Source: an optimization exercise on an open RTL-to-GDS flow (aim: small area, a short achievable clock period and few clock cycles). Production flows keep margins and buffers that such runs may drop. At most, simulation tests tie the RTL to the original design; equivalence was not proved. The series may have gaps, and a smaller design here may also do less where the tests do not look. No functional check of the RTL was part of runs 2 and 3. Power is estimated from default activity; no workload was simulated.

`flow/design.v`:
```
module alu #(
    parameter DATA_WIDTH = 32         
) (
    input  logic [DATA_WIDTH-1:0] operand_a,     
    input  logic [DATA_WIDTH-1:0] operand_b,     
    input  logic [3:0]             alu_control,   
    output logic [DATA_WIDTH-1:0] result,        
    output logic                   zero_flag      
);
    logic [DATA_WIDTH-1:0] alu_result;
    logic [4:0] shift_amount;
    assign shift_amount = operand_b[4:0];
    always_comb begin
        case (alu_control)
            4'b0000: begin
                alu_result = operand_a & operand_b;
            end
            4'b0001: begin
                alu_result = operand_a | operand_b;
            end
            4'b0010: begin
                alu_result = operand_a + operand_b;
            end
            4'b0110: begin
                alu_result = operand_a - operand_b;
            end
            4'b0111: begin
                alu_result = ($signed(operand_a) < $signed(operand_b)) ? 32'd1 : 32'd0;
            end
            4'b1101: begin
                alu_result = (operand_a < operand_b) ? 32'd1 : 32'd0;
            end
            4'b1000: begin
                alu_result = operand_a << shift_amount;
            end
            4'b1001: begin
                alu_result = operand_a >> shift_amount;
            end
            4'b1010: begin
                alu_result = $signed(operand_a) >>> shift_amount;
            end
            4'b1100: begin
                alu_result = operand_a ^ operand_b;
            end
            default: begin
                alu_result = operand_a + operand_b;
            end
        endcase
    end
    assign result = alu_result;
    assign zero_flag = (alu_result == 32'd0) ? 1'b1 : 1'b0;
endmodule
module branch_jump_control #(
    parameter DATA_WIDTH = 32,            
    parameter ADDR_WIDTH = 32             
) (
    input  logic                        Branch,            
    input  logic                        Jump,              
    input  logic [2:0]                  funct3,            
    input  logic                        zero_flag,         
    input  logic [DATA_WIDTH-1:0]       rs1_data,          
    input  logic [DATA_WIDTH-1:0]       rs2_data,          
    input  logic [ADDR_WIDTH-1:0]       branch_target,     
    input  logic [ADDR_WIDTH-1:0]       jump_target,      
    output logic                        PCSrc,             
    output logic                        flush,             
    output logic                        branch_taken       
);
    logic signed_less_than;
    assign signed_less_than = ($signed(rs1_data) < $signed(rs2_data));
    logic unsigned_less_than;
    assign unsigned_less_than = (rs1_data < rs2_data);
    always_comb begin
        if (Branch) begin
            case (funct3)
                3'b000: begin
                    branch_taken = zero_flag;
                end
                3'b001: begin
                    branch_taken = !zero_flag;
                end
                3'b100: begin
                    branch_taken = signed_less_than;
                end
                3'b101: begin
                    branch_taken = !signed_less_than;
                end
                3'b110: begin
                    branch_taken = unsigned_less_than;
                end
                3'b111: begin
                    branch_taken = !unsigned_less_than;
                end
                default: begin
                    branch_taken = 1'b0;
                end
            endcase
        end else begin
            branch_taken = 1'b0;
        end
    end
    logic jump_taken;
    assign jump_taken = Jump;   
    always_comb begin
        if (Jump) begin
            PCSrc = 1'b1;
        end else if (Branch && branch_taken) begin
            PCSrc = 1'b1;
        end else begin
            PCSrc = 1'b0;
        end
    end
    assign flush = branch_taken || jump_taken;
endmodule
module control_unit (
    input  logic [6:0]  opcode,         
    input  logic [2:0]  funct3,         
    input  logic [6:0]  funct7,         
    output logic        RegWrite,       
    output logic        MemRead,        
    output logic        MemWrite,       
    output logic        MemToReg,       
    output logic        ALUSrc,         
    output logic [1:0]  ALUOp,          
    output logic        Branch,          
    output logic        Jump            
);
    always_comb begin
        RegWrite = 1'b0;
        MemRead = 1'b0;
        MemWrite = 1'b0;
        MemToReg = 1'b0;
        ALUSrc = 1'b0;
        ALUOp = 2'b00;
        Branch = 1'b0;
        Jump = 1'b0;
        case (opcode)
            7'b0110011: begin
                RegWrite = 1'b1;       
                MemRead = 1'b0;        
                MemWrite = 1'b0;       
                MemToReg = 1'b0;       
                ALUSrc = 1'b0;         
                ALUOp = 2'b10;         
                Branch = 1'b0;         
                Jump = 1'b0;           
            end
            7'b0010011: begin
                RegWrite = 1'b1;       
                MemRead = 1'b0;        
                MemWrite = 1'b0;       
                MemToReg = 1'b0;       
                ALUSrc = 1'b1;         
                ALUOp = 2'b11;         
                Branch = 1'b0;         
                Jump = 1'b0;           
            end
            7'b0000011: begin
                RegWrite = 1'b1;       
                MemRead = 1'b1;        
                MemWrite = 1'b0;       
                MemToReg = 1'b1;       
                ALUSrc = 1'b1;         
                ALUOp = 2'b00;         
                Branch = 1'b0;         
                Jump = 1'b0;           
            end
            7'b0100011: begin
                RegWrite = 1'b0;       
                MemRead = 1'b0;        
                MemWrite = 1'b1;       
                MemToReg = 1'b0;       
                ALUSrc = 1'b1;         
                ALUOp = 2'b00;         
                Branch = 1'b0;         
                Jump = 1'b0;           
            end
            7'b1100011: begin
                RegWrite = 1'b0;       
                MemRead = 1'b0;        
                MemWrite = 1'b0;       
                MemToReg = 1'b0;       
                ALUSrc = 1'b0;         
                ALUOp = 2'b01;         
                Branch = 1'b1;         
                Jump = 1'b0;           
            end
            7'b0110111: begin
                RegWrite = 1'b1;       
                MemRead = 1'b0;        
                MemWrite = 1'b0;       
                MemToReg = 1'b0;       
                ALUSrc = 1'b1;         
                ALUOp = 2'b11;         
                Branch = 1'b0;         
                Jump = 1'b0;           
            end
            7'b0010111: begin
                RegWrite = 1'b1;       
                MemRead = 1'b0;        
                MemWrite = 1'b0;       
                MemToReg = 1'b0;       
                ALUSrc = 1'b1;         
                ALUOp = 2'b00;         
                Branch = 1'b0;         
                Jump = 1'b0;           
            end
            7'b1101111: begin
                RegWrite = 1'b1;       
                MemRead = 1'b0;        
                MemWrite = 1'b0;       
                MemToReg = 1'b0;       
                ALUSrc = 1'b0;         
                ALUOp = 2'b00;         
                Branch = 1'b0;         
                Jump = 1'b1;           
            end
            7'b1100111: begin
                RegWrite = 1'b1;       
                MemRead = 1'b0;        
                MemWrite = 1'b0;       
                MemToReg = 1'b0;       
                ALUSrc = 1'b1;         
                ALUOp = 2'b00;         
                Branch = 1'b0;         
                Jump = 1'b1;           
            end
            7'b1110011: begin
                RegWrite = 1'b0;       
                MemRead = 1'b0;        
                MemWrite = 1'b0;       
                MemToReg = 1'b0;       
                ALUSrc = 1'b0;         
                ALUOp = 2'b00;         
                Branch = 1'b0;         
                Jump = 1'b0;           
            end
            default: begin
                RegWrite = 1'b0;
                MemRead = 1'b0;
                MemWrite = 1'b0;
                MemToReg = 1'b0;
                ALUSrc = 1'b0;
                ALUOp = 2'b00;
                Branch = 1'b0;
                Jump = 1'b0;
            end
        endcase
    end
endmodule
module forwarding_unit (
    input  logic [4:0]  id_ex_rs1_addr,    
    input  logic [4:0]  id_ex_rs2_addr,    
    input  logic [4:0]  ex_mem_rd_addr,    
    input  logic [4:0]  mem_wb_rd_addr,    
    input  logic        ex_mem_reg_write,  
    input  logic        mem_wb_reg_write,  
    output logic [1:0]  ForwardA,          
    output logic [1:0]  ForwardB           
);
    always_comb begin
        ForwardA = 2'b00;
        if (ex_mem_reg_write && 
            (ex_mem_rd_addr != 5'b00000) && 
            (ex_mem_rd_addr == id_ex_rs1_addr)) begin
            ForwardA = 2'b10;
        end
        else if (mem_wb_reg_write && 
                 (mem_wb_rd_addr != 5'b00000) && 
                 (mem_wb_rd_addr == id_ex_rs1_addr)) begin
            ForwardA = 2'b01;
        end
    end
    always_comb begin
        ForwardB = 2'b00;
        if (ex_mem_reg_write && 
            (ex_mem_rd_addr != 5'b00000) && 
            (ex_mem_rd_addr == id_ex_rs2_addr)) begin
            ForwardB = 2'b10;
        end
        else if (mem_wb_reg_write && 
                 (mem_wb_rd_addr != 5'b00000) && 
                 (mem_wb_rd_addr == id_ex_rs2_addr)) begin
            ForwardB = 2'b01;
        end
    end
endmodule
module hazard_detection_unit (
    input  logic                        id_ex_MemRead,   
    input  logic [4:0]                  id_ex_rd_addr,   
    input  logic [4:0]                  if_id_rs1_addr,   
    input  logic [4:0]                  if_id_rs2_addr,  
    output logic                        stall,           
    output logic                        id_ex_flush      
);
    logic rs1_hazard;   
    logic rs2_hazard;   
    logic load_use_hazard;   
    assign rs1_hazard = id_ex_MemRead && 
                        (id_ex_rd_addr != 5'b00000) && 
                        (id_ex_rd_addr == if_id_rs1_addr);
    assign rs2_hazard = id_ex_MemRead && 
                        (id_ex_rd_addr != 5'b00000) && 
                        (id_ex_rd_addr == if_id_rs2_addr);
    assign load_use_hazard = rs1_hazard || rs2_hazard;
    assign stall = load_use_hazard;
    assign id_ex_flush = load_use_hazard;
endmodule
module imm_gen (
    input  logic [31:0] instruction,      
    output logic [31:0] immediate         
);
    always_comb begin
        case (instruction[6:0])
            7'b0010011,   
            7'b0000011,   
            7'b1100111:   
            begin
                immediate = {{20{instruction[31]}}, instruction[31:20]};
            end
            7'b0100011:   
            begin
                immediate = {{20{instruction[31]}}, instruction[31:25], instruction[11:7]};
            end
            7'b1100011:   
            begin
                immediate = {{19{instruction[31]}}, instruction[31], instruction[7], instruction[30:25], instruction[11:8], 1'b0};
            end
            7'b0110111,   
            7'b0010111:   
            begin
                immediate = {instruction[31:12], 12'b0};
            end
            7'b1101111:   
            begin
                immediate = {{11{instruction[31]}}, instruction[31], instruction[19:12], instruction[20], instruction[30:21], 1'b0};
            end
            default: begin
                immediate = 32'b0;
            end
        endcase
    end
endmodule
module reg_file #(
    parameter DATA_WIDTH = 32,         
    parameter ADDR_WIDTH = 5,           
    parameter NUM_REGS   = 32           
) (
    input  logic                        clk,            
    input  logic                        rst_n,          
    input  logic [ADDR_WIDTH-1:0]       rs1_addr,       
    output logic [DATA_WIDTH-1:0]       rs1_data,       
    input  logic [ADDR_WIDTH-1:0]       rs2_addr,       
    output logic [DATA_WIDTH-1:0]       rs2_data,       
    input  logic                        reg_write_en,   
    input  logic [ADDR_WIDTH-1:0]       rd_addr,        
    input  logic [DATA_WIDTH-1:0]       rd_data         
);
    logic [DATA_WIDTH-1:0] registers [NUM_REGS-1:0];
    always_ff @(posedge clk or negedge rst_n) begin
        if (!rst_n) begin
            for (int i = 0; i < NUM_REGS; i++) begin
                registers[i] <= {DATA_WIDTH{1'b0}};
            end
        end else begin
            if (reg_write_en && (rd_addr != 5'b00000)) begin
                registers[rd_addr] <= rd_data;
            end
        end
    end
    always_comb begin
        if (rs1_addr == 5'b00000) begin
            rs1_data = {DATA_WIDTH{1'b0}};
        end else begin
            rs1_data = (reg_write_en && (rd_addr == rs1_addr)) ? rd_data : registers[rs1_addr];
        end
        if (rs2_addr == 5'b00000) begin
            rs2_data = {DATA_WIDTH{1'b0}};
        end else begin
            rs2_data = (reg_write_en && (rd_addr == rs2_addr)) ? rd_data : registers[rs2_addr];
        end
    end
endmodule
module if_stage #(
    parameter DATA_WIDTH = 32,            
    parameter ADDR_WIDTH = 32,             
    parameter IMEM_DEPTH = 1024,           
    parameter IMEM_ADDR_WIDTH = 10         
) (
    input  logic                        clk,               
    input  logic                        rst_n,             
    input  logic [ADDR_WIDTH-1:0]       branch_target,    
    input  logic                        branch_taken,     
    input  logic                        stall,             
    input  logic                        flush,            
    output logic [ADDR_WIDTH-1:0]      imem_addr,        
    input  logic [DATA_WIDTH-1:0]       imem_data,        
    output logic [DATA_WIDTH-1:0]      instruction,       
    output logic [ADDR_WIDTH-1:0]      PC,                
    output logic [ADDR_WIDTH-1:0]      PC_plus_4         
);
    logic [ADDR_WIDTH-1:0] PC_reg;
    logic [ADDR_WIDTH-1:0] PC_next;
    logic [ADDR_WIDTH-1:0] PC_inc;
    assign PC_inc = PC_reg + 32'd4;
    always_comb begin
        if (branch_taken) begin
            PC_next = branch_target;
        end else if (stall) begin
            PC_next = PC_reg;
        end else begin
            PC_next = PC_inc;
        end
    end
    always_ff @(posedge clk or negedge rst_n) begin
        if (!rst_n) begin
            PC_reg <= {ADDR_WIDTH{1'b0}};
        end else begin
            PC_reg <= PC_next;
        end
    end
    assign imem_addr = PC_reg;
    logic [DATA_WIDTH-1:0] instruction_reg;
    logic [ADDR_WIDTH-1:0] PC_reg_out;
    logic [ADDR_WIDTH-1:0] PC_plus_4_reg;
    always_ff @(posedge clk or negedge rst_n) begin
        if (!rst_n) begin
            instruction_reg <= {DATA_WIDTH{1'b0}};
            PC_reg_out <= {ADDR_WIDTH{1'b0}};
            PC_plus_4_reg <= {ADDR_WIDTH{1'b0}};
        end else if (flush) begin
            instruction_reg <= 32'h00000013;
            PC_reg_out <= PC_reg;
            PC_plus_4_reg <= PC_inc;
        end else if (!stall) begin
            instruction_reg <= imem_data;
            PC_reg_out <= PC_reg;
            PC_plus_4_reg <= PC_inc;
        end
    end
    assign instruction = instruction_reg;
    assign PC = PC_reg_out;
    assign PC_plus_4 = PC_plus_4_reg;
endmodule
module if_id_reg #(
    parameter DATA_WIDTH = 32,            
    parameter ADDR_WIDTH = 32              
) (
    input  logic                        clk,               
    input  logic                        rst_n,             
    input  logic                        enable,            
    input  logic                        flush,             
    input  logic [DATA_WIDTH-1:0]       if_instruction,   
    input  logic [ADDR_WIDTH-1:0]       if_PC,             
    input  logic [ADDR_WIDTH-1:0]       if_PC_plus_4,      
    output logic [DATA_WIDTH-1:0]      id_instruction,    
    output logic [ADDR_WIDTH-1:0]       id_PC,             
    output logic [ADDR_WIDTH-1:0]       id_PC_plus_4      
);
    logic [DATA_WIDTH-1:0] instruction_reg;
    logic [ADDR_WIDTH-1:0] PC_reg;
    logic [ADDR_WIDTH-1:0] PC_plus_4_reg;
    always_ff @(posedge clk or negedge rst_n) begin
        if (!rst_n) begin
            instruction_reg <= {DATA_WIDTH{1'b0}};
            PC_reg <= {ADDR_WIDTH{1'b0}};
            PC_plus_4_reg <= {ADDR_WIDTH{1'b0}};
        end else if (flush) begin
            instruction_reg <= 32'h00000013;
            PC_reg <= if_PC;
            PC_plus_4_reg <= if_PC_plus_4;
        end else if (enable) begin
            instruction_reg <= if_instruction;
            PC_reg <= if_PC;
            PC_plus_4_reg <= if_PC_plus_4;
        end
    end
    assign id_instruction = instruction_reg;
    assign id_PC = PC_reg;
    assign id_PC_plus_4 = PC_plus_4_reg;
endmodule
module id_stage #(
    parameter DATA_WIDTH = 32,            
    parameter ADDR_WIDTH = 32             
) (
    input  logic                        clk,               
    input  logic                        rst_n,             
    input  logic [DATA_WIDTH-1:0]       instruction,       
    input  logic [ADDR_WIDTH-1:0]      PC,                
    input  logic [ADDR_WIDTH-1:0]      PC_plus_4,         
    input  logic                        wb_reg_write_en,   
    input  logic [4:0]                  wb_rd_addr,       
    input  logic [DATA_WIDTH-1:0]      wb_rd_data,        
    input  logic                        stall,             
    input  logic                        flush,             
    output logic [DATA_WIDTH-1:0]      rs1_data,          
    output logic [DATA_WIDTH-1:0]      rs2_data,          
    output logic [DATA_WIDTH-1:0]      immediate,         
    output logic [ADDR_WIDTH-1:0]      PC_out,            
    output logic [ADDR_WIDTH-1:0]      PC_plus_4_out,     
    output logic                        RegWrite,          
    output logic                        MemRead,           
    output logic                        MemWrite,          
    output logic                        MemToReg,          
    output logic                        ALUSrc,            
    output logic [1:0]                  ALUOp,             
    output logic                        Branch,             
    output logic                        Jump,               
    output logic [4:0]                  rs1_addr,          
    output logic [4:0]                  rs2_addr,          
    output logic [4:0]                  rd_addr,           
    output logic [2:0]                  funct3,            
    output logic [6:0]                  funct7,            
    output logic [6:0]                  opcode             
);
    assign opcode = instruction[6:0];
    assign funct3 = instruction[14:12];
    assign funct7 = instruction[31:25];
    assign rs1_addr = instruction[19:15];   
    assign rs2_addr = instruction[24:20];  
    assign rd_addr = instruction[11:7];    
    reg_file reg_file_inst (
        .clk(clk),
        .rst_n(rst_n),
        .rs1_addr(rs1_addr),
        .rs1_data(rs1_data),
        .rs2_addr(rs2_addr),
        .rs2_data(rs2_data),
        .reg_write_en(wb_reg_write_en),
        .rd_addr(wb_rd_addr),
        .rd_data(wb_rd_data)
    );
    control_unit control_unit_inst (
        .opcode(opcode),
        .funct3(funct3),
        .funct7(funct7),
        .RegWrite(RegWrite),
        .MemRead(MemRead),
        .MemWrite(MemWrite),
        .MemToReg(MemToReg),
        .ALUSrc(ALUSrc),
        .ALUOp(ALUOp),
        .Branch(Branch),
        .Jump(Jump)
    );
    imm_gen imm_gen_inst (
        .instruction(instruction),
        .immediate(immediate)
    );
    assign PC_out = PC;
    assign PC_plus_4_out = PC_plus_4;
endmodule
module id_ex_reg #(
    parameter DATA_WIDTH = 32,            
    parameter ADDR_WIDTH = 32             
) (
    input  logic                        clk,               
    input  logic                        rst_n,             
    input  logic                        enable,            
    input  logic                        flush,             
    input  logic [DATA_WIDTH-1:0]       id_rs1_data,       
    input  logic [DATA_WIDTH-1:0]       id_rs2_data,      
    input  logic [4:0]                  id_rs1_addr,       
    input  logic [4:0]                  id_rs2_addr,      
    input  logic [4:0]                  id_rd_addr,       
    input  logic [DATA_WIDTH-1:0]       id_immediate,      
    input  logic [ADDR_WIDTH-1:0]       id_PC,             
    input  logic [ADDR_WIDTH-1:0]       id_PC_plus_4,      
    input  logic                        id_RegWrite,       
    input  logic                        id_MemRead,        
    input  logic                        id_MemWrite,       
    input  logic                        id_MemToReg,       
    input  logic                        id_ALUSrc,         
    input  logic [1:0]                  id_ALUOp,          
    input  logic                        id_Branch,         
    input  logic                        id_Jump,           
    input  logic [2:0]                  id_funct3,         
    input  logic [6:0]                  id_funct7,         
    input  logic [6:0]                  id_opcode,         
    output logic [DATA_WIDTH-1:0]      ex_rs1_data,       
    output logic [DATA_WIDTH-1:0]      ex_rs2_data,       
    output logic [4:0]                  ex_rs1_addr,       
    output logic [4:0]                  ex_rs2_addr,      
    output logic [4:0]                  ex_rd_addr,       
    output logic [DATA_WIDTH-1:0]      ex_immediate,      
    output logic [ADDR_WIDTH-1:0]      ex_PC,             
    output logic [ADDR_WIDTH-1:0]      ex_PC_plus_4,      
    output logic                        ex_RegWrite,       
    output logic                        ex_MemRead,        
    output logic                        ex_MemWrite,       
    output logic                        ex_MemToReg,       
    output logic                        ex_ALUSrc,         
    output logic [1:0]                  ex_ALUOp,          
    output logic                        ex_Branch,         
    output logic                        ex_Jump,           
    output logic [2:0]                  ex_funct3,         
    output logic [6:0]                  ex_funct7,         
    output logic [6:0]                  ex_opcode          
);
    logic [DATA_WIDTH-1:0] rs1_data_reg;
    logic [DATA_WIDTH-1:0] rs2_data_reg;
    logic [4:0] rs1_addr_reg;
    logic [4:0] rs2_addr_reg;
    logic [4:0] rd_addr_reg;
    logic [DATA_WIDTH-1:0] immediate_reg;
    logic [ADDR_WIDTH-1:0] PC_reg;
    logic [ADDR_WIDTH-1:0] PC_plus_4_reg;
    logic RegWrite_reg;
    logic MemRead_reg;
    logic MemWrite_reg;
    logic MemToReg_reg;
    logic ALUSrc_reg;
    logic [1:0] ALUOp_reg;
    logic Branch_reg;
    logic Jump_reg;
    logic [2:0] funct3_reg;
    logic [6:0] funct7_reg;
    logic [6:0] opcode_reg;
    always_ff @(posedge clk or negedge rst_n) begin
        if (!rst_n) begin
            rs1_data_reg <= {DATA_WIDTH{1'b0}};
            rs2_data_reg <= {DATA_WIDTH{1'b0}};
            rs1_addr_reg <= 5'b00000;
            rs2_addr_reg <= 5'b00000;
            rd_addr_reg <= 5'b00000;
            immediate_reg <= {DATA_WIDTH{1'b0}};
            PC_reg <= {ADDR_WIDTH{1'b0}};
            PC_plus_4_reg <= {ADDR_WIDTH{1'b0}};
            RegWrite_reg <= 1'b0;
            MemRead_reg <= 1'b0;
            MemWrite_reg <= 1'b0;
            MemToReg_reg <= 1'b0;
            ALUSrc_reg <= 1'b0;
            ALUOp_reg <= 2'b00;
            Branch_reg <= 1'b0;
            Jump_reg <= 1'b0;
            funct3_reg <= 3'b000;
            funct7_reg <= 7'b0000000;
            opcode_reg <= 7'b0000000;
        end else if (flush) begin
            rs1_data_reg <= {DATA_WIDTH{1'b0}};
            rs2_data_reg <= {DATA_WIDTH{1'b0}};
            rs1_addr_reg <= 5'b00000;
            rs2_addr_reg <= 5'b00000;
            rd_addr_reg <= 5'b00000;
            immediate_reg <= {DATA_WIDTH{1'b0}};
            PC_reg <= id_PC;               
            PC_plus_4_reg <= id_PC_plus_4;  
            RegWrite_reg <= 1'b0;          
            MemRead_reg <= 1'b0;           
            MemWrite_reg <= 1'b0;          
            MemToReg_reg <= 1'b0;          
            ALUSrc_reg <= 1'b0;            
            ALUOp_reg <= 2'b00;            
            Branch_reg <= 1'b0;            
            Jump_reg <= 1'b0;              
            funct3_reg <= 3'b000;          
            funct7_reg <= 7'b0000000;      
        end else if (enable) begin
            rs1_data_reg <= id_rs1_data;
            rs2_data_reg <= id_rs2_data;
            rs1_addr_reg <= id_rs1_addr;
            rs2_addr_reg <= id_rs2_addr;
            rd_addr_reg <= id_rd_addr;
            immediate_reg <= id_immediate;
            PC_reg <= id_PC;
            PC_plus_4_reg <= id_PC_plus_4;
            RegWrite_reg <= id_RegWrite;
            MemRead_reg <= id_MemRead;
            MemWrite_reg <= id_MemWrite;
            MemToReg_reg <= id_MemToReg;
            ALUSrc_reg <= id_ALUSrc;
            ALUOp_reg <= id_ALUOp;
            Branch_reg <= id_Branch;
            Jump_reg <= id_Jump;
            funct3_reg <= id_funct3;
            funct7_reg <= id_funct7;
            opcode_reg <= id_opcode;
        end
    end
    assign ex_rs1_data = rs1_data_reg;
    assign ex_rs2_data = rs2_data_reg;
    assign ex_rs1_addr = rs1_addr_reg;
    assign ex_rs2_addr = rs2_addr_reg;
    assign ex_rd_addr = rd_addr_reg;
    assign ex_immediate = immediate_reg;
    assign ex_PC = PC_reg;
    assign ex_PC_plus_4 = PC_plus_4_reg;
    assign ex_RegWrite = RegWrite_reg;
    assign ex_MemRead = MemRead_reg;
    assign ex_MemWrite = MemWrite_reg;
    assign ex_MemToReg = MemToReg_reg;
    assign ex_ALUSrc = ALUSrc_reg;
    assign ex_ALUOp = ALUOp_reg;
    assign ex_Branch = Branch_reg;
    assign ex_Jump = Jump_reg;
    assign ex_funct3 = funct3_reg;
    assign ex_funct7 = funct7_reg;
    assign ex_opcode = opcode_reg;
endmodule
module ex_stage #(
    parameter DATA_WIDTH = 32,            
    parameter ADDR_WIDTH = 32             
) (
    input  logic [DATA_WIDTH-1:0]       id_ex_rs1_data,     
    input  logic [DATA_WIDTH-1:0]       id_ex_rs2_data,     
    input  logic [DATA_WIDTH-1:0]       id_ex_immediate,    
    input  logic [ADDR_WIDTH-1:0]       id_ex_PC,           
    input  logic [ADDR_WIDTH-1:0]       id_ex_PC_plus_4,    
    input  logic [DATA_WIDTH-1:0]       ex_mem_alu_result,  
    input  logic [DATA_WIDTH-1:0]       mem_wb_write_data,  
    input  logic [1:0]                   ForwardA,           
    input  logic [1:0]                   ForwardB,           
    input  logic                        ALUSrc,             
    input  logic [1:0]                  ALUOp,              
    input  logic [2:0]                  funct3,              
    input  logic [6:0]                  funct7,              
    input  logic [6:0]                  opcode,               
    input  logic                        Branch,              
    input  logic                        Jump,                
    output logic [DATA_WIDTH-1:0]       alu_result,         
    output logic                        zero_flag,          
    output logic                        branch_taken,        
    output logic [ADDR_WIDTH-1:0]       branch_target,      
    output logic [ADDR_WIDTH-1:0]       jump_target,        
    output logic [DATA_WIDTH-1:0]       rs2_data_out,       
    output logic [DATA_WIDTH-1:0]       rs1_data_forwarded_out,  
    output logic [DATA_WIDTH-1:0]       rs2_data_forwarded_out   
);
    logic [DATA_WIDTH-1:0] rs1_data_forwarded;   
    logic [DATA_WIDTH-1:0] rs2_data_forwarded;   
    logic [DATA_WIDTH-1:0] alu_operand_a;        
    logic [DATA_WIDTH-1:0] alu_operand_b;         
    logic [3:0] alu_control;
    always_comb begin
        case (ForwardA)
            2'b00: begin
                rs1_data_forwarded = id_ex_rs1_data;
            end
            2'b01: begin
                rs1_data_forwarded = mem_wb_write_data;
            end
            2'b10: begin
                rs1_data_forwarded = ex_mem_alu_result;
            end
            default: begin
                rs1_data_forwarded = id_ex_rs1_data;
            end
        endcase
    end
    always_comb begin
        case (ForwardB)
            2'b00: begin
                rs2_data_forwarded = id_ex_rs2_data;
            end
            2'b01: begin
                rs2_data_forwarded = mem_wb_write_data;
            end
            2'b10: begin
                rs2_data_forwarded = ex_mem_alu_result;
            end
            default: begin
                rs2_data_forwarded = id_ex_rs2_data;
            end
        endcase
    end
    assign alu_operand_a = (opcode == 7'b0010111) ? id_ex_PC : rs1_data_forwarded;
    assign alu_operand_b = ALUSrc ? id_ex_immediate : rs2_data_forwarded;
    always_comb begin
        case (ALUOp)
            2'b00: begin
                alu_control = 4'b0010;   
            end
            2'b01: begin
                alu_control = 4'b0110;   
            end
            2'b10: begin
                case ({funct7[5], funct3})
                    4'b0_000: alu_control = 4'b0010;   
                    4'b1_000: alu_control = 4'b0110;   
                    4'b0_001: alu_control = 4'b1000;   
                    4'b0_101: alu_control = 4'b1001;   
                    4'b1_101: alu_control = 4'b1010;   
                    4'b0_010: alu_control = 4'b0111;   
                    4'b0_011: alu_control = 4'b1101;   
                    4'b0_100: alu_control = 4'b1100;   
                    4'b0_110: alu_control = 4'b0001;   
                    4'b0_111: alu_control = 4'b0000;   
                    default:  alu_control = 4'b0010;   
                endcase
            end
            2'b11: begin
                case (funct3)
                    3'b000: alu_control = 4'b0010;   
                    3'b010: alu_control = 4'b0111;   
                    3'b011: alu_control = 4'b1101;   
                    3'b100: alu_control = 4'b1100;   
                    3'b110: alu_control = 4'b0001;   
                    3'b111: alu_control = 4'b0000;   
                    3'b001: alu_control = 4'b1000;   
                    3'b101: begin
                        if (funct7[5])
                            alu_control = 4'b1010;   
                        else
                            alu_control = 4'b1001;   
                    end
                    default: alu_control = 4'b0010;   
                endcase
            end
            default: begin
                alu_control = 4'b0010;   
            end
        endcase
    end
    logic [DATA_WIDTH-1:0] alu_raw_result;
    assign alu_result = Jump ? id_ex_PC_plus_4 :
                        (opcode == 7'b0110111) ? id_ex_immediate : alu_raw_result;
    alu alu_inst (
        .operand_a(alu_operand_a),
        .operand_b(alu_operand_b),
        .alu_control(alu_control),
        .result(alu_raw_result),
        .zero_flag(zero_flag)
    );
    assign branch_target = id_ex_PC + id_ex_immediate;
    always_comb begin
        if (Jump && opcode == 7'b1100111) begin
            jump_target = (rs1_data_forwarded + id_ex_immediate) & 32'hFFFFFFFE;
        end else if (Jump && opcode == 7'b1101111) begin
            jump_target = id_ex_PC + id_ex_immediate;
        end else begin
            jump_target = id_ex_PC + id_ex_immediate;
        end
    end
    logic less_than_flag;
    assign less_than_flag = ($signed(rs1_data_forwarded) < $signed(rs2_data_forwarded));
    always_comb begin
        if (Branch) begin
            case (funct3)
                3'b000: branch_taken = zero_flag;            
                3'b001: branch_taken = !zero_flag;           
                3'b100: branch_taken = less_than_flag;       
                3'b101: branch_taken = !less_than_flag;      
                3'b110: branch_taken = (rs1_data_forwarded < rs2_data_forwarded);   
                3'b111: branch_taken = (rs1_data_forwarded >= rs2_data_forwarded);  
                default: branch_taken = 1'b0;
            endcase
        end else begin
            branch_taken = 1'b0;
        end
    end
    assign rs2_data_out = rs2_data_forwarded;
    assign rs1_data_forwarded_out = rs1_data_forwarded;
    assign rs2_data_forwarded_out = rs2_data_forwarded;
endmodule
module ex_mem_reg #(
    parameter DATA_WIDTH = 32,            
    parameter ADDR_WIDTH = 32             
) (
    input  logic                        clk,               
    input  logic                        rst_n,             
    input  logic                        enable,            
    input  logic                        flush,             
    input  logic [DATA_WIDTH-1:0]       ex_alu_result,     
    input  logic [DATA_WIDTH-1:0]       ex_rs2_data,       
    input  logic [4:0]                  ex_rd_addr,        
    input  logic                        ex_MemRead,        
    input  logic                        ex_MemWrite,       
    input  logic                        ex_MemToReg,       
    input  logic                        ex_RegWrite,       
    input  logic                        ex_Branch,         
    input  logic                        ex_Jump,           
    input  logic                        ex_branch_taken,   
    input  logic [ADDR_WIDTH-1:0]       ex_branch_target,  
    input  logic [ADDR_WIDTH-1:0]       ex_jump_target,    
    input  logic                        ex_PCSrc,          
    input  logic                        ex_branch_flush,   
    output logic [DATA_WIDTH-1:0]      mem_alu_result,    
    output logic [DATA_WIDTH-1:0]      mem_rs2_data,       
    output logic [4:0]                  mem_rd_addr,       
    output logic                        mem_MemRead,       
    output logic                        mem_MemWrite,      
    output logic                        mem_MemToReg,      
    output logic                        mem_RegWrite,      
    output logic                        mem_Branch,        
    output logic                        mem_Jump,          
    output logic                        mem_branch_taken,  
    output logic [ADDR_WIDTH-1:0]       mem_branch_target,  
    output logic [ADDR_WIDTH-1:0]       mem_jump_target,   
    output logic                        mem_PCSrc,         
    output logic                        mem_branch_flush   
);
    logic [DATA_WIDTH-1:0] alu_result_reg;
    logic [DATA_WIDTH-1:0] rs2_data_reg;
    logic [4:0] rd_addr_reg;
    logic MemRead_reg;
    logic MemWrite_reg;
    logic MemToReg_reg;
    logic RegWrite_reg;
    logic Branch_reg;
    logic PCSrc_reg;
    logic branch_flush_reg;
    logic Jump_reg;
    logic branch_taken_reg;
    logic [ADDR_WIDTH-1:0] branch_target_reg;
    logic [ADDR_WIDTH-1:0] jump_target_reg;
    always_ff @(posedge clk or negedge rst_n) begin
        if (!rst_n) begin
            alu_result_reg <= {DATA_WIDTH{1'b0}};
            rs2_data_reg <= {DATA_WIDTH{1'b0}};
            rd_addr_reg <= 5'b00000;
            MemRead_reg <= 1'b0;
            MemWrite_reg <= 1'b0;
            MemToReg_reg <= 1'b0;
            RegWrite_reg <= 1'b0;
            Branch_reg <= 1'b0;
            Jump_reg <= 1'b0;
            branch_taken_reg <= 1'b0;
            branch_target_reg <= {ADDR_WIDTH{1'b0}};
            jump_target_reg <= {ADDR_WIDTH{1'b0}};
            PCSrc_reg <= 1'b0;
            branch_flush_reg <= 1'b0;
        end else if (flush) begin
            alu_result_reg <= {DATA_WIDTH{1'b0}};
            rs2_data_reg <= {DATA_WIDTH{1'b0}};
            rd_addr_reg <= 5'b00000;
            MemRead_reg <= 1'b0;          
            MemWrite_reg <= 1'b0;         
            MemToReg_reg <= 1'b0;         
            RegWrite_reg <= 1'b0;         
            Branch_reg <= 1'b0;           
            Jump_reg <= 1'b0;             
            branch_taken_reg <= 1'b0;     
            branch_target_reg <= {ADDR_WIDTH{1'b0}};
            jump_target_reg <= {ADDR_WIDTH{1'b0}};
            PCSrc_reg <= 1'b0;            
            branch_flush_reg <= 1'b0;     
        end else if (enable) begin
            alu_result_reg <= ex_alu_result;
            rs2_data_reg <= ex_rs2_data;
            rd_addr_reg <= ex_rd_addr;
            MemRead_reg <= ex_MemRead;
            MemWrite_reg <= ex_MemWrite;
            MemToReg_reg <= ex_MemToReg;
            RegWrite_reg <= ex_RegWrite;
            Branch_reg <= ex_Branch;
            Jump_reg <= ex_Jump;
            branch_taken_reg <= ex_branch_taken;
            branch_target_reg <= ex_branch_target;
            jump_target_reg <= ex_jump_target;
            PCSrc_reg <= ex_PCSrc;
            branch_flush_reg <= ex_branch_flush;
        end
    end
    assign mem_alu_result = alu_result_reg;
    assign mem_rs2_data = rs2_data_reg;
    assign mem_rd_addr = rd_addr_reg;
    assign mem_MemRead = MemRead_reg;
    assign mem_MemWrite = MemWrite_reg;
    assign mem_MemToReg = MemToReg_reg;
    assign mem_RegWrite = RegWrite_reg;
    assign mem_Branch = Branch_reg;
    assign mem_Jump = Jump_reg;
    assign mem_branch_taken = branch_taken_reg;
    assign mem_branch_target = branch_target_reg;
    assign mem_jump_target = jump_target_reg;
    assign mem_PCSrc = PCSrc_reg;
    assign mem_branch_flush = branch_flush_reg;
endmodule
module mem_wb_reg #(
    parameter DATA_WIDTH = 32,            
    parameter ADDR_WIDTH = 32             
) (
    input  logic                        clk,               
    input  logic                        rst_n,             
    input  logic                        enable,            
    input  logic                        flush,             
    input  logic [DATA_WIDTH-1:0]       mem_read_data,     
    input  logic [DATA_WIDTH-1:0]       mem_alu_result,     
    input  logic [4:0]                  mem_rd_addr,      
    input  logic                        mem_MemToReg,       
    input  logic                        mem_RegWrite,       
    output logic [DATA_WIDTH-1:0]      wb_mem_read_data,  
    output logic [DATA_WIDTH-1:0]      wb_alu_result,      
    output logic [4:0]                  wb_rd_addr,        
    output logic                        wb_MemToReg,       
    output logic                        wb_RegWrite         
);
    logic [DATA_WIDTH-1:0] mem_read_data_reg;
    logic [DATA_WIDTH-1:0] alu_result_reg;
    logic [4:0] rd_addr_reg;
    logic MemToReg_reg;
    logic RegWrite_reg;
    always_ff @(posedge clk or negedge rst_n) begin
        if (!rst_n) begin
            mem_read_data_reg <= {DATA_WIDTH{1'b0}};
            alu_result_reg <= {DATA_WIDTH{1'b0}};
            rd_addr_reg <= 5'b00000;
            MemToReg_reg <= 1'b0;
            RegWrite_reg <= 1'b0;
        end else if (flush) begin
            mem_read_data_reg <= {DATA_WIDTH{1'b0}};
            alu_result_reg <= {DATA_WIDTH{1'b0}};
            rd_addr_reg <= 5'b00000;
            MemToReg_reg <= 1'b0;         
            RegWrite_reg <= 1'b0;         
        end else if (enable) begin
            mem_read_data_reg <= mem_read_data;
            alu_result_reg <= mem_alu_result;
            rd_addr_reg <= mem_rd_addr;
            MemToReg_reg <= mem_MemToReg;
            RegWrite_reg <= mem_RegWrite;
        end
    end
    assign wb_mem_read_data = mem_read_data_reg;
    assign wb_alu_result = alu_result_reg;
    assign wb_rd_addr = rd_addr_reg;
    assign wb_MemToReg = MemToReg_reg;
    assign wb_RegWrite = RegWrite_reg;
endmodule
module wb_stage #(
    parameter DATA_WIDTH = 32            
) (
    input  logic [DATA_WIDTH-1:0]       mem_wb_alu_result,   
    input  logic [DATA_WIDTH-1:0]       mem_wb_mem_read_data,  
    input  logic                        mem_wb_MemToReg,      
    output logic [DATA_WIDTH-1:0]       wb_write_data        
);
    assign wb_write_data = mem_wb_MemToReg ? mem_wb_mem_read_data : mem_wb_alu_result;
endmodule
module riscv_pipeline #(
    parameter DATA_WIDTH = 32,            
    parameter ADDR_WIDTH = 32             
) (
    input  logic                        clk,               
    input  logic                        rst_n,             
    output logic [ADDR_WIDTH-1:0]       imem_addr,
    input  logic [DATA_WIDTH-1:0]       imem_rdata,
    output logic [ADDR_WIDTH-1:0]       dmem_addr,
    output logic [DATA_WIDTH-1:0]       dmem_wdata,
    output logic                        dmem_we,
    output logic                        dmem_re,
    input  logic [DATA_WIDTH-1:0]       dmem_rdata,
    output logic                        wb_valid,
    output logic [4:0]                  wb_rd,
    output logic [DATA_WIDTH-1:0]       wb_data
);
    logic [ADDR_WIDTH-1:0]             if_imem_addr;      
    logic [DATA_WIDTH-1:0]             if_imem_data;      
    logic [DATA_WIDTH-1:0]             if_instruction;    
    logic [ADDR_WIDTH-1:0]             if_PC;             
    logic [ADDR_WIDTH-1:0]             if_PC_plus_4;      
    logic [DATA_WIDTH-1:0]             id_instruction;    
    logic [ADDR_WIDTH-1:0]             id_PC;             
    logic [ADDR_WIDTH-1:0]             id_PC_plus_4;       
    logic [DATA_WIDTH-1:0]             id_rs1_data;       
    logic [DATA_WIDTH-1:0]             id_rs2_data;       
    logic [DATA_WIDTH-1:0]             id_immediate;      
    logic [ADDR_WIDTH-1:0]             id_PC_out;         
    logic [ADDR_WIDTH-1:0]             id_PC_plus_4_out;  
    logic [4:0]                        id_rs1_addr;      
    logic [4:0]                        id_rs2_addr;      
    logic [4:0]                        id_rd_addr;        
    logic [2:0]                        id_funct3;         
    logic [6:0]                        id_funct7;         
    logic [6:0]                        id_opcode;         
    logic                              id_RegWrite;       
    logic                              id_MemRead;         
    logic                              id_MemWrite;        
    logic                              id_MemToReg;        
    logic                              id_ALUSrc;          
    logic [1:0]                        id_ALUOp;          
    logic                              id_Branch;          
    logic                              id_Jump;            
    logic [DATA_WIDTH-1:0]             ex_rs1_data;       
    logic [DATA_WIDTH-1:0]             ex_rs2_data;       
    logic [DATA_WIDTH-1:0]             ex_immediate;      
    logic [ADDR_WIDTH-1:0]             ex_PC;             
    logic [ADDR_WIDTH-1:0]             ex_PC_plus_4;      
    logic [4:0]                        ex_rs1_addr;       
    logic [4:0]                        ex_rs2_addr;       
    logic [4:0]                        ex_rd_addr;        
    logic [2:0]                        ex_funct3;         
    logic [6:0]                        ex_funct7;         
    logic [6:0]                        ex_opcode;         
    logic                              ex_RegWrite;       
    logic                              ex_MemRead;        
    logic                              ex_MemWrite;       
    logic                              ex_MemToReg;       
    logic                              ex_ALUSrc;         
    logic [1:0]                        ex_ALUOp;          
    logic                              ex_Branch;         
    logic                              ex_Jump;           
    logic [DATA_WIDTH-1:0]             ex_alu_result;    
    logic                               ex_zero_flag;      
    logic                               ex_branch_taken;   
    logic [ADDR_WIDTH-1:0]             ex_branch_target;  
    logic [ADDR_WIDTH-1:0]             ex_jump_target;    
    logic [DATA_WIDTH-1:0]             ex_rs2_data_out;   
    logic [1:0]                        ForwardA;          
    logic [1:0]                        ForwardB;          
    logic [DATA_WIDTH-1:0]             mem_alu_result;    
    logic [DATA_WIDTH-1:0]             mem_rs2_data;     
    logic [4:0]                        mem_rd_addr;       
    logic                              mem_MemRead;       
    logic                              mem_MemWrite;      
    logic                              mem_MemToReg;      
    logic                              mem_RegWrite;      
    logic                              mem_Branch;        
    logic                              mem_Jump;          
    logic                              mem_branch_taken;  
    logic [ADDR_WIDTH-1:0]             mem_branch_target;  
    logic [ADDR_WIDTH-1:0]             mem_jump_target;   
    logic [DATA_WIDTH-1:0]             mem_read_data;     
    logic [DATA_WIDTH-1:0]             mem_alu_result_out;  
    logic [DATA_WIDTH-1:0]             wb_mem_read_data;  
    logic [DATA_WIDTH-1:0]             wb_alu_result;     
    logic [4:0]                        wb_rd_addr;        
    logic                              wb_MemToReg;       
    logic                              wb_RegWrite;       
    logic [DATA_WIDTH-1:0]             wb_write_data;    
    logic [ADDR_WIDTH-1:0]             branch_target;     
    logic                              branch_taken;       
    logic                              ex_PCSrc;           
    logic                              ex_branch_flush;    
    logic                              mem_PCSrc;          
    logic                              mem_branch_flush;   
    logic [DATA_WIDTH-1:0]             ex_rs1_data_forwarded;  
    logic [DATA_WIDTH-1:0]             ex_rs2_data_forwarded;  
    logic                              hazard_stall;             
    logic                              hazard_id_ex_flush;       
    logic                              pipeline_stall_internal;   
    logic                              pipeline_flush_internal;   
    assign imem_addr    = if_imem_addr;
    assign if_imem_data = imem_rdata;
    if_stage #(
        .DATA_WIDTH(DATA_WIDTH),
        .ADDR_WIDTH(ADDR_WIDTH)
    ) if_stage_inst (
        .clk(clk),
        .rst_n(rst_n),
        .branch_target(branch_target),       
        .branch_taken(mem_PCSrc),            
        .stall(pipeline_stall_internal),      
        .flush(pipeline_flush_internal),      
        .imem_addr(if_imem_addr),             
        .imem_data(if_imem_data),             
        .instruction(if_instruction),         
        .PC(if_PC),                           
        .PC_plus_4(if_PC_plus_4)              
    );
    if_id_reg #(
        .DATA_WIDTH(DATA_WIDTH),
        .ADDR_WIDTH(ADDR_WIDTH)
    ) if_id_reg_inst (
        .clk(clk),
        .rst_n(rst_n),
        .enable(~pipeline_stall_internal),   
        .flush(pipeline_flush_internal),     
        .if_instruction(if_instruction),     
        .if_PC(if_PC),                        
        .if_PC_plus_4(if_PC_plus_4),          
        .id_instruction(id_instruction),      
        .id_PC(id_PC),                        
        .id_PC_plus_4(id_PC_plus_4)           
    );
    id_stage #(
        .DATA_WIDTH(DATA_WIDTH),
        .ADDR_WIDTH(ADDR_WIDTH)
    ) id_stage_inst (
        .clk(clk),
        .rst_n(rst_n),
        .instruction(id_instruction),         
        .PC(id_PC),                           
        .PC_plus_4(id_PC_plus_4),             
        .wb_reg_write_en(wb_RegWrite),        
        .wb_rd_addr(wb_rd_addr),              
        .wb_rd_data(wb_write_data),           
        .stall(pipeline_stall_internal),      
        .flush(pipeline_flush_internal),      
        .rs1_data(id_rs1_data),               
        .rs2_data(id_rs2_data),               
        .immediate(id_immediate),             
        .PC_out(id_PC_out),                   
        .PC_plus_4_out(id_PC_plus_4_out),     
        .RegWrite(id_RegWrite),               
        .MemRead(id_MemRead),                 
        .MemWrite(id_MemWrite),               
        .MemToReg(id_MemToReg),               
        .ALUSrc(id_ALUSrc),                   
        .ALUOp(id_ALUOp),                     
        .Branch(id_Branch),                   
        .Jump(id_Jump),                       
        .rs1_addr(id_rs1_addr),                
        .rs2_addr(id_rs2_addr),               
        .rd_addr(id_rd_addr),                 
        .funct3(id_funct3),                   
        .funct7(id_funct7),                   
        .opcode(id_opcode)                    
    );
    id_ex_reg #(
        .DATA_WIDTH(DATA_WIDTH),
        .ADDR_WIDTH(ADDR_WIDTH)
    ) id_ex_reg_inst (
        .clk(clk),
        .rst_n(rst_n),
        .enable(~pipeline_stall_internal),     
        .flush(pipeline_flush_internal || hazard_id_ex_flush),  
        .id_rs1_data(id_rs1_data),            
        .id_rs2_data(id_rs2_data),            
        .id_rs1_addr(id_rs1_addr),             
        .id_rs2_addr(id_rs2_addr),             
        .id_rd_addr(id_rd_addr),               
        .id_immediate(id_immediate),           
        .id_PC(id_PC_out),                     
        .id_PC_plus_4(id_PC_plus_4_out),       
        .id_RegWrite(id_RegWrite),            
        .id_MemRead(id_MemRead),              
        .id_MemWrite(id_MemWrite),            
        .id_MemToReg(id_MemToReg),            
        .id_ALUSrc(id_ALUSrc),                
        .id_ALUOp(id_ALUOp),                  
        .id_Branch(id_Branch),                
        .id_Jump(id_Jump),                    
        .id_funct3(id_funct3),                
        .id_funct7(id_funct7),                
        .id_opcode(id_opcode),                
        .ex_rs1_data(ex_rs1_data),            
        .ex_rs2_data(ex_rs2_data),           
        .ex_rs1_addr(ex_rs1_addr),             
        .ex_rs2_addr(ex_rs2_addr),            
        .ex_rd_addr(ex_rd_addr),               
        .ex_immediate(ex_immediate),          
        .ex_PC(ex_PC),                        
        .ex_PC_plus_4(ex_PC_plus_4),          
        .ex_RegWrite(ex_RegWrite),            
        .ex_MemRead(ex_MemRead),              
        .ex_MemWrite(ex_MemWrite),            
        .ex_MemToReg(ex_MemToReg),            
        .ex_ALUSrc(ex_ALUSrc),                
        .ex_ALUOp(ex_ALUOp),                  
        .ex_Branch(ex_Branch),                
        .ex_Jump(ex_Jump),                    
        .ex_funct3(ex_funct3),                
        .ex_funct7(ex_funct7),                
        .ex_opcode(ex_opcode)                 
    );
    hazard_detection_unit hazard_detection_unit_inst (
        .id_ex_MemRead(ex_MemRead),           
        .id_ex_rd_addr(ex_rd_addr),            
        .if_id_rs1_addr(id_rs1_addr),         
        .if_id_rs2_addr(id_rs2_addr),         
        .stall(hazard_stall),                  
        .id_ex_flush(hazard_id_ex_flush)      
    );
    assign pipeline_stall_internal = hazard_stall;
    forwarding_unit forwarding_unit_inst (
        .id_ex_rs1_addr(ex_rs1_addr),         
        .id_ex_rs2_addr(ex_rs2_addr),         
        .ex_mem_rd_addr(mem_rd_addr),         
        .mem_wb_rd_addr(wb_rd_addr),          
        .ex_mem_reg_write(mem_RegWrite),      
        .mem_wb_reg_write(wb_RegWrite),      
        .ForwardA(ForwardA),                  
        .ForwardB(ForwardB)                    
    );
    ex_stage #(
        .DATA_WIDTH(DATA_WIDTH),
        .ADDR_WIDTH(ADDR_WIDTH)
    ) ex_stage_inst (
        .id_ex_rs1_data(ex_rs1_data),         
        .id_ex_rs2_data(ex_rs2_data),         
        .id_ex_immediate(ex_immediate),       
        .id_ex_PC(ex_PC),                     
        .id_ex_PC_plus_4(ex_PC_plus_4),      
        .ex_mem_alu_result(mem_alu_result),  
        .mem_wb_write_data(wb_write_data),    
        .ForwardA(ForwardA),                  
        .ForwardB(ForwardB),                   
        .ALUSrc(ex_ALUSrc),                   
        .ALUOp(ex_ALUOp),                     
        .funct3(ex_funct3),                   
        .funct7(ex_funct7),                   
        .opcode(ex_opcode),                   
        .Branch(ex_Branch),                   
        .Jump(ex_Jump),                       
        .alu_result(ex_alu_result),           
        .zero_flag(ex_zero_flag),             
        .branch_taken(ex_branch_taken),       
        .branch_target(ex_branch_target),     
        .jump_target(ex_jump_target),         
        .rs2_data_out(ex_rs2_data_out),       
        .rs1_data_forwarded_out(ex_rs1_data_forwarded),  
        .rs2_data_forwarded_out(ex_rs2_data_forwarded)   
    );
    branch_jump_control #(
        .DATA_WIDTH(DATA_WIDTH),
        .ADDR_WIDTH(ADDR_WIDTH)
    ) branch_jump_control_inst (
        .Branch(ex_Branch),                   
        .Jump(ex_Jump),                       
        .funct3(ex_funct3),                   
        .zero_flag(ex_zero_flag),             
        .rs1_data(ex_rs1_data_forwarded),    
        .rs2_data(ex_rs2_data_forwarded),    
        .branch_target(ex_branch_target),     
        .jump_target(ex_jump_target),         
        .PCSrc(ex_PCSrc),                     
        .flush(ex_branch_flush),              
        .branch_taken()                       
    );
    always_comb begin
        if (mem_PCSrc) begin
            if (mem_Jump) begin
                branch_target = mem_jump_target;
            end else begin
                branch_target = mem_branch_target;
            end
            branch_taken = 1'b1;
        end else begin
            branch_target = {ADDR_WIDTH{1'b0}};   
            branch_taken = 1'b0;
        end
    end
    assign pipeline_flush_internal = mem_branch_flush;
    ex_mem_reg #(
        .DATA_WIDTH(DATA_WIDTH),
        .ADDR_WIDTH(ADDR_WIDTH)
    ) ex_mem_reg_inst (
        .clk(clk),
        .rst_n(rst_n),
        .enable(1'b1)                    ,    
        .flush(pipeline_flush_internal),      
        .ex_alu_result(ex_alu_result),        
        .ex_rs2_data(ex_rs2_data_out),        
        .ex_rd_addr(ex_rd_addr),              
        .ex_MemRead(ex_MemRead),              
        .ex_MemWrite(ex_MemWrite),            
        .ex_MemToReg(ex_MemToReg),            
        .ex_RegWrite(ex_RegWrite),            
        .ex_Branch(ex_Branch),                
        .ex_Jump(ex_Jump),                    
        .ex_branch_taken(ex_branch_taken),    
        .ex_branch_target(ex_branch_target),  
        .ex_jump_target(ex_jump_target),      
        .ex_PCSrc(ex_PCSrc),                  
        .ex_branch_flush(ex_branch_flush),    
        .mem_alu_result(mem_alu_result),      
        .mem_rs2_data(mem_rs2_data),          
        .mem_rd_addr(mem_rd_addr),            
        .mem_MemRead(mem_MemRead),            
        .mem_MemWrite(mem_MemWrite),          
        .mem_MemToReg(mem_MemToReg),          
        .mem_RegWrite(mem_RegWrite),          
        .mem_Branch(mem_Branch),              
        .mem_Jump(mem_Jump),                  
        .mem_branch_taken(mem_branch_taken),  
        .mem_branch_target(mem_branch_target),  
        .mem_jump_target(mem_jump_target),    
        .mem_PCSrc(mem_PCSrc),                
        .mem_branch_flush(mem_branch_flush)   
    );
    assign dmem_addr          = mem_alu_result;
    assign dmem_wdata         = mem_rs2_data;
    assign dmem_we            = mem_MemWrite;
    assign dmem_re            = mem_MemRead;
    assign mem_read_data      = dmem_rdata;
    assign mem_alu_result_out = mem_alu_result;
    mem_wb_reg #(
        .DATA_WIDTH(DATA_WIDTH),
        .ADDR_WIDTH(ADDR_WIDTH)
    ) mem_wb_reg_inst (
        .clk(clk),
        .rst_n(rst_n),
        .enable(1'b1)                    ,    
        .flush(1'b0)                   ,      
        .mem_read_data(mem_read_data),        
        .mem_alu_result(mem_alu_result_out),  
        .mem_rd_addr(mem_rd_addr),            
        .mem_MemToReg(mem_MemToReg),          
        .mem_RegWrite(mem_RegWrite),          
        .wb_mem_read_data(wb_mem_read_data),  
        .wb_alu_result(wb_alu_result),         
        .wb_rd_addr(wb_rd_addr),              
        .wb_MemToReg(wb_MemToReg),            
        .wb_RegWrite(wb_RegWrite)             
    );
    wb_stage #(
        .DATA_WIDTH(DATA_WIDTH)
    ) wb_stage_inst (
        .mem_wb_alu_result(wb_alu_result),       
        .mem_wb_mem_read_data(wb_mem_read_data),  
        .mem_wb_MemToReg(wb_MemToReg),            
        .wb_write_data(wb_write_data)             
    );
    assign wb_valid = wb_RegWrite && (wb_rd_addr != 5'b00000);
    assign wb_rd    = wb_rd_addr;
    assign wb_data  = wb_write_data;
endmodule
```
`flow/run.sh`:
```
#!/bin/bash
# synth_recipe.tcl (not shown) runs the flow's synth.tcl, then flattens the netlist and writes it again
# the make line also repeats each setting of config.mk as NAME=value (left out here)
make -C /OpenROAD-flow-scripts/flow DESIGN_CONFIG=/design/flow/config.mk WORK_HOME=/design/flow/orfs CLKGATE_MAP_FILE= SYNTH_SCRIPT=/design/flow/synth_recipe.tcl finish
```
`flow/config.mk`:
```
export PLATFORM = sky130hd
export DESIGN_NAME = riscv_pipeline
export DESIGN_NICKNAME = riscv_pipeline
export VERILOG_FILES = /design/flow/design.v
export SDC_FILE = /design/flow/constraint.sdc
export NUM_CORES = 8
export LEC_CHECK = 0
export CAP_MARGIN = 20
export CORE_MARGIN = 2
export CORE_UTILIZATION = 40
export PLACE_DENSITY = 0.6
export SLEW_MARGIN = 20
```
`flow/constraint.sdc`:
```
create_clock -name core_clock -period 12.0 [get_ports {clk}]
set_input_delay 2.4000 -clock core_clock [delete_from_list [all_inputs] [get_ports {clk}]]
set_output_delay 2.4000 -clock core_clock [all_outputs]
set_load 0.01 [all_outputs]
```
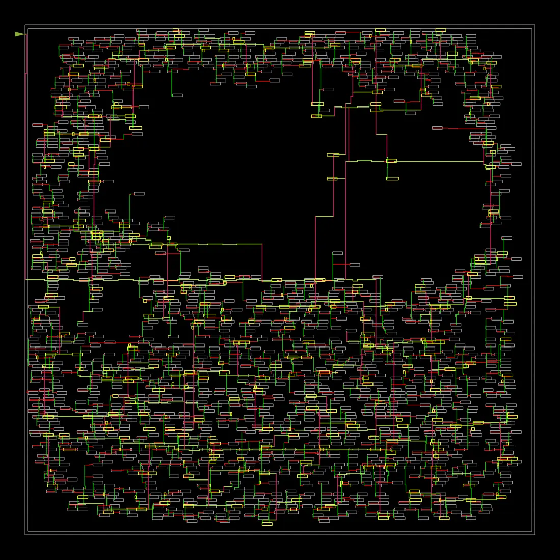
*Clock wiring as the flow saved it, run 1*
FFs & Latches: 1613
Post-Route Skew: 0.0683 ns

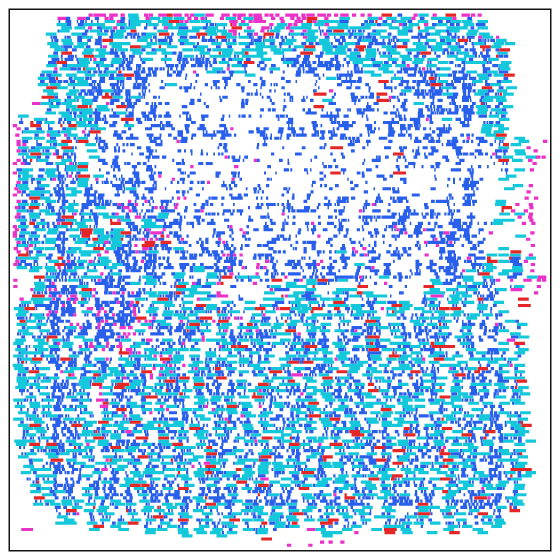
*Cell classes on the final placement, run 1*
magenta -> remaining buffers and delay cells  # cells 463, share of their area 4.5%
red -> clock drivers and dummy loads  # cells 319, share of their area 6.7%
blue -> remaining logic cells  # cells 6938, share of their area 46%
cyan -> sequential cells  # cells 1613, share of their area 43%
core area: 212000 um^2
Site Rows: 169

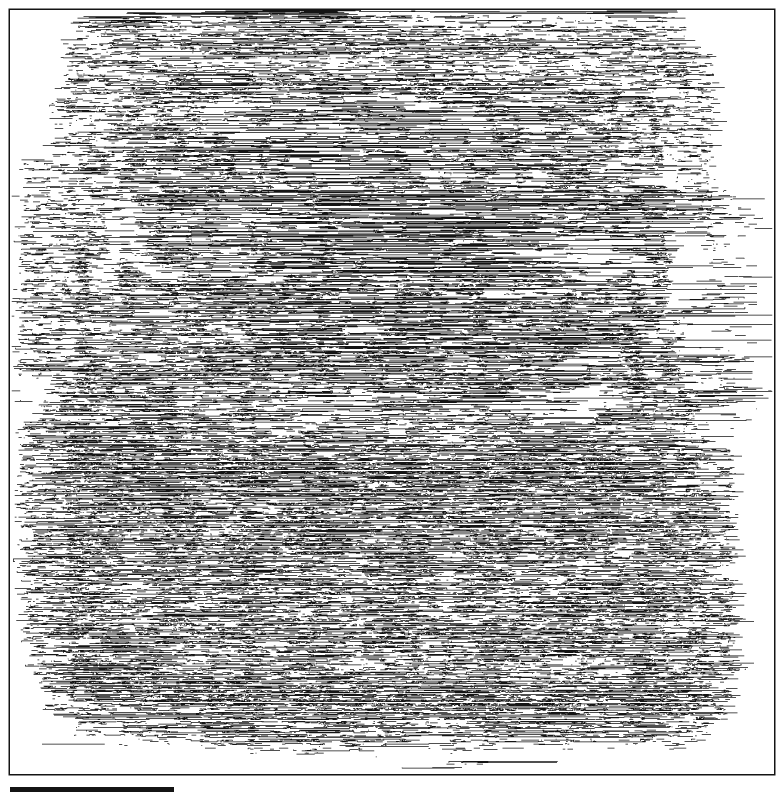
*M1 wires, run 1*
Scale bar: 100 um.
longest straight run = 149 um
main direction = horizontal
nets with wire on the layer = 8887
wire length on this layer = 179 mm

==> flow_metrics.tcl, run 1 <==
set metrics [dict create \
    synth_edf_count 0 \
    regMostFlops "id_stage_inst.reg_file_inst.registers" \
    dieWidth_um 466 \
    met3_length_mm 61.0 \
    synth-xor-area-share_pct 1.64 \
    drive_above_1_share_pct 10.5 \
    finalWeightedCongestion 1.02 \
    avgRoutedWirePerCell_um 37.3 \
    worstPathMaxFanout 38 \
    fin_util_pct 45.8 \
    cts_buffer_depth 3 \
    postSynthCellCount 9417 \
    crit_slowest_cell "a311oi_1" \
    place_ws_ns 2.99 \
    cts_tree "done" \
    synth_compound_area_share_pct 23.9 \
    critPathMaxStageDelay_ns 0.87 \
    drc_errors 0 \
    vias_per_cell 6.88 \
    cp-end-kind "flip-flop" \
    clock-sinks 1613 \
    peakVddDrop_mv 0.185 \
    nets 9456 \
    switching_share_pct 33.7 \
    die_h_um 466 \
    layout_common_cells "dfrtp_1, nor2_1, a21oi_1" \
    rsz0062_at_grt "false" \
    dpl.cell_count 11800 \
    critPathArrivalTime_ns 10.15 \
    setup_ws_ns 2.61 \
    path_class "reg -> reg" \
    fmax_mhz 107 \
    io_buffers 201 \
    die_area_um2 217000 \
    critPathCapture "ex_mem_reg_inst.PCSrc_reg$_DFF_PN0_" \
    hpwl_mm 295 \
    gr-total-overflow 0 \
    power_frac_clock_pct 36.4 \
    antenna_found_initial 38 \
    drtIter0Drc 14700 \
    clk_pin_slew_worst_paths_ns 0.06 \
    rrSetupSlack_ns 2.61 \
    r2r_start "mem_wb_reg_inst.rd_addr_reg[1]$_DFF_PN0_" \
    hold_start "if_id_reg_inst.PC_reg[30]$_DFFE_PN0P_" \
    whs_ns 0.367 \
    whs_path_depth 0 \
    worst_setup_path_start_kind "flip-flop" \
    synth_cell_types 94 \
    placed_area_um2 90600 \
    vias 83900 \
    ios 202 \
    clock_latency_ns 0.91 \
    power.density_nw_per_um2 167 \
    drt-pass1-iter-count 10 \
    grt_max_degree 165 \
    syn_avg_cell_area_um2 9.05 \
    hp-class "reg -> reg" \
    synth_area_um2 85200 \
    multi_input_area_um2 42000 \
    wl_mm 455 \
    drtAntennaViolNets 0 \
    initial_core_util_pct 40.2 \
    synth_top_family_by_area "compound AO/OA/AOI/OAI gates" \
    yosysSeqAreaShare_pct 47.4 \
    synth_fa_ha_area_share_pct 2.94 \
    drt-met1-wl_mm 179 \
    relSlewSlack_pct 13.0 \
    grt.total_usage_pct 41.0 \
    grt_pass1_wl_mm 627 \
    rr_endpoint "ex_mem_reg_inst.PCSrc_reg$_DFF_PN0_" \
    largest_reg_flops 992 \
    cts-buffers-inserted 176 \
    cap_violations 0 \
    grt_pass1_vias 78200 \
    root_buffer "clkbuf_16" \
    tns_ns 0 \
    hold_viol 0 \
    stdcell_area_um2 97100 \
    synth.ff_latch_count 1613 \
    instances_no_fill 12200 \
    post_cts_buffers 0 \
    htree_levels 4 \
    min_to "id_ex_reg_inst.PC_reg[30]$_DFFE_PN0P_" \
    rr_worst_depth 25 \
    synth_simple_gate_area_share_pct 15.8 \
    internal_power_mw 10.8 \
    ys.flop_type "dfrtp_1" \
    critPathRequiredTime_ns 12.77 \
    async_flop_share_pct 100 \
    pwr-share-seq_pct 42.3 \
    cp-startpoint "mem_wb_reg_inst.rd_addr_reg[1]$_DFF_PN0_" \
    status "no timing/DRC/antenna violations" \
    synth_warnings 14 \
    muxShareOfSynthArea_pct 3.57 \
    met2_wirelength_mm 180 \
    p_leak_nw 41.9 \
    comb_power_share_pct 21.3 \
    period_needed_ns 9.39 \
    top_layer "met5" \
    post-route-period-util_pct 78.2 \
    p_sw_mw 5.47 \
    ctsHoldBuffers 0 \
    nFillCells 20200 \
    worstMarginPinSlew_ns 1.31 \
    layout_commonest_cell "dfrtp_1" \
    area_growth_pct 14.0 \
    ctsResizeCount 0 \
    drv_slew 0 \
    seq_area_um2 40400 \
    setup_viol 0 \
    power.total_mw 16.2 \
]
Testbench counts for the RTL of run 1, summed over its fixed seeds: cycles 44,178.
[run 1: metal layers]
metal  up-vias  global-route usage (%)
met5         -                   0.834
met4        28                    24.8
met2      6927                    55.7
met3      1954                    15.5
met1     41200                    54.8
li1      33800                       -
[run 1: final cells by class]
cell class | instances | share of cell area [%]
antenna | 42 | 0.108
tap | 2821 | 3.63
clock buffer | 239 | 5.11
multi-input combinational | 6744 | 43.2
timing repair buffer | 463 | 4.34
sequential | 1613 | 41.6
clock inverter | 80 | 1.30
inverter | 194 | 0.750
[run 1: power groups by stage]
stage	Combinational [mW]	Sequential [mW]	Clock, mW
after floorplan	1.90	6.61	0
after global placement	3.27	6.93	0
after detailed placement	3.31	6.95	0
after CTS	3.33	6.86	5.93
after global routing	3.64	6.93	6.16
final	3.45	6.87	5.91
[run 1: cells in the mapped netlist, types with 61 or more instances]
| library cell | number | share of area, % |
|---|---|---|
| a221oi_1 | 143 | 1.5 |
| a222oi_1 | 65 | 0.76 |
| a22o_1 | 128 | 1.3 |
| inv_1 | 189 | 0.83 |
| a21oi_1 | 970 | 5.7 |
| dfrtp_1 | 1613 | 47 |
| nand4_1 | 190 | 1.4 |
| nand2_1 | 737 | 3.2 |
| mux2_2 | 130 | 1.7 |
| a211oi_1 | 85 | 0.75 |
| nand3_1 | 163 | 0.96 |
| nor3_1 | 227 | 1.3 |
| o21ai_0 | 604 | 3.5 |
| nor2_1 | 1215 | 5.4 |
| xnor2_1 | 105 | 1.1 |
| ha_1 | 194 | 2.8 |
| a22oi_1 | 618 | 5.4 |
| clkbuf_1 | 766 | 3.4 |
| nor4_1 | 97 | 0.71 |
| buf_1 | 61 | 0.27 |
| mux2i_1 | 151 | 1.8 |
[run 1: critical path: cells and delay by family (launching register included)]
family / cells / cell delay [ns]
and+or+nand+nor: 7 / 1.96
buffers and inverters: 3 / 0.85
AOI/OAI and AO/OA: 14 / 5.20
DFF: 1 / 0.84
adders and majority gates: 1 / 0.40
[run 1: logic make-up (layout without fill, tap and decap cells)]
logic type / after synthesis / count (layout)
adders and majority gates: 198 / 198
AOI/OAI and AO/OA: 3115 / 3115
and+or+nand+nor: 2987 / 2987
xor gates and xnor gates: 160 / 160
buffers and inverters: 1060 / 976
DFF: 1613 / 1613
other: 0 / 42
muxes: 284 / 284
### Top view of the die, run 1

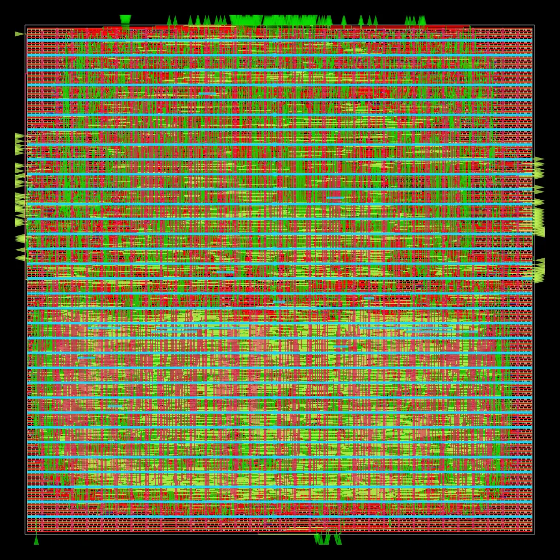

--- run 2 (changed files replaced; the others as in run 1) ---
removed: flow/run.sh
==> flow/design.v <==
module pfx_add #(
    parameter int N = 32
) (
    input  logic [N-1:0] a,
    input  logic [N-1:0] b,
    input  logic         cin,
    output logic [N-1:0] s,
    output logic         cout
);
    localparam int L = $clog2(N);
    logic [N-1:0] p, g;
    assign p = a ^ b;
    assign g = a & b;
    logic [N-1:0] gl [0:L];
    logic [N-1:0] pl [0:L];
    assign gl[0] = {g[N-1:1], g[0] | (p[0] & cin)};
    assign pl[0] = p;
    for (genvar l = 0; l < L; l++) begin : g_lvl
        for (genvar i = 0; i < N; i++) begin : g_bit
            if (i >= (1 << l)) begin : g_op
                assign gl[l+1][i] = gl[l][i] | (pl[l][i] & gl[l][i-(1<<l)]);
                assign pl[l+1][i] = pl[l][i] & pl[l][i-(1<<l)];
            end else begin : g_pass
                assign gl[l+1][i] = gl[l][i];
                assign pl[l+1][i] = pl[l][i];
            end
        end
    end
    assign s    = p ^ {gl[L][N-2:0], cin};
    assign cout = gl[L][N-1];
endmodule
module pfx_incdec #(
    parameter int N = 20
) (
    input  logic [N-1:0] x,
    input  logic         sgn,
    input  logic         cin,
    output logic [N-1:0] s
);
    localparam int L = $clog2(N);
    logic [N-1:0] ol [0:L];
    logic [N-1:0] zl [0:L];
    assign ol[0] = x;
    assign zl[0] = ~x;
    for (genvar l = 0; l < L; l++) begin : g_lvl
        for (genvar i = 0; i < N; i++) begin : g_bit
            if (i >= (1 << l)) begin : g_op
                assign ol[l+1][i] = ol[l][i] & ol[l][i-(1<<l)];
                assign zl[l+1][i] = zl[l][i] & zl[l][i-(1<<l)];
            end else begin : g_pass
                assign ol[l+1][i] = ol[l][i];
                assign zl[l+1][i] = zl[l][i];
            end
        end
    end
    logic [N-1:0] inc, dec;
    assign inc = x ^ {ol[L][N-2:0], 1'b1};
    assign dec = x ^ {zl[L][N-2:0], 1'b1};
    assign s = (sgn == cin) ? x : cin ? inc : dec;
endmodule
module pfx_inc #(
    parameter int N = 30
) (
    input  logic [N-1:0] x,
    output logic [N-1:0] s
);
    localparam int L = $clog2(N);
    logic [N-1:0] ol [0:L];
    assign ol[0] = x;
    for (genvar l = 0; l < L; l++) begin : g_lvl
        for (genvar i = 0; i < N; i++) begin : g_bit
            if (i >= (1 << l)) begin : g_op
                assign ol[l+1][i] = ol[l][i] & ol[l][i-(1<<l)];
            end else begin : g_pass
                assign ol[l+1][i] = ol[l][i];
            end
        end
    end
    assign s = x ^ {ol[L][N-2:0], 1'b1};
endmodule
module riscv_pipeline #(
    parameter DATA_WIDTH = 32,
    parameter ADDR_WIDTH = 32
) (
    input  logic                        clk,
    input  logic                        rst_n,
    output logic [ADDR_WIDTH-1:0]       imem_addr,
    input  logic [DATA_WIDTH-1:0]       imem_rdata,
    output logic [ADDR_WIDTH-1:0]       dmem_addr,
    output logic [DATA_WIDTH-1:0]       dmem_wdata,
    output logic                        dmem_we,
    output logic                        dmem_re,
    input  logic [DATA_WIDTH-1:0]       dmem_rdata,
    output logic                        wb_valid,
    output logic [4:0]                  wb_rd,
    output logic [DATA_WIDTH-1:0]       wb_data
);
    logic [31:2] x_pc4;          
    logic [31:2] x_tgt;          
    logic        x_pred;         
    logic [31:0] x_a;            
    logic [31:0] x_b;            
    logic [11:0] x_off;          
    logic [4:0]  x_rd;
    logic        x_we;           
    logic        x_link;         
    logic        x_ld, x_st, x_br, x_jalr;
    logic [2:0]  x_f3;           
    logic        x_alt;          
    logic        x_sub;          
    logic [31:0] wdata;          
    logic [31:2] npc;            
    logic        kill;           
    logic [31:2] fix;            
    logic [31:0] rf [1:31];
    logic [31:1] rf_v;
    for (genvar i = 1; i < 32; i++) begin : g_rf
        always_ff @(posedge clk)
            if (x_we && x_rd == i) rf[i] <= wdata;
        always_ff @(posedge clk or negedge rst_n)
            if (!rst_n) rf_v[i] <= 1'b0;
            else if (x_we && x_rd == i) rf_v[i] <= 1'b1;
    end
    assign npc = x_pred ? x_tgt : x_pc4;
    assign imem_addr = {npc, 2'b00};
    logic [31:0] ins;
    assign ins = imem_rdata;
    logic [4:0] f_op, f_rd, f_rs1, f_rs2;
    logic [2:0] f_f3;
    assign f_op  = ins[6:2];
    assign f_rd  = ins[11:7];
    assign f_f3  = ins[14:12];
    assign f_rs1 = ins[19:15];
    assign f_rs2 = ins[24:20];
    logic f_lui, f_auipc, f_jal, f_jalr, f_br, f_ld, f_st, f_opi, f_opr;
    assign f_lui   = (f_op == 5'b01101);
    assign f_auipc = (f_op == 5'b00101);
    assign f_jal   = (f_op == 5'b11011);
    assign f_jalr  = (f_op == 5'b11001);
    assign f_br    = (f_op == 5'b11000);
    assign f_ld    = (f_op == 5'b00000);
    assign f_st    = (f_op == 5'b01000);
    assign f_opi   = (f_op == 5'b00100);
    assign f_opr   = (f_op == 5'b01100);
    logic [31:0] imm_i, imm_s, imm_b, imm_u, imm_j;
    assign imm_i = {{20{ins[31]}}, ins[31:20]};
    assign imm_s = {{20{ins[31]}}, ins[31:25], ins[11:7]};
    assign imm_b = {{19{ins[31]}}, ins[31], ins[7], ins[30:25], ins[11:8], 1'b0};
    assign imm_u = {ins[31:12], 12'b0};
    assign imm_j = {{11{ins[31]}}, ins[31], ins[19:12], ins[20], ins[30:21], 1'b0};
    logic [31:0] rf_r1, rf_r2;
    always_comb begin
        rf_r1 = '0;
        rf_r2 = '0;
        for (int i = 1; i < 32; i++) begin
            rf_r1 = rf_r1 | (rf[i] & {32{rf_v[i] && f_rs1 == i}});
            rf_r2 = rf_r2 | (rf[i] & {32{rf_v[i] && f_rs2 == i}});
        end
    end
    logic [31:0] f_r1, f_r2;
    assign f_r1 = (x_we && x_rd == f_rs1) ? wdata : rf_r1;
    assign f_r2 = (x_we && x_rd == f_rs2) ? wdata : rf_r2;
    logic [20:2] f_off;
    logic [31:2] f_tgt;
    logic        f_tc;
    assign f_off = ins[3] ? imm_j[20:2] : imm_b[20:2];    
    pfx_add #(.N(19)) u_tgt_lo (.a(npc[20:2]), .b(f_off), .cin(1'b0), .s(f_tgt[20:2]), .cout(f_tc));
    pfx_incdec #(.N(11)) u_tgt_hi (.x(npc[31:21]), .sgn(ins[31]), .cin(f_tc), .s(f_tgt[31:21]));
    logic [31:2] f_pc4;
    pfx_inc #(.N(30)) u_pc4 (.x(npc), .s(f_pc4));
    always_ff @(posedge clk or negedge rst_n) begin
        if (!rst_n) begin
            x_pc4  <= 30'd0;              
            x_pred <= 1'b0;
            x_we   <= 1'b0;
            x_ld   <= 1'b0;
            x_st   <= 1'b0;
            x_br   <= 1'b0;
            x_jalr <= 1'b0;
        end else if (kill) begin
            x_pc4  <= fix;
            x_pred <= 1'b0;
            x_we   <= 1'b0;
            x_ld   <= 1'b0;
            x_st   <= 1'b0;
            x_br   <= 1'b0;
            x_jalr <= 1'b0;
        end else begin
            x_pc4  <= f_pc4;
            x_pred <= f_jal | (f_br & ins[31]);
            x_we   <= (f_lui | f_auipc | f_jal | f_jalr | f_ld | f_opi | f_opr) && f_rd != 5'd0;
            x_ld   <= f_ld;
            x_st   <= f_st;
            x_br   <= f_br;
            x_jalr <= f_jalr;
        end
    end
    always_ff @(posedge clk) begin
        x_tgt  <= f_tgt;
        x_rd   <= f_rd;
        x_link <= f_jal | f_jalr;
        x_f3   <= (f_lui | f_auipc) ? 3'b000 : f_f3;
        x_alt  <= ins[30] & (f_opr | (f_opi & f_f3 == 3'b101));
        x_sub  <= (ins[30] & f_opr & f_f3 == 3'b000) | ((f_opr | f_opi) & f_f3[2:1] == 2'b01) | f_br;
        x_a    <= f_auipc ? {npc, 2'b00} : f_lui ? 32'd0 : f_r1;
        x_b    <= f_opi ? imm_i : (f_lui | f_auipc) ? imm_u : f_r2;
        x_off  <= f_st ? imm_s[11:0] : imm_i[11:0];
    end
    logic [31:0] addr_sum;
    logic        addr_c;
    pfx_add #(.N(12)) u_addr_lo (.a(x_a[11:0]), .b(x_off), .cin(1'b0), .s(addr_sum[11:0]), .cout(addr_c));
    pfx_incdec #(.N(20)) u_addr_hi (.x(x_a[31:12]), .sgn(x_off[11]), .cin(addr_c), .s(addr_sum[31:12]));
    logic [31:0] sum;
    logic        sum_c;
    pfx_add #(.N(32)) u_sum (.a(x_a), .b(x_b ^ {32{x_sub}}), .cin(x_sub), .s(sum), .cout(sum_c));
    logic        slt, sltu;
    assign sltu = !sum_c;
    assign slt  = (x_a[31] ^ x_b[31]) ? x_a[31] : sum[31];
    logic b_eq, b_lt, b_ltu, b_cond;
    assign b_eq  = ~|(x_a ^ x_b);
    assign b_lt  = slt;
    assign b_ltu = sltu;
    always_comb begin
        case (x_f3)
            3'b000:  b_cond = b_eq;
            3'b001:  b_cond = !b_eq;
            3'b100:  b_cond = b_lt;
            3'b101:  b_cond = !b_lt;
            3'b110:  b_cond = b_ltu;
            3'b111:  b_cond = !b_ltu;
            default: b_cond = 1'b0;
        endcase
    end
    assign kill = x_jalr || (x_br && (b_cond != x_pred));
    assign fix  = x_jalr ? addr_sum[31:2] : b_cond ? x_tgt : x_pc4;
    logic        sh_left;
    logic [31:0] sh_in, sh_r, sh_out;
    assign sh_left = (x_f3 == 3'b001);
    always_comb begin
        for (int i = 0; i < 32; i++) sh_in[i] = sh_left ? x_a[31-i] : x_a[i];
    end
    assign sh_r = 32'($signed({x_alt & x_a[31], sh_in}) >>> x_b[4:0]);
    always_comb begin
        for (int i = 0; i < 32; i++) sh_out[i] = sh_left ? sh_r[31-i] : sh_r[i];
    end
    logic [31:0] alu;
    always_comb begin
        case (x_f3)
            3'b000:  alu = sum;
            3'b001:  alu = sh_out;
            3'b010:  alu = {31'd0, slt};
            3'b011:  alu = {31'd0, sltu};
            3'b100:  alu = x_a ^ x_b;
            3'b101:  alu = sh_out;
            3'b110:  alu = x_a | x_b;
            default: alu = x_a & x_b;
        endcase
    end
    assign wdata = x_ld ? dmem_rdata : x_link ? {x_pc4, 2'b00} : alu;
    assign dmem_addr  = addr_sum;
    assign dmem_wdata = x_b;
    assign dmem_we    = x_st;
    assign dmem_re    = x_ld;
    logic        t_valid;
    logic [4:0]  t_rd;
    logic [31:0] t_data;
    always_ff @(posedge clk or negedge rst_n)
        if (!rst_n) t_valid <= 1'b0;
        else        t_valid <= x_we;
    always_ff @(posedge clk) begin
        t_rd   <= x_rd;
        t_data <= wdata;
    end
    assign wb_valid = t_valid;
    assign wb_rd    = t_rd;
    assign wb_data  = t_data;
endmodule
==> flow/flow/run.sh <==
#!/bin/bash
set -euo pipefail
M=$(cat flow/margin.txt)
bash standard.sh SETUP_SLACK_MARGIN=$M finish > standard_flow.log 2>&1
==> flow/flow/margin.txt <==
7
==> flow/standard.sh <==
#!/bin/bash
# synth_recipe.tcl (not shown) runs the flow's synth.tcl, then flattens the netlist and writes it again
# the make line also repeats each setting of config.mk as NAME=value (left out here)
make -C /OpenROAD-flow-scripts/flow DESIGN_CONFIG=/design/flow/config.mk WORK_HOME=/design/flow/orfs CLKGATE_MAP_FILE= SYNTH_SCRIPT=/design/flow/synth_recipe.tcl "${@:-finish}"
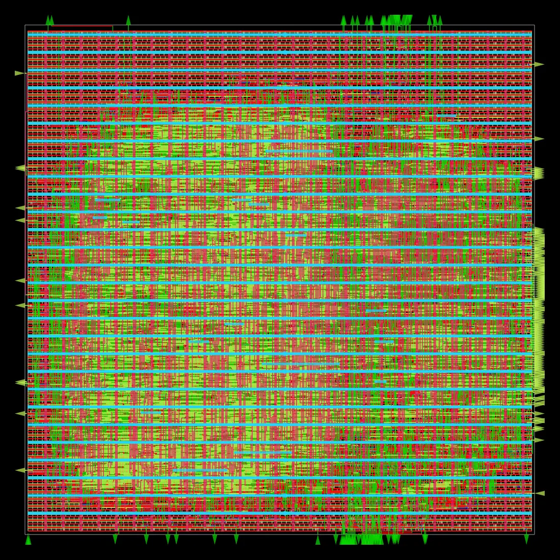
*Top view of the die, run 2*
Die Height: 391 um
Non-Filler Instances: 7211
Util after Layout: 48.2%
die area: 153000 um^2

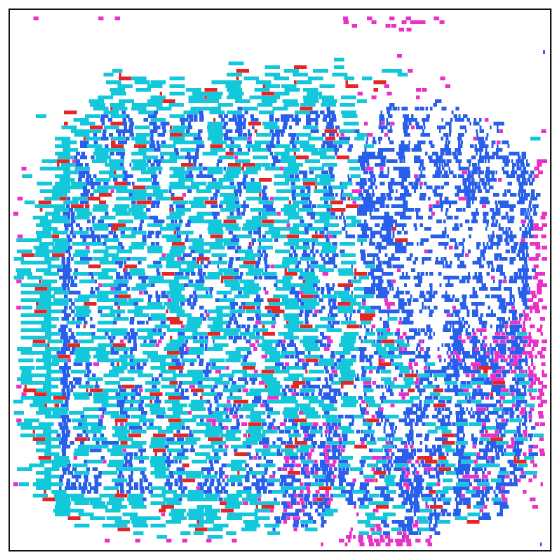
*Cell classes on the final placement, run 2*
magenta -> remaining buffers and delay cells  # cells 511, share of their area 6.6%
red -> clock drivers and dummy loads  # cells 232, share of their area 6.0%
blue -> remaining logic cells  # cells 3302, share of their area 37%
cyan -> sequential cells  # cells 1214, share of their area 50%
core area: 148000 um^2
Site Rows: 141
cell area after layout: 71400 um^2

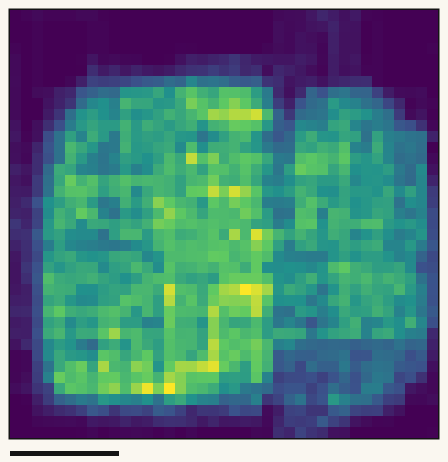
*Wire density map, run 2*
Scale bar: 100 um. 39 x 39 tiles, from dark purple (low) to yellow (high), scaled to the fullest tile. Values are wire area over tile area, all layers added.
fullest tile = 1.1
mean over tiles = 0.42
tiles over half the peak = 43%
nearly empty tiles = 15%
densest ninth of the die = centre

==> flow_metrics.tcl, run 2 <==
set metrics [dict create \
    fmax_mhz 161 \
    htree_levels 4 \
    yosysSeqAreaShare_pct 57.7 \
    seq_area_um2 34600 \
    hold_viol 0 \
    drc_errors 0 \
    cts-buffers-inserted 130 \
    dieWidth_um 391 \
    setup_viol 0 \
    drt-met1-wl_mm 107 \
    hpwl_mm 190 \
    area_growth_pct 19.3 \
    met3_length_mm 59.1 \
    critPathMaxStageDelay_ns 0.70 \
    power.total_mw 12.5 \
    largest_reg_flops 992 \
    synth_edf_count 992 \
    grt_pass1_wl_mm 440 \
    nFillCells 13100 \
    grt_max_degree 69 \
    synth_area_um2 59900 \
    gr-total-overflow 0 \
    finalWeightedCongestion 1.03 \
    status "no timing/DRC/antenna violations" \
    crit_slowest_cell "dfxtp_2" \
    initial_core_util_pct 40.4 \
    fin_worst_skew_ns 0.0612 \
    worst-path-buf-inv 4 \
    clock_latency_ns 0.81 \
    root_buffer "clkbuf_16" \
    critPathRequiredTime_ns 9.60 \
    tns_ns 0 \
    ys.flop_type "edfxtp_1" \
    grt_pass1_vias 51800 \
    crit_family "flip-flops" \
    syn_avg_cell_area_um2 12.1 \
    avgRoutedWirePerCell_um 45.9 \
    period_needed_ns 6.23 \
    vias 56300 \
    clock-sinks 1214 \
    critPathArrivalTime_ns 3.83 \
    drv_slew 0 \
    relSlewSlack_pct 20.4 \
    synth.most_common_cell "edfxtp_1" \
    post-route-period-util_pct 51.9 \
    ios 202 \
    met2_wirelength_mm 131 \
    clk_pin_slew_worst_paths_ns 0.06 \
    path_class "reg -> out" \
    worst_setup_path_start_kind "flip-flop" \
    nets 5355 \
    drtIter0Drc 13000 \
    hp-class "reg -> reg" \
    rrSetupSlack_ns 6.83 \
    yosysTopAreaCellShare_pct 49.7 \
    drtAntennaViolNets 0 \
    synth_common_cells "edfxtp_1, a22oi_1, clkbuf_1" \
    top_layer "met5" \
    cp-end-kind "primary output" \
    layout_common_cells "edfxtp_1, a22oi_1, buf_4" \
    place_ws_ns 5.20 \
    drt-pass1-iter-count 10 \
    regMostFlops "rf" \
    power.density_nw_per_um2 175 \
    wl_mm 331 \
    cts_buffer_depth 3 \
    worstMarginPinSlew_ns 1.19 \
    grt.total_usage_pct 42.0 \
    synth_warnings 19 \
    cap_violations 0 \
    synth_cell_types 95 \
    yosys-top-cells-area "edfxtp_1, a22oi_1, dfxtp_1, a221oi_1, a22o_1" \
    setup_ws_ns 5.77 \
    synth.ff_latch_count 1214 \
    antenna_found_initial 32 \
    multi_input_area_um2 25100 \
    synth_top_area_cell "edfxtp_1" \
    postSynthCellCount 4933 \
    peakVddDrop_mv 0.146 \
    worstPathMaxFanout 9 \
    layout_commonest_cell "edfxtp_1" \
    io_buffers 197 \
    cts_tree "done" \
]
[run 2: power by group]
group	total, mW	internal [mW]	switching (mW)
Combinational	3.24	1.17	2.07
Clock	4.01	2.21	1.79
Sequential	5.28	4.94	0.337
[run 2: final cells by class]
cell class                      count  area share (%)
Sequential cell                  1214            48.4
Multi-Input combinational cell   3162            35.1
Timing Repair Buffer              511            6.37
Clock buffer                      171            4.95
Tap cell                         1930            3.38
Clock inverter                     61           0.848
Inverter                          134           0.757
Antenna cell                       22          0.0771
Timing Repair inverter              6          0.0595
[run 2: timing repair]
action,4_1_cts,5_1_grt
endpoints found under the setup margin,512,355
gates resized for setup,404,129
buffers inserted,69,43
cloned,14,2
pin swaps,62,50
[run 2: cells by family (layout without fill, tap and decap cells)]
| group | after synthesis | count (layout) | share of synthesized area [%] |
|---|---|---|---|
| AO/OA/AOI/OAI | 1681 | 1684 | 21.3 |
| other | 1 | 24 | 0.00626 |
| buffers and inverters | 564 | 883 | 3.65 |
| flip-flops | 1214 | 1214 | 57.7 |
| adder cells (fa/ha/maj) | 130 | 130 | 2.75 |
| multiplexers | 148 | 148 | 3.57 |
| XOR/XNOR | 152 | 152 | 2.22 |
| AND/OR/NAND/NOR | 1043 | 1046 | 8.82 |
[run 2: final timing paths]
kind / from / end / cells past startpoint
hold reg to reg: x_rd[1]$_DFF_P_ / t_rd[1]$_DFF_P_ / 0
min in group asynchronous: rst_n / x_pc4[21]$_DFFE_PN0P_ / 1
setup / recovery: x_a[7]$_DFF_P_ / dmem_addr[27] / 11
max in group asynchronous: rst_n / x_pred$_DFF_PN0_ / 1
hold / removal: x_rd[1]$_DFF_P_ / t_rd[1]$_DFF_P_ / 0
setup reg to reg: x_f3[0]$_SDFF_PP0_ / rf[23][10]$_DFFE_PP_ / 13
[run 2: layer usage]
metal,up-vias,GRT usage (%)
met2,6549,58.4
met4,34,32.5
met3,2020,20.4
met1,27200,49.4
li1,20500,-
met5,-,0.574
[run 2: per-stage QoR]
| step | util, % | hold WS (ns) | cells | instance area (um^2) |
|---|---|---|---|---|
| final | 48.2 | 0.485 | 7211 | 71400 |
| after global routing | 48.2 | 0.502 | 7196 | 71400 |
| after CTS | 47.6 | 0.479 | 7144 | 70600 |
| after detailed placement | 43.6 | 0.463 | 6829 | 64700 |
| after global placement | 43.6 | 0.458 | 6829 | 64700 |
| after floorplan | - | 0.329 | 4934 | 60000 |
### Cells by drive strength, run 2

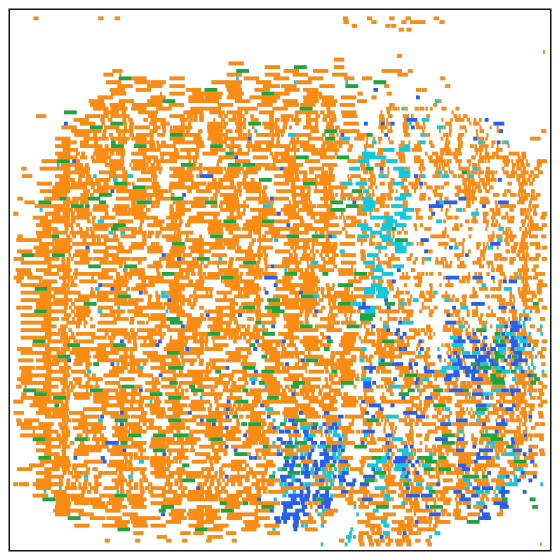

--- run 3 (diff from run 2) ---
--- a/flow/design.v
+++ b/flow/design.v
@@ -100,6 +100,7 @@
     logic        x_pred;         
     logic [31:0] x_a;            
     logic [31:0] x_b;            
+    logic        x_fa, x_fb;     
     logic [11:0] x_off;          
     logic [4:0]  x_rd;
     logic        x_we;           
@@ -108,18 +109,24 @@
     logic [2:0]  x_f3;           
     logic        x_alt;          
     logic        x_sub;          
-    logic [31:0] wdata;          
+    logic [31:0] m_addr;         
+    logic [31:0] m_val;          
+    logic [4:0]  m_rd;
+    logic        m_we, m_ld, m_st;
+    logic [31:0] x_res;          
+    logic [31:0] m_wdata;        
     logic [31:2] npc;            
     logic        kill;           
     logic [31:2] fix;            
+    logic        stall;          
     logic [31:0] rf [1:31];
     logic [31:1] rf_v;
     for (genvar i = 1; i < 32; i++) begin : g_rf
         always_ff @(posedge clk)
-            if (x_we && x_rd == i) rf[i] <= wdata;
+            if (m_we && m_rd == i) rf[i] <= m_wdata;
         always_ff @(posedge clk or negedge rst_n)
             if (!rst_n) rf_v[i] <= 1'b0;
-            else if (x_we && x_rd == i) rf_v[i] <= 1'b1;
+            else if (m_we && m_rd == i) rf_v[i] <= 1'b1;
     end
     assign npc = x_pred ? x_tgt : x_pc4;
     assign imem_addr = {npc, 2'b00};
@@ -157,9 +164,15 @@
             rf_r2 = rf_r2 | (rf[i] & {32{rf_v[i] && f_rs2 == i}});
         end
     end
+    logic f_x1, f_x2, f_m1, f_m2;
+    assign f_x1 = x_we && x_rd == f_rs1;
+    assign f_x2 = x_we && x_rd == f_rs2;
+    assign stall = x_ld && ((f_x1 && !(f_lui || f_auipc || f_jal)) || (f_x2 && (f_opr || f_br || f_st)));
+    assign f_m1 = m_we && m_rd == f_rs1;
+    assign f_m2 = m_we && m_rd == f_rs2;
     logic [31:0] f_r1, f_r2;
-    assign f_r1 = (x_we && x_rd == f_rs1) ? wdata : rf_r1;
-    assign f_r2 = (x_we && x_rd == f_rs2) ? wdata : rf_r2;
+    assign f_r1 = f_m1 ? m_wdata : rf_r1;
+    assign f_r2 = f_m2 ? m_wdata : rf_r2;
     logic [20:2] f_off;
     logic [31:2] f_tgt;
     logic        f_tc;
@@ -177,8 +190,8 @@
             x_st   <= 1'b0;
             x_br   <= 1'b0;
             x_jalr <= 1'b0;
-        end else if (kill) begin
-            x_pc4  <= fix;
+        end else if (kill || stall) begin
+            x_pc4  <= stall ? npc : fix;
             x_pred <= 1'b0;
             x_we   <= 1'b0;
             x_ld   <= 1'b0;
@@ -204,30 +217,33 @@
         x_sub  <= (ins[30] & f_opr & f_f3 == 3'b000) | ((f_opr | f_opi) & f_f3[2:1] == 2'b01) | f_br;
         x_a    <= f_auipc ? {npc, 2'b00} : f_lui ? 32'd0 : f_r1;
         x_b    <= f_opi ? imm_i : (f_lui | f_auipc) ? imm_u : f_r2;
+        x_fa   <= f_x1 && !(f_auipc || f_lui);
+        x_fb   <= f_x2 && !(f_opi || f_lui || f_auipc);
         x_off  <= f_st ? imm_s[11:0] : imm_i[11:0];
     end
+    logic [31:0] a, b;
+    assign a = x_fa ? m_val : x_a;
+    assign b = x_fb ? m_val : x_b;
     logic [31:0] addr_sum;
     logic        addr_c;
-    pfx_add #(.N(12)) u_addr_lo (.a(x_a[11:0]), .b(x_off), .cin(1'b0), .s(addr_sum[11:0]), .cout(addr_c));
-    pfx_incdec #(.N(20)) u_addr_hi (.x(x_a[31:12]), .sgn(x_off[11]), .cin(addr_c), .s(addr_sum[31:12]));
+    pfx_add #(.N(12)) u_addr_lo (.a(a[11:0]), .b(x_off), .cin(1'b0), .s(addr_sum[11:0]), .cout(addr_c));
+    pfx_incdec #(.N(20)) u_addr_hi (.x(a[31:12]), .sgn(x_off[11]), .cin(addr_c), .s(addr_sum[31:12]));
     logic [31:0] sum;
     logic        sum_c;
-    pfx_add #(.N(32)) u_sum (.a(x_a), .b(x_b ^ {32{x_sub}}), .cin(x_sub), .s(sum), .cout(sum_c));
+    pfx_add #(.N(32)) u_sum (.a(a), .b(b ^ {32{x_sub}}), .cin(x_sub), .s(sum), .cout(sum_c));
     logic        slt, sltu;
     assign sltu = !sum_c;
-    assign slt  = (x_a[31] ^ x_b[31]) ? x_a[31] : sum[31];
-    logic b_eq, b_lt, b_ltu, b_cond;
-    assign b_eq  = ~|(x_a ^ x_b);
-    assign b_lt  = slt;
-    assign b_ltu = sltu;
+    assign slt  = (a[31] ^ b[31]) ? a[31] : sum[31];
+    logic b_eq, b_cond;
+    assign b_eq = ~|(a ^ b);
     always_comb begin
         case (x_f3)
             3'b000:  b_cond = b_eq;
             3'b001:  b_cond = !b_eq;
-            3'b100:  b_cond = b_lt;
-            3'b101:  b_cond = !b_lt;
-            3'b110:  b_cond = b_ltu;
-            3'b111:  b_cond = !b_ltu;
+            3'b100:  b_cond = slt;
+            3'b101:  b_cond = !slt;
+            3'b110:  b_cond = sltu;
+            3'b111:  b_cond = !sltu;
             default: b_cond = 1'b0;
         endcase
     end
@@ -237,9 +253,9 @@
     logic [31:0] sh_in, sh_r, sh_out;
     assign sh_left = (x_f3 == 3'b001);
     always_comb begin
-        for (int i = 0; i < 32; i++) sh_in[i] = sh_left ? x_a[31-i] : x_a[i];
-    end
-    assign sh_r = 32'($signed({x_alt & x_a[31], sh_in}) >>> x_b[4:0]);
+        for (int i = 0; i < 32; i++) sh_in[i] = sh_left ? a[31-i] : a[i];
+    end
+    assign sh_r = 32'($signed({x_alt & a[31], sh_in}) >>> b[4:0]);
     always_comb begin
         for (int i = 0; i < 32; i++) sh_out[i] = sh_left ? sh_r[31-i] : sh_r[i];
     end
@@ -250,26 +266,43 @@
             3'b001:  alu = sh_out;
             3'b010:  alu = {31'd0, slt};
             3'b011:  alu = {31'd0, sltu};
-            3'b100:  alu = x_a ^ x_b;
+            3'b100:  alu = a ^ b;
             3'b101:  alu = sh_out;
-            3'b110:  alu = x_a | x_b;
-            default: alu = x_a & x_b;
+            3'b110:  alu = a | b;
+            default: alu = a & b;
         endcase
     end
-    assign wdata = x_ld ? dmem_rdata : x_link ? {x_pc4, 2'b00} : alu;
-    assign dmem_addr  = addr_sum;
-    assign dmem_wdata = x_b;
-    assign dmem_we    = x_st;
-    assign dmem_re    = x_ld;
+    assign x_res = x_link ? {x_pc4, 2'b00} : alu;
+    always_ff @(posedge clk or negedge rst_n) begin
+        if (!rst_n) begin
+            m_we <= 1'b0;
+            m_ld <= 1'b0;
+            m_st <= 1'b0;
+        end else begin
+            m_we <= x_we;
+            m_ld <= x_ld;
+            m_st <= x_st;
+        end
+    end
+    always_ff @(posedge clk) begin
+        m_addr <= addr_sum;
+        m_val  <= x_st ? b : x_res;
+        m_rd   <= x_rd;
+    end
+    assign dmem_addr  = m_addr;
+    assign dmem_wdata = m_val;
+    assign dmem_we    = m_st;
+    assign dmem_re    = m_ld;
+    assign m_wdata = m_ld ? dmem_rdata : m_val;
     logic        t_valid;
     logic [4:0]  t_rd;
     logic [31:0] t_data;
     always_ff @(posedge clk or negedge rst_n)
         if (!rst_n) t_valid <= 1'b0;
-        else        t_valid <= x_we;
+        else        t_valid <= m_we;
     always_ff @(posedge clk) begin
-        t_rd   <= x_rd;
-        t_data <= wdata;
+        t_rd   <= m_rd;
+        t_data <= m_wdata;
     end
     assign wb_valid = t_valid;
     assign wb_rd    = t_rd;
==> flow/flow/margin.txt (replaced) <==
8
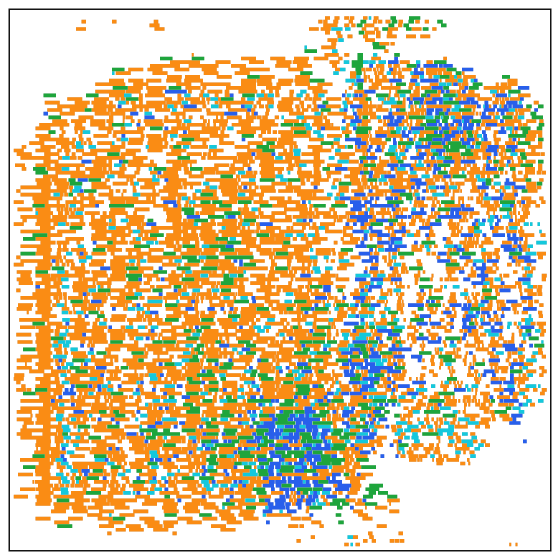
*Cells by drive strength, run 3*
blue -> x3 and x4  # cells 879, share 15%
cyan -> x2  # cells 612, share 10%
orange -> x1 and smaller  # cells 3993, share 66%
green -> x6 and larger  # cells 546, share 9.1%
bufs w/o clock: 1014
cell area after layout: 85200 um^2
Area Overhead vs Synth: 36.6%
Setup WS post-layout: 7.33 ns

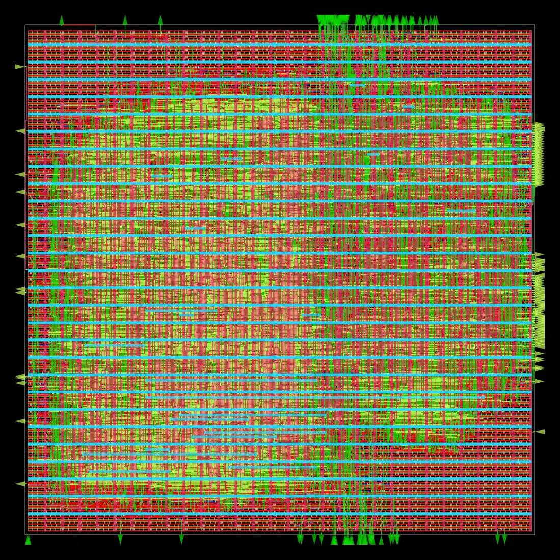
*Top view of the die, run 3*
# IOs: 202
Site Rows: 144
Die Height: 399 um

==> flow_metrics.tcl, run 3 <==
set metrics [dict create \
    wl_mm 368 \
    instances_no_fill 8109 \
    cap_violations 0 \
    clk_pin_slew_worst_paths_ns 0.06 \
    cp-startpoint "imem_rdata[14]" \
    postSynthCellCount 5177 \
    critPathArrivalTime_ns 5.42 \
    worstPathMaxFanout 6 \
    synth_simple_gate_area_share_pct 8.76 \
    rr_endpoint "x_pc4[16]$_DFFE_PN0P_" \
    htree_levels 4 \
    power.density_nw_per_um2 166 \
    drtIter0Drc 14600 \
    core_area_um2 154000 \
    fmax_mhz 214 \
    layout_common_cells "edfxtp_1, buf_4, a22oi_1" \
    finalWeightedCongestion 1.03 \
    cp-end-kind "flip-flop" \
    hpwl_mm 195 \
    relSlewSlack_pct 10.7 \
    rrSetupSlack_ns 7.33 \
    synth_area_um2 62400 \
    crit_slowest_cell "clkdlybuf4s50_1" \
    yosysTopAreaCellShare_pct 47.7 \
    drt-pass1-iter-count 15 \
    io_buffers 197 \
    synth.ff_latch_count 1288 \
    yosysSeqAreaShare_pct 57.8 \
    placed_area_um2 67800 \
    ys.flop_type "edfxtp_1" \
    synth_common_cells "edfxtp_1, a22oi_1, clkbuf_1" \
    setup_viol 0 \
    nFillCells 12400 \
    hp-class "reg -> reg" \
    hold_start "x_rd[0]$_DFF_P_" \
    yosys-top-cells-area "edfxtp_1, dfxtp_1, a22oi_1, mux2i_1, a221oi_1" \
    hold_viol 0 \
    grt_pass1_wl_mm 477 \
    vias_per_cell 7.66 \
    die_area_um2 159000 \
    tns_ns 0 \
    synth_edf_count 992 \
    rsz0062_at_grt "true" \
    crit_family "buffers and inverters" \
    drtAntennaViolNets 0 \
    drv_slew 0 \
    synth_cell_types 100 \
    clock-sinks 1288 \
    cts-buffers-inserted 141 \
    critPathMaxStageDelay_ns 0.82 \
    grt_max_degree 68 \
    cts_buffer_depth 3 \
    worst_setup_path_start_kind "input port" \
    status "no timing/DRC/antenna violations" \
    worstMarginPinSlew_ns 1.33 \
    min_to "m_rd[0]$_DFF_P_" \
    drc_errors 0 \
    synth_fa_ha_area_share_pct 2.64 \
    nets 6111 \
    synth_warnings 19 \
    largest_reg_flops 992 \
    post-route-period-util_pct 38.9 \
    synth_top_family_by_area "compound AO/OA/AOI/OAI gates" \
    drive_above_1_share_pct 33.8 \
    syn_avg_cell_area_um2 12.1 \
    ctsHoldBuffers 0 \
    rr_worst_depth 21 \
    cts_tree "done" \
    regMostFlops "rf" \
    crit_top_cell "nand2_1" \
    peakVddDrop_mv 0.154 \
    period_needed_ns 4.67 \
    layout_commonest_cell "edfxtp_1" \
    root_buffer "clkbuf_16" \
    dpl.cell_count 7155 \
    muxShareOfSynthArea_pct 4.79 \
    critPathRequiredTime_ns 12.75 \
    dieWidth_um 399 \
    crit_chain "clkdlybuf4s50_1 -> nand2_1 -> nand2_1 -> ha_1 -> a21o_1 -> nor2_2 -> a211oi_4 -> nor2_4 -> buf_4 -> o21ai_4 -> buf_12 -> mux2i_2 -> xnor2_1" \
    p_leak_nw 31.0 \
    worst-path-buf-inv 3 \
    synth.most_common_cell "edfxtp_1" \
    clock_latency_ns 0.85 \
    gr-total-overflow 0 \
    fin_worst_skew_ns 0.0565 \
    async_flop_share_pct 5.51 \
    grt_pass1_vias 56400 \
    whs_path_depth 0 \
    antenna_found_initial 43 \
    path_class "in -> reg" \
    synth-xor-area-share_pct 2.11 \
    synth_top_area_cell "edfxtp_1" \
    grt.total_usage_pct 44.1 \
    place_ws_ns 5.22 \
    r2r_start "x_fb$_DFF_P_" \
    initial_core_util_pct 40.4 \
    synth_compound_area_share_pct 20.4 \
]
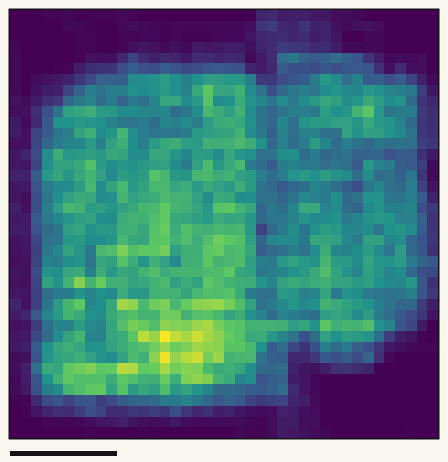
*Wire density map, run 3*
Scale bar: 100 um. 40 x 40 tiles, from dark purple (low) to yellow (high), scaled to the fullest tile. Values are wire area over tile area, all layers added.
densest ninth of the die = centre
mean over tiles = 0.46
tiles over half the peak = 35%
fullest tile = 1.3
nearly empty tiles = 13%
emptiest ninth of the die = south-east
DR vias: 62100
Wirelength per Cell: 45.4 um

==> run 3: changes by cell type in the layout (fill, tap and decap cells not counted), sizes merged, moves of 55 or more <==
cell           before  now
clkdlybuf4s50     142   39
buf               344  839
a21oi             191  136
dlygate4sd2        13   97
dfxtp             154  225
mux2i              75  206
==> run 3: metrics by stage <==
step	power [mW]	hold slack [ns]	utilization [%]
6_report	14.1	0.396	55.2
5_1_grt	14.4	0.409	55.2
4_1_cts	13.6	0.401	53.0
3_5_place_dp	8.42	0.386	43.9
3_3_place_gp	8.40	0.388	43.9
2_1_floorplan	7.07	0.329	-
==> run 3: worst max path at each step <==
stage                                 end  slack, ns  depth (start not counted)
CTS                     x_tgt[19]$_DFF_P_       7.43                         17
detailed placement      x_tgt[24]$_DFF_P_       5.22                         16
floorplan               x_tgt[24]$_DFF_P_       7.07                         16
finish                  x_tgt[25]$_DFF_P_       7.33                         13
global route        x_pc4[16]$_DFFE_PN0P_       7.26                         21
global placement        x_tgt[24]$_DFF_P_       5.22                         16
==> run 3: what timing repair did <==
action | in CTS | in global routing
setup endpoints to repair | 316 | 190
resized for setup | 1267 | 375
pin swaps | 256 | 223
cloned | 48 | 10
hold endpoints to repair | 0 | 0
setup buffers | 452 | 150
==> run 3: final cells by class <==
class,instances,area [um^2],share of cell area (%)
repair inverters,1,5.00,0.00587
well taps,2044,2560,3.00
flip-flops and latches,1288,36200,42.5
inverters,128,556,0.652
clock buffers,184,3850,4.52
repair buffers,1014,11500,13.5
multi-input cells,3341,29500,34.6
clock inverters,74,966,1.13
diodes,35,87.6,0.103
==> run 3: cell families after synthesis <==
group / Yosys count
flip-flops: 1288
AND/OR/NAND/NOR: 1083
XOR/XNOR: 150
multiplexers: 279
adder cells (fa/ha/maj): 130
other: 1
AO/OA/AOI/OAI: 1691
buffers and inverters: 555
==> run 3: report_power, final <==
group | internal (mW) | leakage (nW) | switching (mW)
clock | 2.62 | 2.33 | 2.02
combinational | 1.52 | 16.8 | 2.29
sequential | 5.29 | 11.8 | 0.381
total | 9.43 | 31.0 | 4.69
==> run 3: metal layers <==
layer  vias up  GRT usage [%]  part of all wire [%]
li1      22400              -                     -
met1     29600           49.0                    31
met4        42           39.3                    12
met2      7410           61.2                    39
met5         -           3.03                  0.33
met3      2649           22.7                    18
### Cell classes on the final placement, run 3

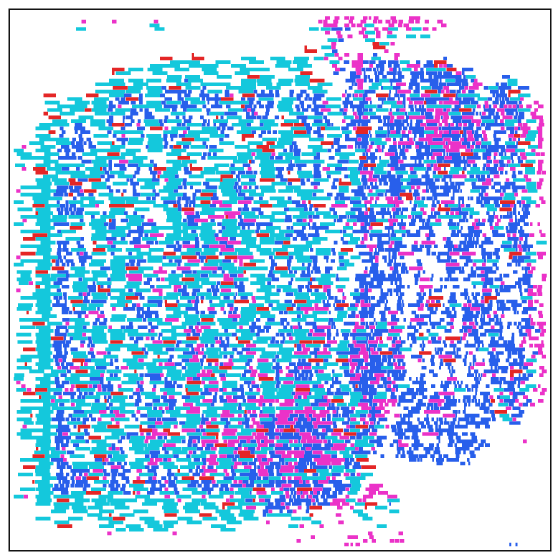

--- run 4 (diff from run 3) ---
--- a/flow/design.v
+++ b/flow/design.v
@@ -7,7 +7,7 @@
     output logic [N-1:0] s,
     output logic         cout
 );
-    localparam int L = $clog2(N);
+    localparam int L = (N <= 2) ? 1 : (N <= 4) ? 2 : (N <= 8) ? 3 : (N <= 16) ? 4 : (N <= 32) ? 5 : 6;
     logic [N-1:0] p, g;
     assign p = a ^ b;
     assign g = a & b;
@@ -37,7 +37,7 @@
     input  logic         cin,
     output logic [N-1:0] s
 );
-    localparam int L = $clog2(N);
+    localparam int L = (N <= 2) ? 1 : (N <= 4) ? 2 : (N <= 8) ? 3 : (N <= 16) ? 4 : (N <= 32) ? 5 : 6;
     logic [N-1:0] ol [0:L];
     logic [N-1:0] zl [0:L];
     assign ol[0] = x;
@@ -64,7 +64,7 @@
     input  logic [N-1:0] x,
     output logic [N-1:0] s
 );
-    localparam int L = $clog2(N);
+    localparam int L = (N <= 2) ? 1 : (N <= 4) ? 2 : (N <= 8) ? 3 : (N <= 16) ? 4 : (N <= 32) ? 5 : 6;
     logic [N-1:0] ol [0:L];
     assign ol[0] = x;
     for (genvar l = 0; l < L; l++) begin : g_lvl
==> flow/flow/margin.txt (replaced) <==
7.6
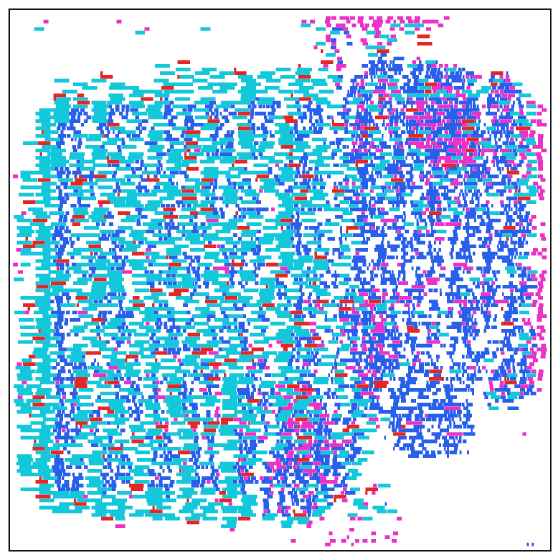
*Cell classes on the final placement, run 4*
blue -> remaining logic cells  # cells 3467, share of their area 36%
magenta -> remaining buffers and delay cells  # cells 694, share of their area 9.6%
red -> clock drivers and dummy loads  # cells 263, share of their area 6.4%
cyan -> sequential cells  # cells 1288, share of their area 48%
Util after Layout: 50.9%
core area: 154000 um^2
Seq area share: 46.0%

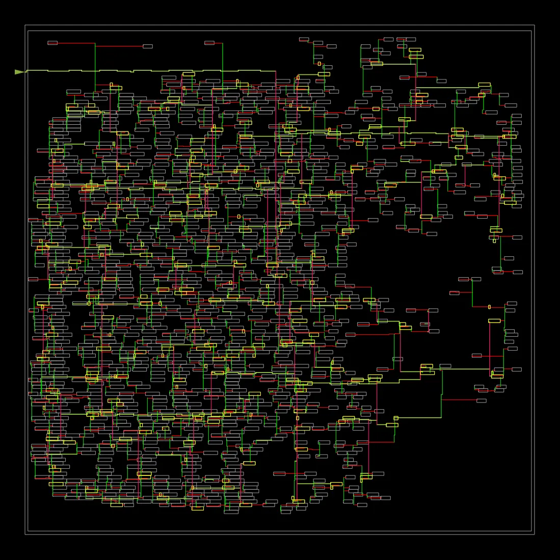
*Clock wiring as the flow saved it, run 4*
worst-skew pair later-pin latency: 0.82 ns
number of clock buffers in the layout: 189
Post-Route Skew: 0.0724 ns
FFs & Latches: 1288
clock sink count: 1288

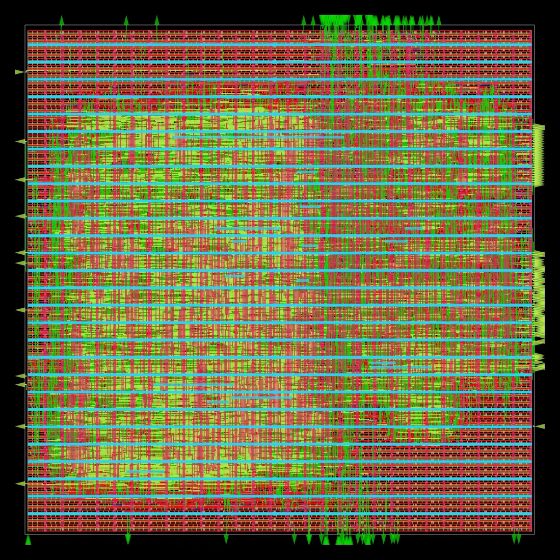
*Top view of the die, run 4*
die area: 159000 um^2
chip width: 399 um
Total Wirelength: 342 mm
cell area after layout: 78500 um^2
Non-Filler Instances: 7766

==> flow_metrics.tcl, run 4 <==
set metrics [dict create \
    rr_endpoint "x_pc4[14]$_DFFE_PN0P_" \
    hold_start "x_rd[0]$_DFF_P_" \
    met3_length_mm 58.2 \
    synth_area_um2 62400 \
    syn_avg_cell_area_um2 12.1 \
    synth_common_cells "edfxtp_1, a22oi_1, clkbuf_1" \
    p_leak_nw 27.8 \
    hp-class "reg -> reg" \
    grt_pass1_vias 53700 \
    crit_slowest_cell "clkdlybuf4s50_1" \
    period_needed_ns 4.71 \
    vias_per_cell 7.57 \
    met1_usage_pct 47.7 \
    root_buffer "clkbuf_16" \
    whs_ns 0.379 \
    drc_errors 0 \
    synth_cell_types 100 \
    area_growth_pct 25.9 \
    drive_above_1_share_pct 24.0 \
    critPathArrivalTime_ns 5.43 \
    gr-total-overflow 0 \
    antenna_found_initial 26 \
    setup_ws_ns 7.29 \
    rrSetupSlack_ns 7.36 \
    tns_ns 0 \
    dpl.cell_count 7157 \
    placed_area_um2 67000 \
    num_rows 144 \
    worstPathMaxFanout 5 \
    nets 5789 \
    cts_buffer_depth 3 \
    gr-usage-met2_pct 58.2 \
    drv_slew 0 \
    crit_chain "clkdlybuf4s50_1 -> ha_1 -> nand4_1 -> a21boi_0 -> o31ai_4 -> a211oi_2 -> nor2_2 -> o21ai_4 -> clkbuf_16 -> mux2i_1 -> xnor2_1" \
    hold_viol 0 \
    largest_reg_flops 992 \
    cts-buffers-inserted 142 \
    setup_viol 0 \
    seq_area_um2 36100 \
    drtIter0Drc 12700 \
    cap_violations 0 \
    drt-met1-wl_mm 109 \
    vias 58800 \
    finalWeightedCongestion 1.01 \
    synth_edf_count 992 \
    grt.total_usage_pct 41.2 \
    grtUsageMet3_pct 19.0 \
    regMostFlops "rf" \
    fmax_mhz 212 \
    grt_max_degree 69 \
    worstMarginPinSlew_ns 1.26 \
    cp-end-kind "flip-flop" \
    worst_setup_path_start_kind "input port" \
    top_layer "met5" \
    multi_input_area_um2 27100 \
    synth.most_common_cell "edfxtp_1" \
    rr_worst_depth 21 \
    power.total_mw 13.8 \
    r2r_start "x_fa$_DFF_P_" \
    layout_common_cells "edfxtp_1, a22oi_1, buf_4" \
    grt.busiest_layer "met2" \
    yosys-top-cells-area "edfxtp_1, dfxtp_1, a22oi_1, mux2i_1, a221oi_1" \
    avgRoutedWirePerCell_um 44.0 \
    layout_commonest_cell "edfxtp_1" \
    relSlewSlack_pct 15.9 \
    ios 202 \
    path_class "in -> reg" \
    met2_wirelength_mm 136 \
    drtAntennaViolNets 0 \
    yosysTopAreaCellShare_pct 47.7 \
    status "no timing/DRC/antenna violations" \
    htree_levels 4 \
    place_ws_ns 5.12 \
    whs_path_depth 0 \
    rsz0062_at_grt "true" \
    post-route-period-util_pct 39.2 \
    grt_pass1_wl_mm 449 \
    io_buffers 197 \
    clk_pin_slew_worst_paths_ns 0.07 \
    initial_core_util_pct 40.4 \
    synth.ff_latch_count 1288 \
    critPathMaxStageDelay_ns 0.89 \
    peakVddDrop_mv 0.141 \
    nFillCells 13100 \
    yosysSeqAreaShare_pct 57.8 \
    drt-pass1-iter-count 14 \
    cts_tree "done" \
    hpwl_mm 190 \
    power.density_nw_per_um2 176 \
    synth_top_area_cell "edfxtp_1" \
    ys.flop_type "edfxtp_1" \
    ctsHoldBuffers 0 \
    postSynthCellCount 5177 \
    async_flop_share_pct 5.51 \
    min_to "m_rd[0]$_DFF_P_" \
    critPathRequiredTime_ns 12.72 \
    synth_warnings 19 \
]
Testbench counts for the RTL of run 4, summed over its fixed seeds: cycles 32,739.
## run 4: cell count changes in the layout (fill, tap and decap cells not counted), moves of 25 or more
cell             before  now
buf_12              116   51
a221oi_2            156   15
clkdlybuf4s50_1      39  143
a221oi_1             62  205
buf_4               500  343
buf_16               47   13
a22oi_2              47    3
buf_6               145   90
a22oi_1             480  524
dlygate4sd2_1        97    5
diode_2              35   10
## run 4: logic make-up (layout without fill, tap and decap cells)
| family | count (synthesis) | in the layout | share of synthesized area (%) |
|---|---|---|---|
| AOI/OAI and AO/OA | 1691 | 1691 | 20.4 |
| DFF | 1288 | 1288 | 57.8 |
| and+or+nand+nor | 1083 | 1087 | 8.76 |
| buffers and inverters | 555 | 1085 | 3.45 |
| muxes | 279 | 279 | 4.79 |
| xor gates and xnor gates | 150 | 150 | 2.11 |
| adders and majority gates | 130 | 130 | 2.64 |
| other | 1 | 12 | 0.00601 |
## run 4: worst max-delay path: cells and delay by family
kind            cells  cell delay (ns)
buf+inv             2             1.09
mux                 1             0.25
compound gates      4             1.06
xor+xnor            1             0.16
simple gates        2             0.17
fa+ha+maj           1             0.29
## run 4: worst max-delay path by stage
stage / depth (start not counted) / endpoint / start / slack [ns]
2_1_floorplan: 16 / x_tgt[24]$_DFF_P_ / imem_rdata[3] / 7.07
3_3_place_gp: 15 / x_pc4[8]$_DFFE_PN0P_ / imem_rdata[3] / 5.11
3_5_place_dp: 15 / x_pc4[8]$_DFFE_PN0P_ / imem_rdata[3] / 5.12
4_1_cts: 15 / x_pc4[15]$_DFFE_PN0P_ / x_fb$_DFF_P_ / 7.39
5_1_grt: 18 / x_tgt[29]$_DFF_P_ / imem_rdata[3] / 7.19
6_report: 11 / x_tgt[29]$_DFF_P_ / imem_rdata[27] / 7.29
## run 4: power by group
group	switching, mW	internal [mW]	leakage (nW)
sequential	0.375	5.28	11.8
combinational	2.12	1.40	13.6
clock	1.97	2.66	2.40
## run 4: cell type report
type                       count  area share (%)
timing repair buffer         694            9.31
tap                         2044            3.26
inverter                     128           0.679
clock inverter                74            1.14
sequential                  1288            46.0
clock buffer                 189            5.06
antenna                       10          0.0319
multi-input combinational   3339            34.5
## run 4: repair_timing
action	CTS	global route
setup endpoints to repair	217	147
resized for setup	733	265
pin swaps	74	108
gates cloned	24	5
buffers inserted	178	128
### Wire density map, run 4

Scale bar: 100 um. 40 x 40 tiles, from dark purple (low) to yellow (high), scaled to the fullest tile. Values are wire area over tile area, all layers added.
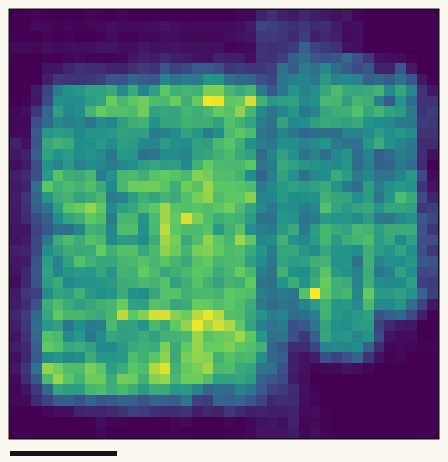

## Run 5: large edit since run 4, in outline
flow/design.v: 310 -> 343 lines; modules unchanged: 3
  pfx_cmp: new, 34 lines
  riscv_pipeline: edited, 230 -> 229 lines
==> module pfx_cmp as of run 5 <==
module pfx_cmp (
    input  logic [31:0] a,
    input  logic [31:0] b,
    output logic        eq,
    output logic        ltu,
    output logic        lts
);
    logic [31:0] l0, e0;
    logic [15:0] l1, e1;
    logic [7:0]  l2, e2;
    logic [3:0]  l3, e3;
    logic [1:0]  l4, e4;
    assign l0 = ~a & b;
    assign e0 = ~(a ^ b);
    for (genvar j = 0; j < 16; j++) begin : g1
        assign l1[j] = l0[2*j+1] | (e0[2*j+1] & l0[2*j]);
        assign e1[j] = e0[2*j+1] & e0[2*j];
    end
    for (genvar j = 0; j < 8; j++) begin : g2
        assign l2[j] = l1[2*j+1] | (e1[2*j+1] & l1[2*j]);
        assign e2[j] = e1[2*j+1] & e1[2*j];
    end
    for (genvar j = 0; j < 4; j++) begin : g3
        assign l3[j] = l2[2*j+1] | (e2[2*j+1] & l2[2*j]);
        assign e3[j] = e2[2*j+1] & e2[2*j];
    end
    for (genvar j = 0; j < 2; j++) begin : g4
        assign l4[j] = l3[2*j+1] | (e3[2*j+1] & l3[2*j]);
        assign e4[j] = e3[2*j+1] & e3[2*j];
    end
    assign ltu = l4[1] | (e4[1] & l4[0]);
    assign eq  = e4[1] & e4[0];
    assign lts = ltu ^ (a[31] ^ b[31]);
endmodule
==> flow/flow/run.sh (replaced) <==
#!/bin/bash
set -euo pipefail
ARGS=()
while IFS= read -r line; do
  [[ -z "$line" || "$line" == \#* ]] && continue
  ARGS+=("$line")
done < flow/knobs.txt
bash standard.sh "${ARGS[@]}" finish > standard_flow.log 2>&1
==> flow/flow/knobs.txt (new file) <==
SETUP_SLACK_MARGIN=7.8
CTS_BUF_LIST=sky130_fd_sc_hd__clkbuf_4 sky130_fd_sc_hd__clkbuf_8
BUFFER_PORTS_ARGS=-buffer_cell sky130_fd_sc_hd__buf_2
--- a/flow/config.mk
+++ b/flow/config.mk
@@ -8,5 +8,5 @@
 export CAP_MARGIN = 20
 export CORE_MARGIN = 2
-export CORE_UTILIZATION = 40
-export PLACE_DENSITY = 0.6
+export CORE_UTILIZATION = 50
+export PLACE_DENSITY = 0.65
 export SLEW_MARGIN = 20
removed: flow/flow/margin.txt
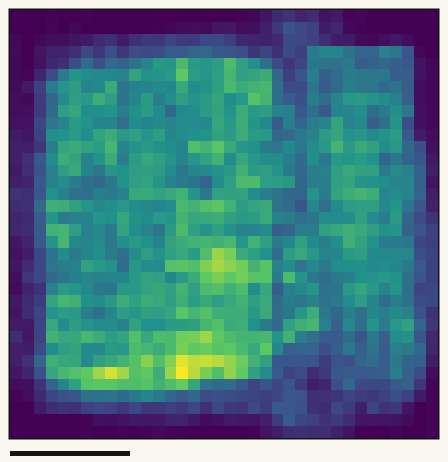
*Wire density map, run 5*
Scale bar: 100 um. 36 x 36 tiles, from dark purple (low) to yellow (high), scaled to the fullest tile. Values are wire area over tile area, all layers added.
nearly empty tiles = 7.6%
densest ninth of the die = centre
tiles over half the peak = 34%
mean over tiles = 0.49
fullest tile = 1.3

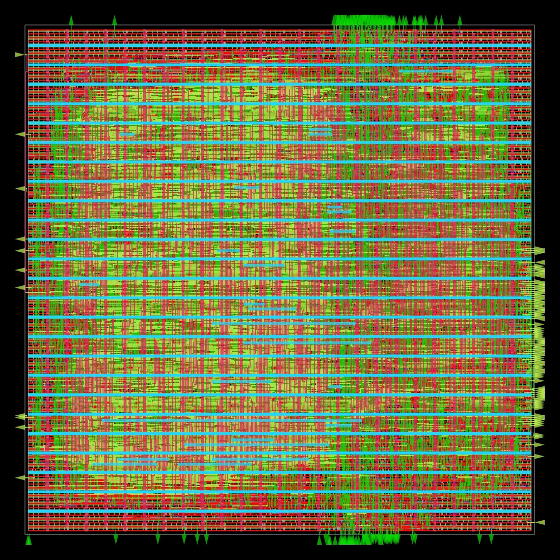
*Top view of the die, run 5*
Total Wirelength: 314 mm
Die Height: 357 um
Util after Layout: 58.5%

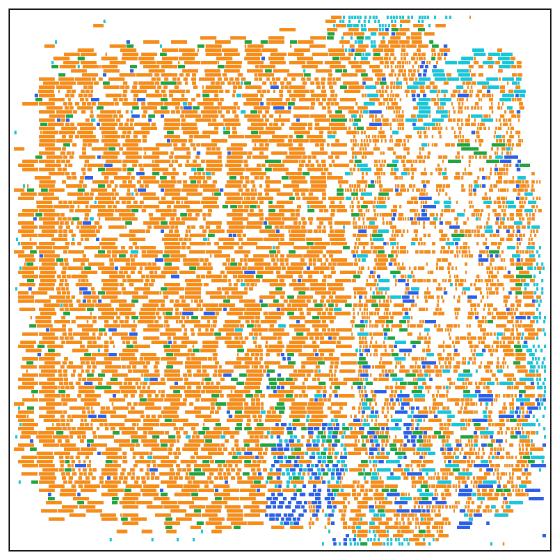
*Cells by drive strength, run 5*
blue -> x3 and x4  # cells 417, share 7.6%
cyan -> x2  # cells 529, share 9.7%
green -> x6 and larger  # cells 320, share 5.8%
orange -> x1 and smaller  # cells 4213, share 77%

==> flow_metrics.tcl, run 5 <==
set metrics [dict create \
    synth.most_common_cell "edfxtp_1" \
    dieWidth_um 357 \
    status "no timing/DRC/antenna violations" \
    hold_viol 0 \
    critPathRequiredTime_ns 12.82 \
    power.total_mw 12.6 \
    grt_pass1_vias 52000 \
    layout_common_cells "edfxtp_1, a221oi_1, a22o_1" \
    drt-pass1-iter-count 15 \
    core_area_um2 124000 \
    finalWeightedCongestion 1.04 \
    internal_power_mw 8.34 \
    synth_area_um2 62300 \
    multi_input_area_um2 25900 \
    worst-path-buf-inv 2 \
    p_sw_mw 4.23 \
    post-route-period-util_pct 36.9 \
    critPathArrivalTime_ns 5.24 \
    power_frac_clock_pct 31.5 \
    root_buffer "clkbuf_8" \
    hpwl_mm 179 \
    min_to "m_st$_DFF_PN0_" \
    antenna_found_initial 29 \
    fmax_mhz 226 \
    seq_area_um2 36100 \
    ys.flop_type "edfxtp_1" \
    clk_pin_slew_worst_paths_ns 0.07 \
    rrSetupSlack_ns 7.67 \
    yosys-top-cells-area "edfxtp_1, dfxtp_1, a221oi_1, a22o_1, ha_1" \
    path_depth 10 \
    yosysTopAreaCellShare_pct 47.8 \
    clock-sinks 1285 \
    grt.total_usage_pct 47.4 \
    period_needed_ns 4.42 \
    rr_endpoint "x_a[27]$_DFF_P_" \
    critPathMaxStageDelay_ns 0.73 \
    instances_no_fill 7144 \
    synth_cell_types 97 \
    stdcell_area_um2 72400 \
    initial_core_util_pct 50.4 \
    p_leak_nw 25.9 \
    crit_family "simple AND/OR/NAND/NOR gates" \
    avgRoutedWirePerCell_um 44.0 \
    ctsHoldBuffers 0 \
    num_rows 129 \
    relSlewSlack_pct 11.6 \
    path_class "in -> reg" \
    synth.ff_latch_count 1285 \
    r2r_start "x_sub$_DFF_P_" \
    switching_share_pct 33.6 \
    tns_ns 0 \
    comb_power_share_pct 23.1 \
    rr_worst_depth 15 \
    grt_max_degree 75 \
    vias_per_cell 7.97 \
    clock_latency_ns 0.99 \
    cap_violations 0 \
    placed_area_um2 65500 \
    drv_slew 0 \
    yosysSeqAreaShare_pct 57.8 \
    hp-class "reg -> reg" \
    synth_top_area_cell "edfxtp_1" \
    crit_chain "clkbuf_4 -> nor2b_2 -> and2_1 -> and3_2 -> buf_6 -> a22o_1 -> a221oi_1 -> nand4_1 -> nor3_2 -> a2111oi_2" \
    async_flop_share_pct 5.53 \
    drc_errors 0 \
    hold_start "x_st$_DFF_PN0_" \
    cp-end-kind "flip-flop" \
    drtIter0Drc 14200 \
    drtAntennaViolNets 0 \
    layout_commonest_cell "edfxtp_1" \
    postSynthCellCount 5088 \
    dpl.cell_count 6654 \
    cts-buffers-inserted 201 \
    largest_reg_flops 992 \
    ios 202 \
    worstMarginPinSlew_ns 1.29 \
    whs_path_depth 0 \
    syn_avg_cell_area_um2 12.3 \
    synth_warnings 19 \
    drive_above_1_share_pct 23.1 \
    die_area_um2 128000 \
    power.density_nw_per_um2 174 \
    synth_edf_count 992 \
    vias 56900 \
    pwr-share-seq_pct 45.4 \
    htree_levels 4 \
    regMostFlops "rf" \
    nets 5522 \
    fin_worst_skew_ns 0.0712 \
    synth_common_cells "edfxtp_1, a221oi_1, a22o_1" \
    gr-total-overflow 0 \
    cts_buffer_depth 3 \
    worstPathMaxFanout 32 \
    setup_viol 0 \
    io_buffers 197 \
    rsz0062_at_grt "true" \
    worst_setup_path_start_kind "input port" \
    crit_slowest_cell "nor3_2" \
    area_growth_pct 16.1 \
    peakVddDrop_mv 0.156 \
    cts_tree "done" \
    grt_pass1_wl_mm 415 \
    nFillCells 10100 \
]
Testbench counts for the RTL of run 5, summed over its fixed seeds: cycles 33,074.
-- run 5: cell types whose count changed in the layout (fill, tap and decap cells not counted), sizes merged, moves of 98 or more --
cell,before,now
a221oi,220,422
a22o,207,400
a22oi,527,112
clkbuf,202,300
clkdlybuf4s50,143,0
mux2i,206,94
-- run 5: per-stage QoR --
| step | setup slack (ns) | hold WS [ns] |
|---|---|---|
| after floorplan | 7.24 | 0.329 |
| after global placement | 6.01 | 0.365 |
| after detailed placement | 5.93 | 0.362 |
| after CTS | 7.76 | 0.383 |
| after global routing | 7.68 | 0.391 |
| final | 7.58 | 0.386 |
-- run 5: area by class of cell --
cell class / count / area share, %
clock inverters: 92 / 0.906
flip-flops and latches: 1285 / 49.9
multi-input cells: 3245 / 35.8
repair buffers: 440 / 4.77
inverters: 130 / 0.733
well taps: 1637 / 2.83
clock buffers: 287 / 4.97
diodes: 28 / 0.0968
-- run 5: power groups by stage --
stage | logic [mW] | registers [mW] | clock network, mW
finish | 2.90 | 5.71 | 3.96
global route | 3.01 | 5.71 | 4.13
CTS | 2.64 | 5.67 | 3.93
detailed placement | 2.53 | 5.75 | 0
global placement | 2.50 | 5.75 | 0
floorplan | 1.50 | 5.56 | 0
-- run 5: how the worst max path moves through the flow --
stage,start,to
detailed placement,imem_rdata[5],x_b[13]$_DFF_P_
floorplan,imem_rdata[10],x_nxt[29]$_DFF_PN0_
global placement,imem_rdata[5],x_b[13]$_DFF_P_
CTS,imem_rdata[24],x_b[21]$_DFF_P_
finish,imem_rdata[15],x_a[1]$_DFF_P_
global route,imem_rdata[11],x_nxt[29]$_DFF_PN0_
-- run 5: metal layers --
layer,share of wire [%],vias up,track usage (%)
li1,-,21100,-
met3,18,2202,22.6
met2,40,6579,66.2
met1,31,27000,55.1
met4,11,50,38.6
met5,0.31,-,1.56
-- run 5: repair_timing --
item | in CTS | in global routing
setup buffers | 32 | 41
endpoints found under the setup margin | 169 | 114
gates cloned | 2 | 8
resized for setup | 246 | 186
pin swaps | 23 | 46
-- run 5: cell families after synthesis --
group                      count (synthesis)  synth area share [%]
muxes                                    176                  3.76
AOI/OAI and AO/OA                       1657                  20.7
xor gates and xnor gates                 162                  2.28
other                                      1               0.00602
and+or+nand+nor                         1094                  8.78
adders and majority gates                153                  3.11
buffers and inverters                    560                  3.57
DFF                                     1285                  57.8

## Gallery

Clock wiring as the flow saved it.
(a)
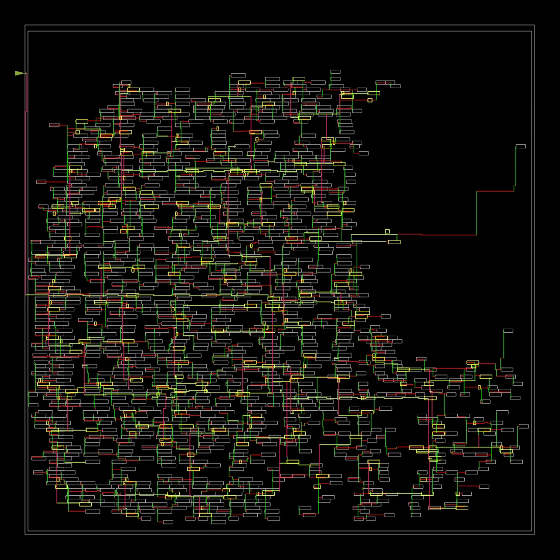
(b)
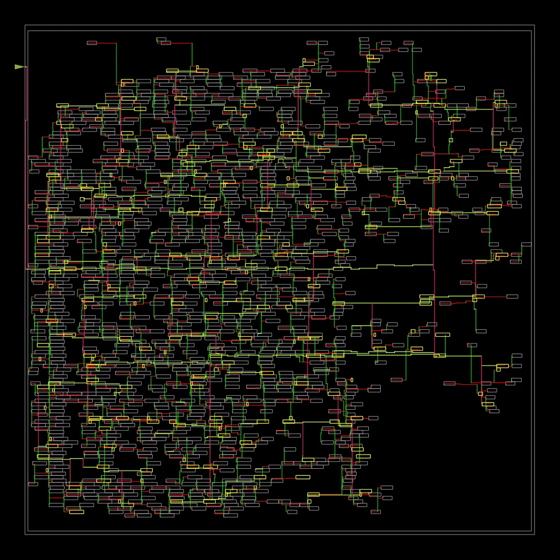
(b) is run 3.
(a) is run 2.

-- port drivers added, routing unchanged --
In the flow no input, the clock included, has a driving cell. The finished layouts below were timed again as built, in two steps. Step 1 sets driving cells, clkbuf_16 on the clock port and buf_2 on the other inputs (assumed; they add their load-dependent delay and slew). Step 2 adds t to the input delays and takes it off the output delays; t is the mean of the earliest and latest rising clock arrival at the registers after step 1. Input paths then give back, and output paths get back, about the clock's delay inside the block. Three values: no drivers, after step 1, after step 2; two values: the first two.
| run | t, ns | slack for setup (ns) | worst setup path after step 2 |
|---|---|---|---|
| run 1 | 0.969 | 2.614 / 2.614 / 2.614 | register to register |
| run 2 | 0.855 | 5.771 / 5.694 / 5.911 | input to register |
| run 3 | 0.908 | 7.328 / 7.329 / 6.451 | input to register |
| run 4 | 0.861 | 7.291 / 7.319 / 6.457 | input to register |
| run 5 | 1.029 | 7.576 / 7.627 / 6.598 | input to register |
After both steps setup and hold are still met in every run listed. The setup slack of run 5, which loses most, moves by +0.051 ns with the drivers and by -0.978 ns with both steps.
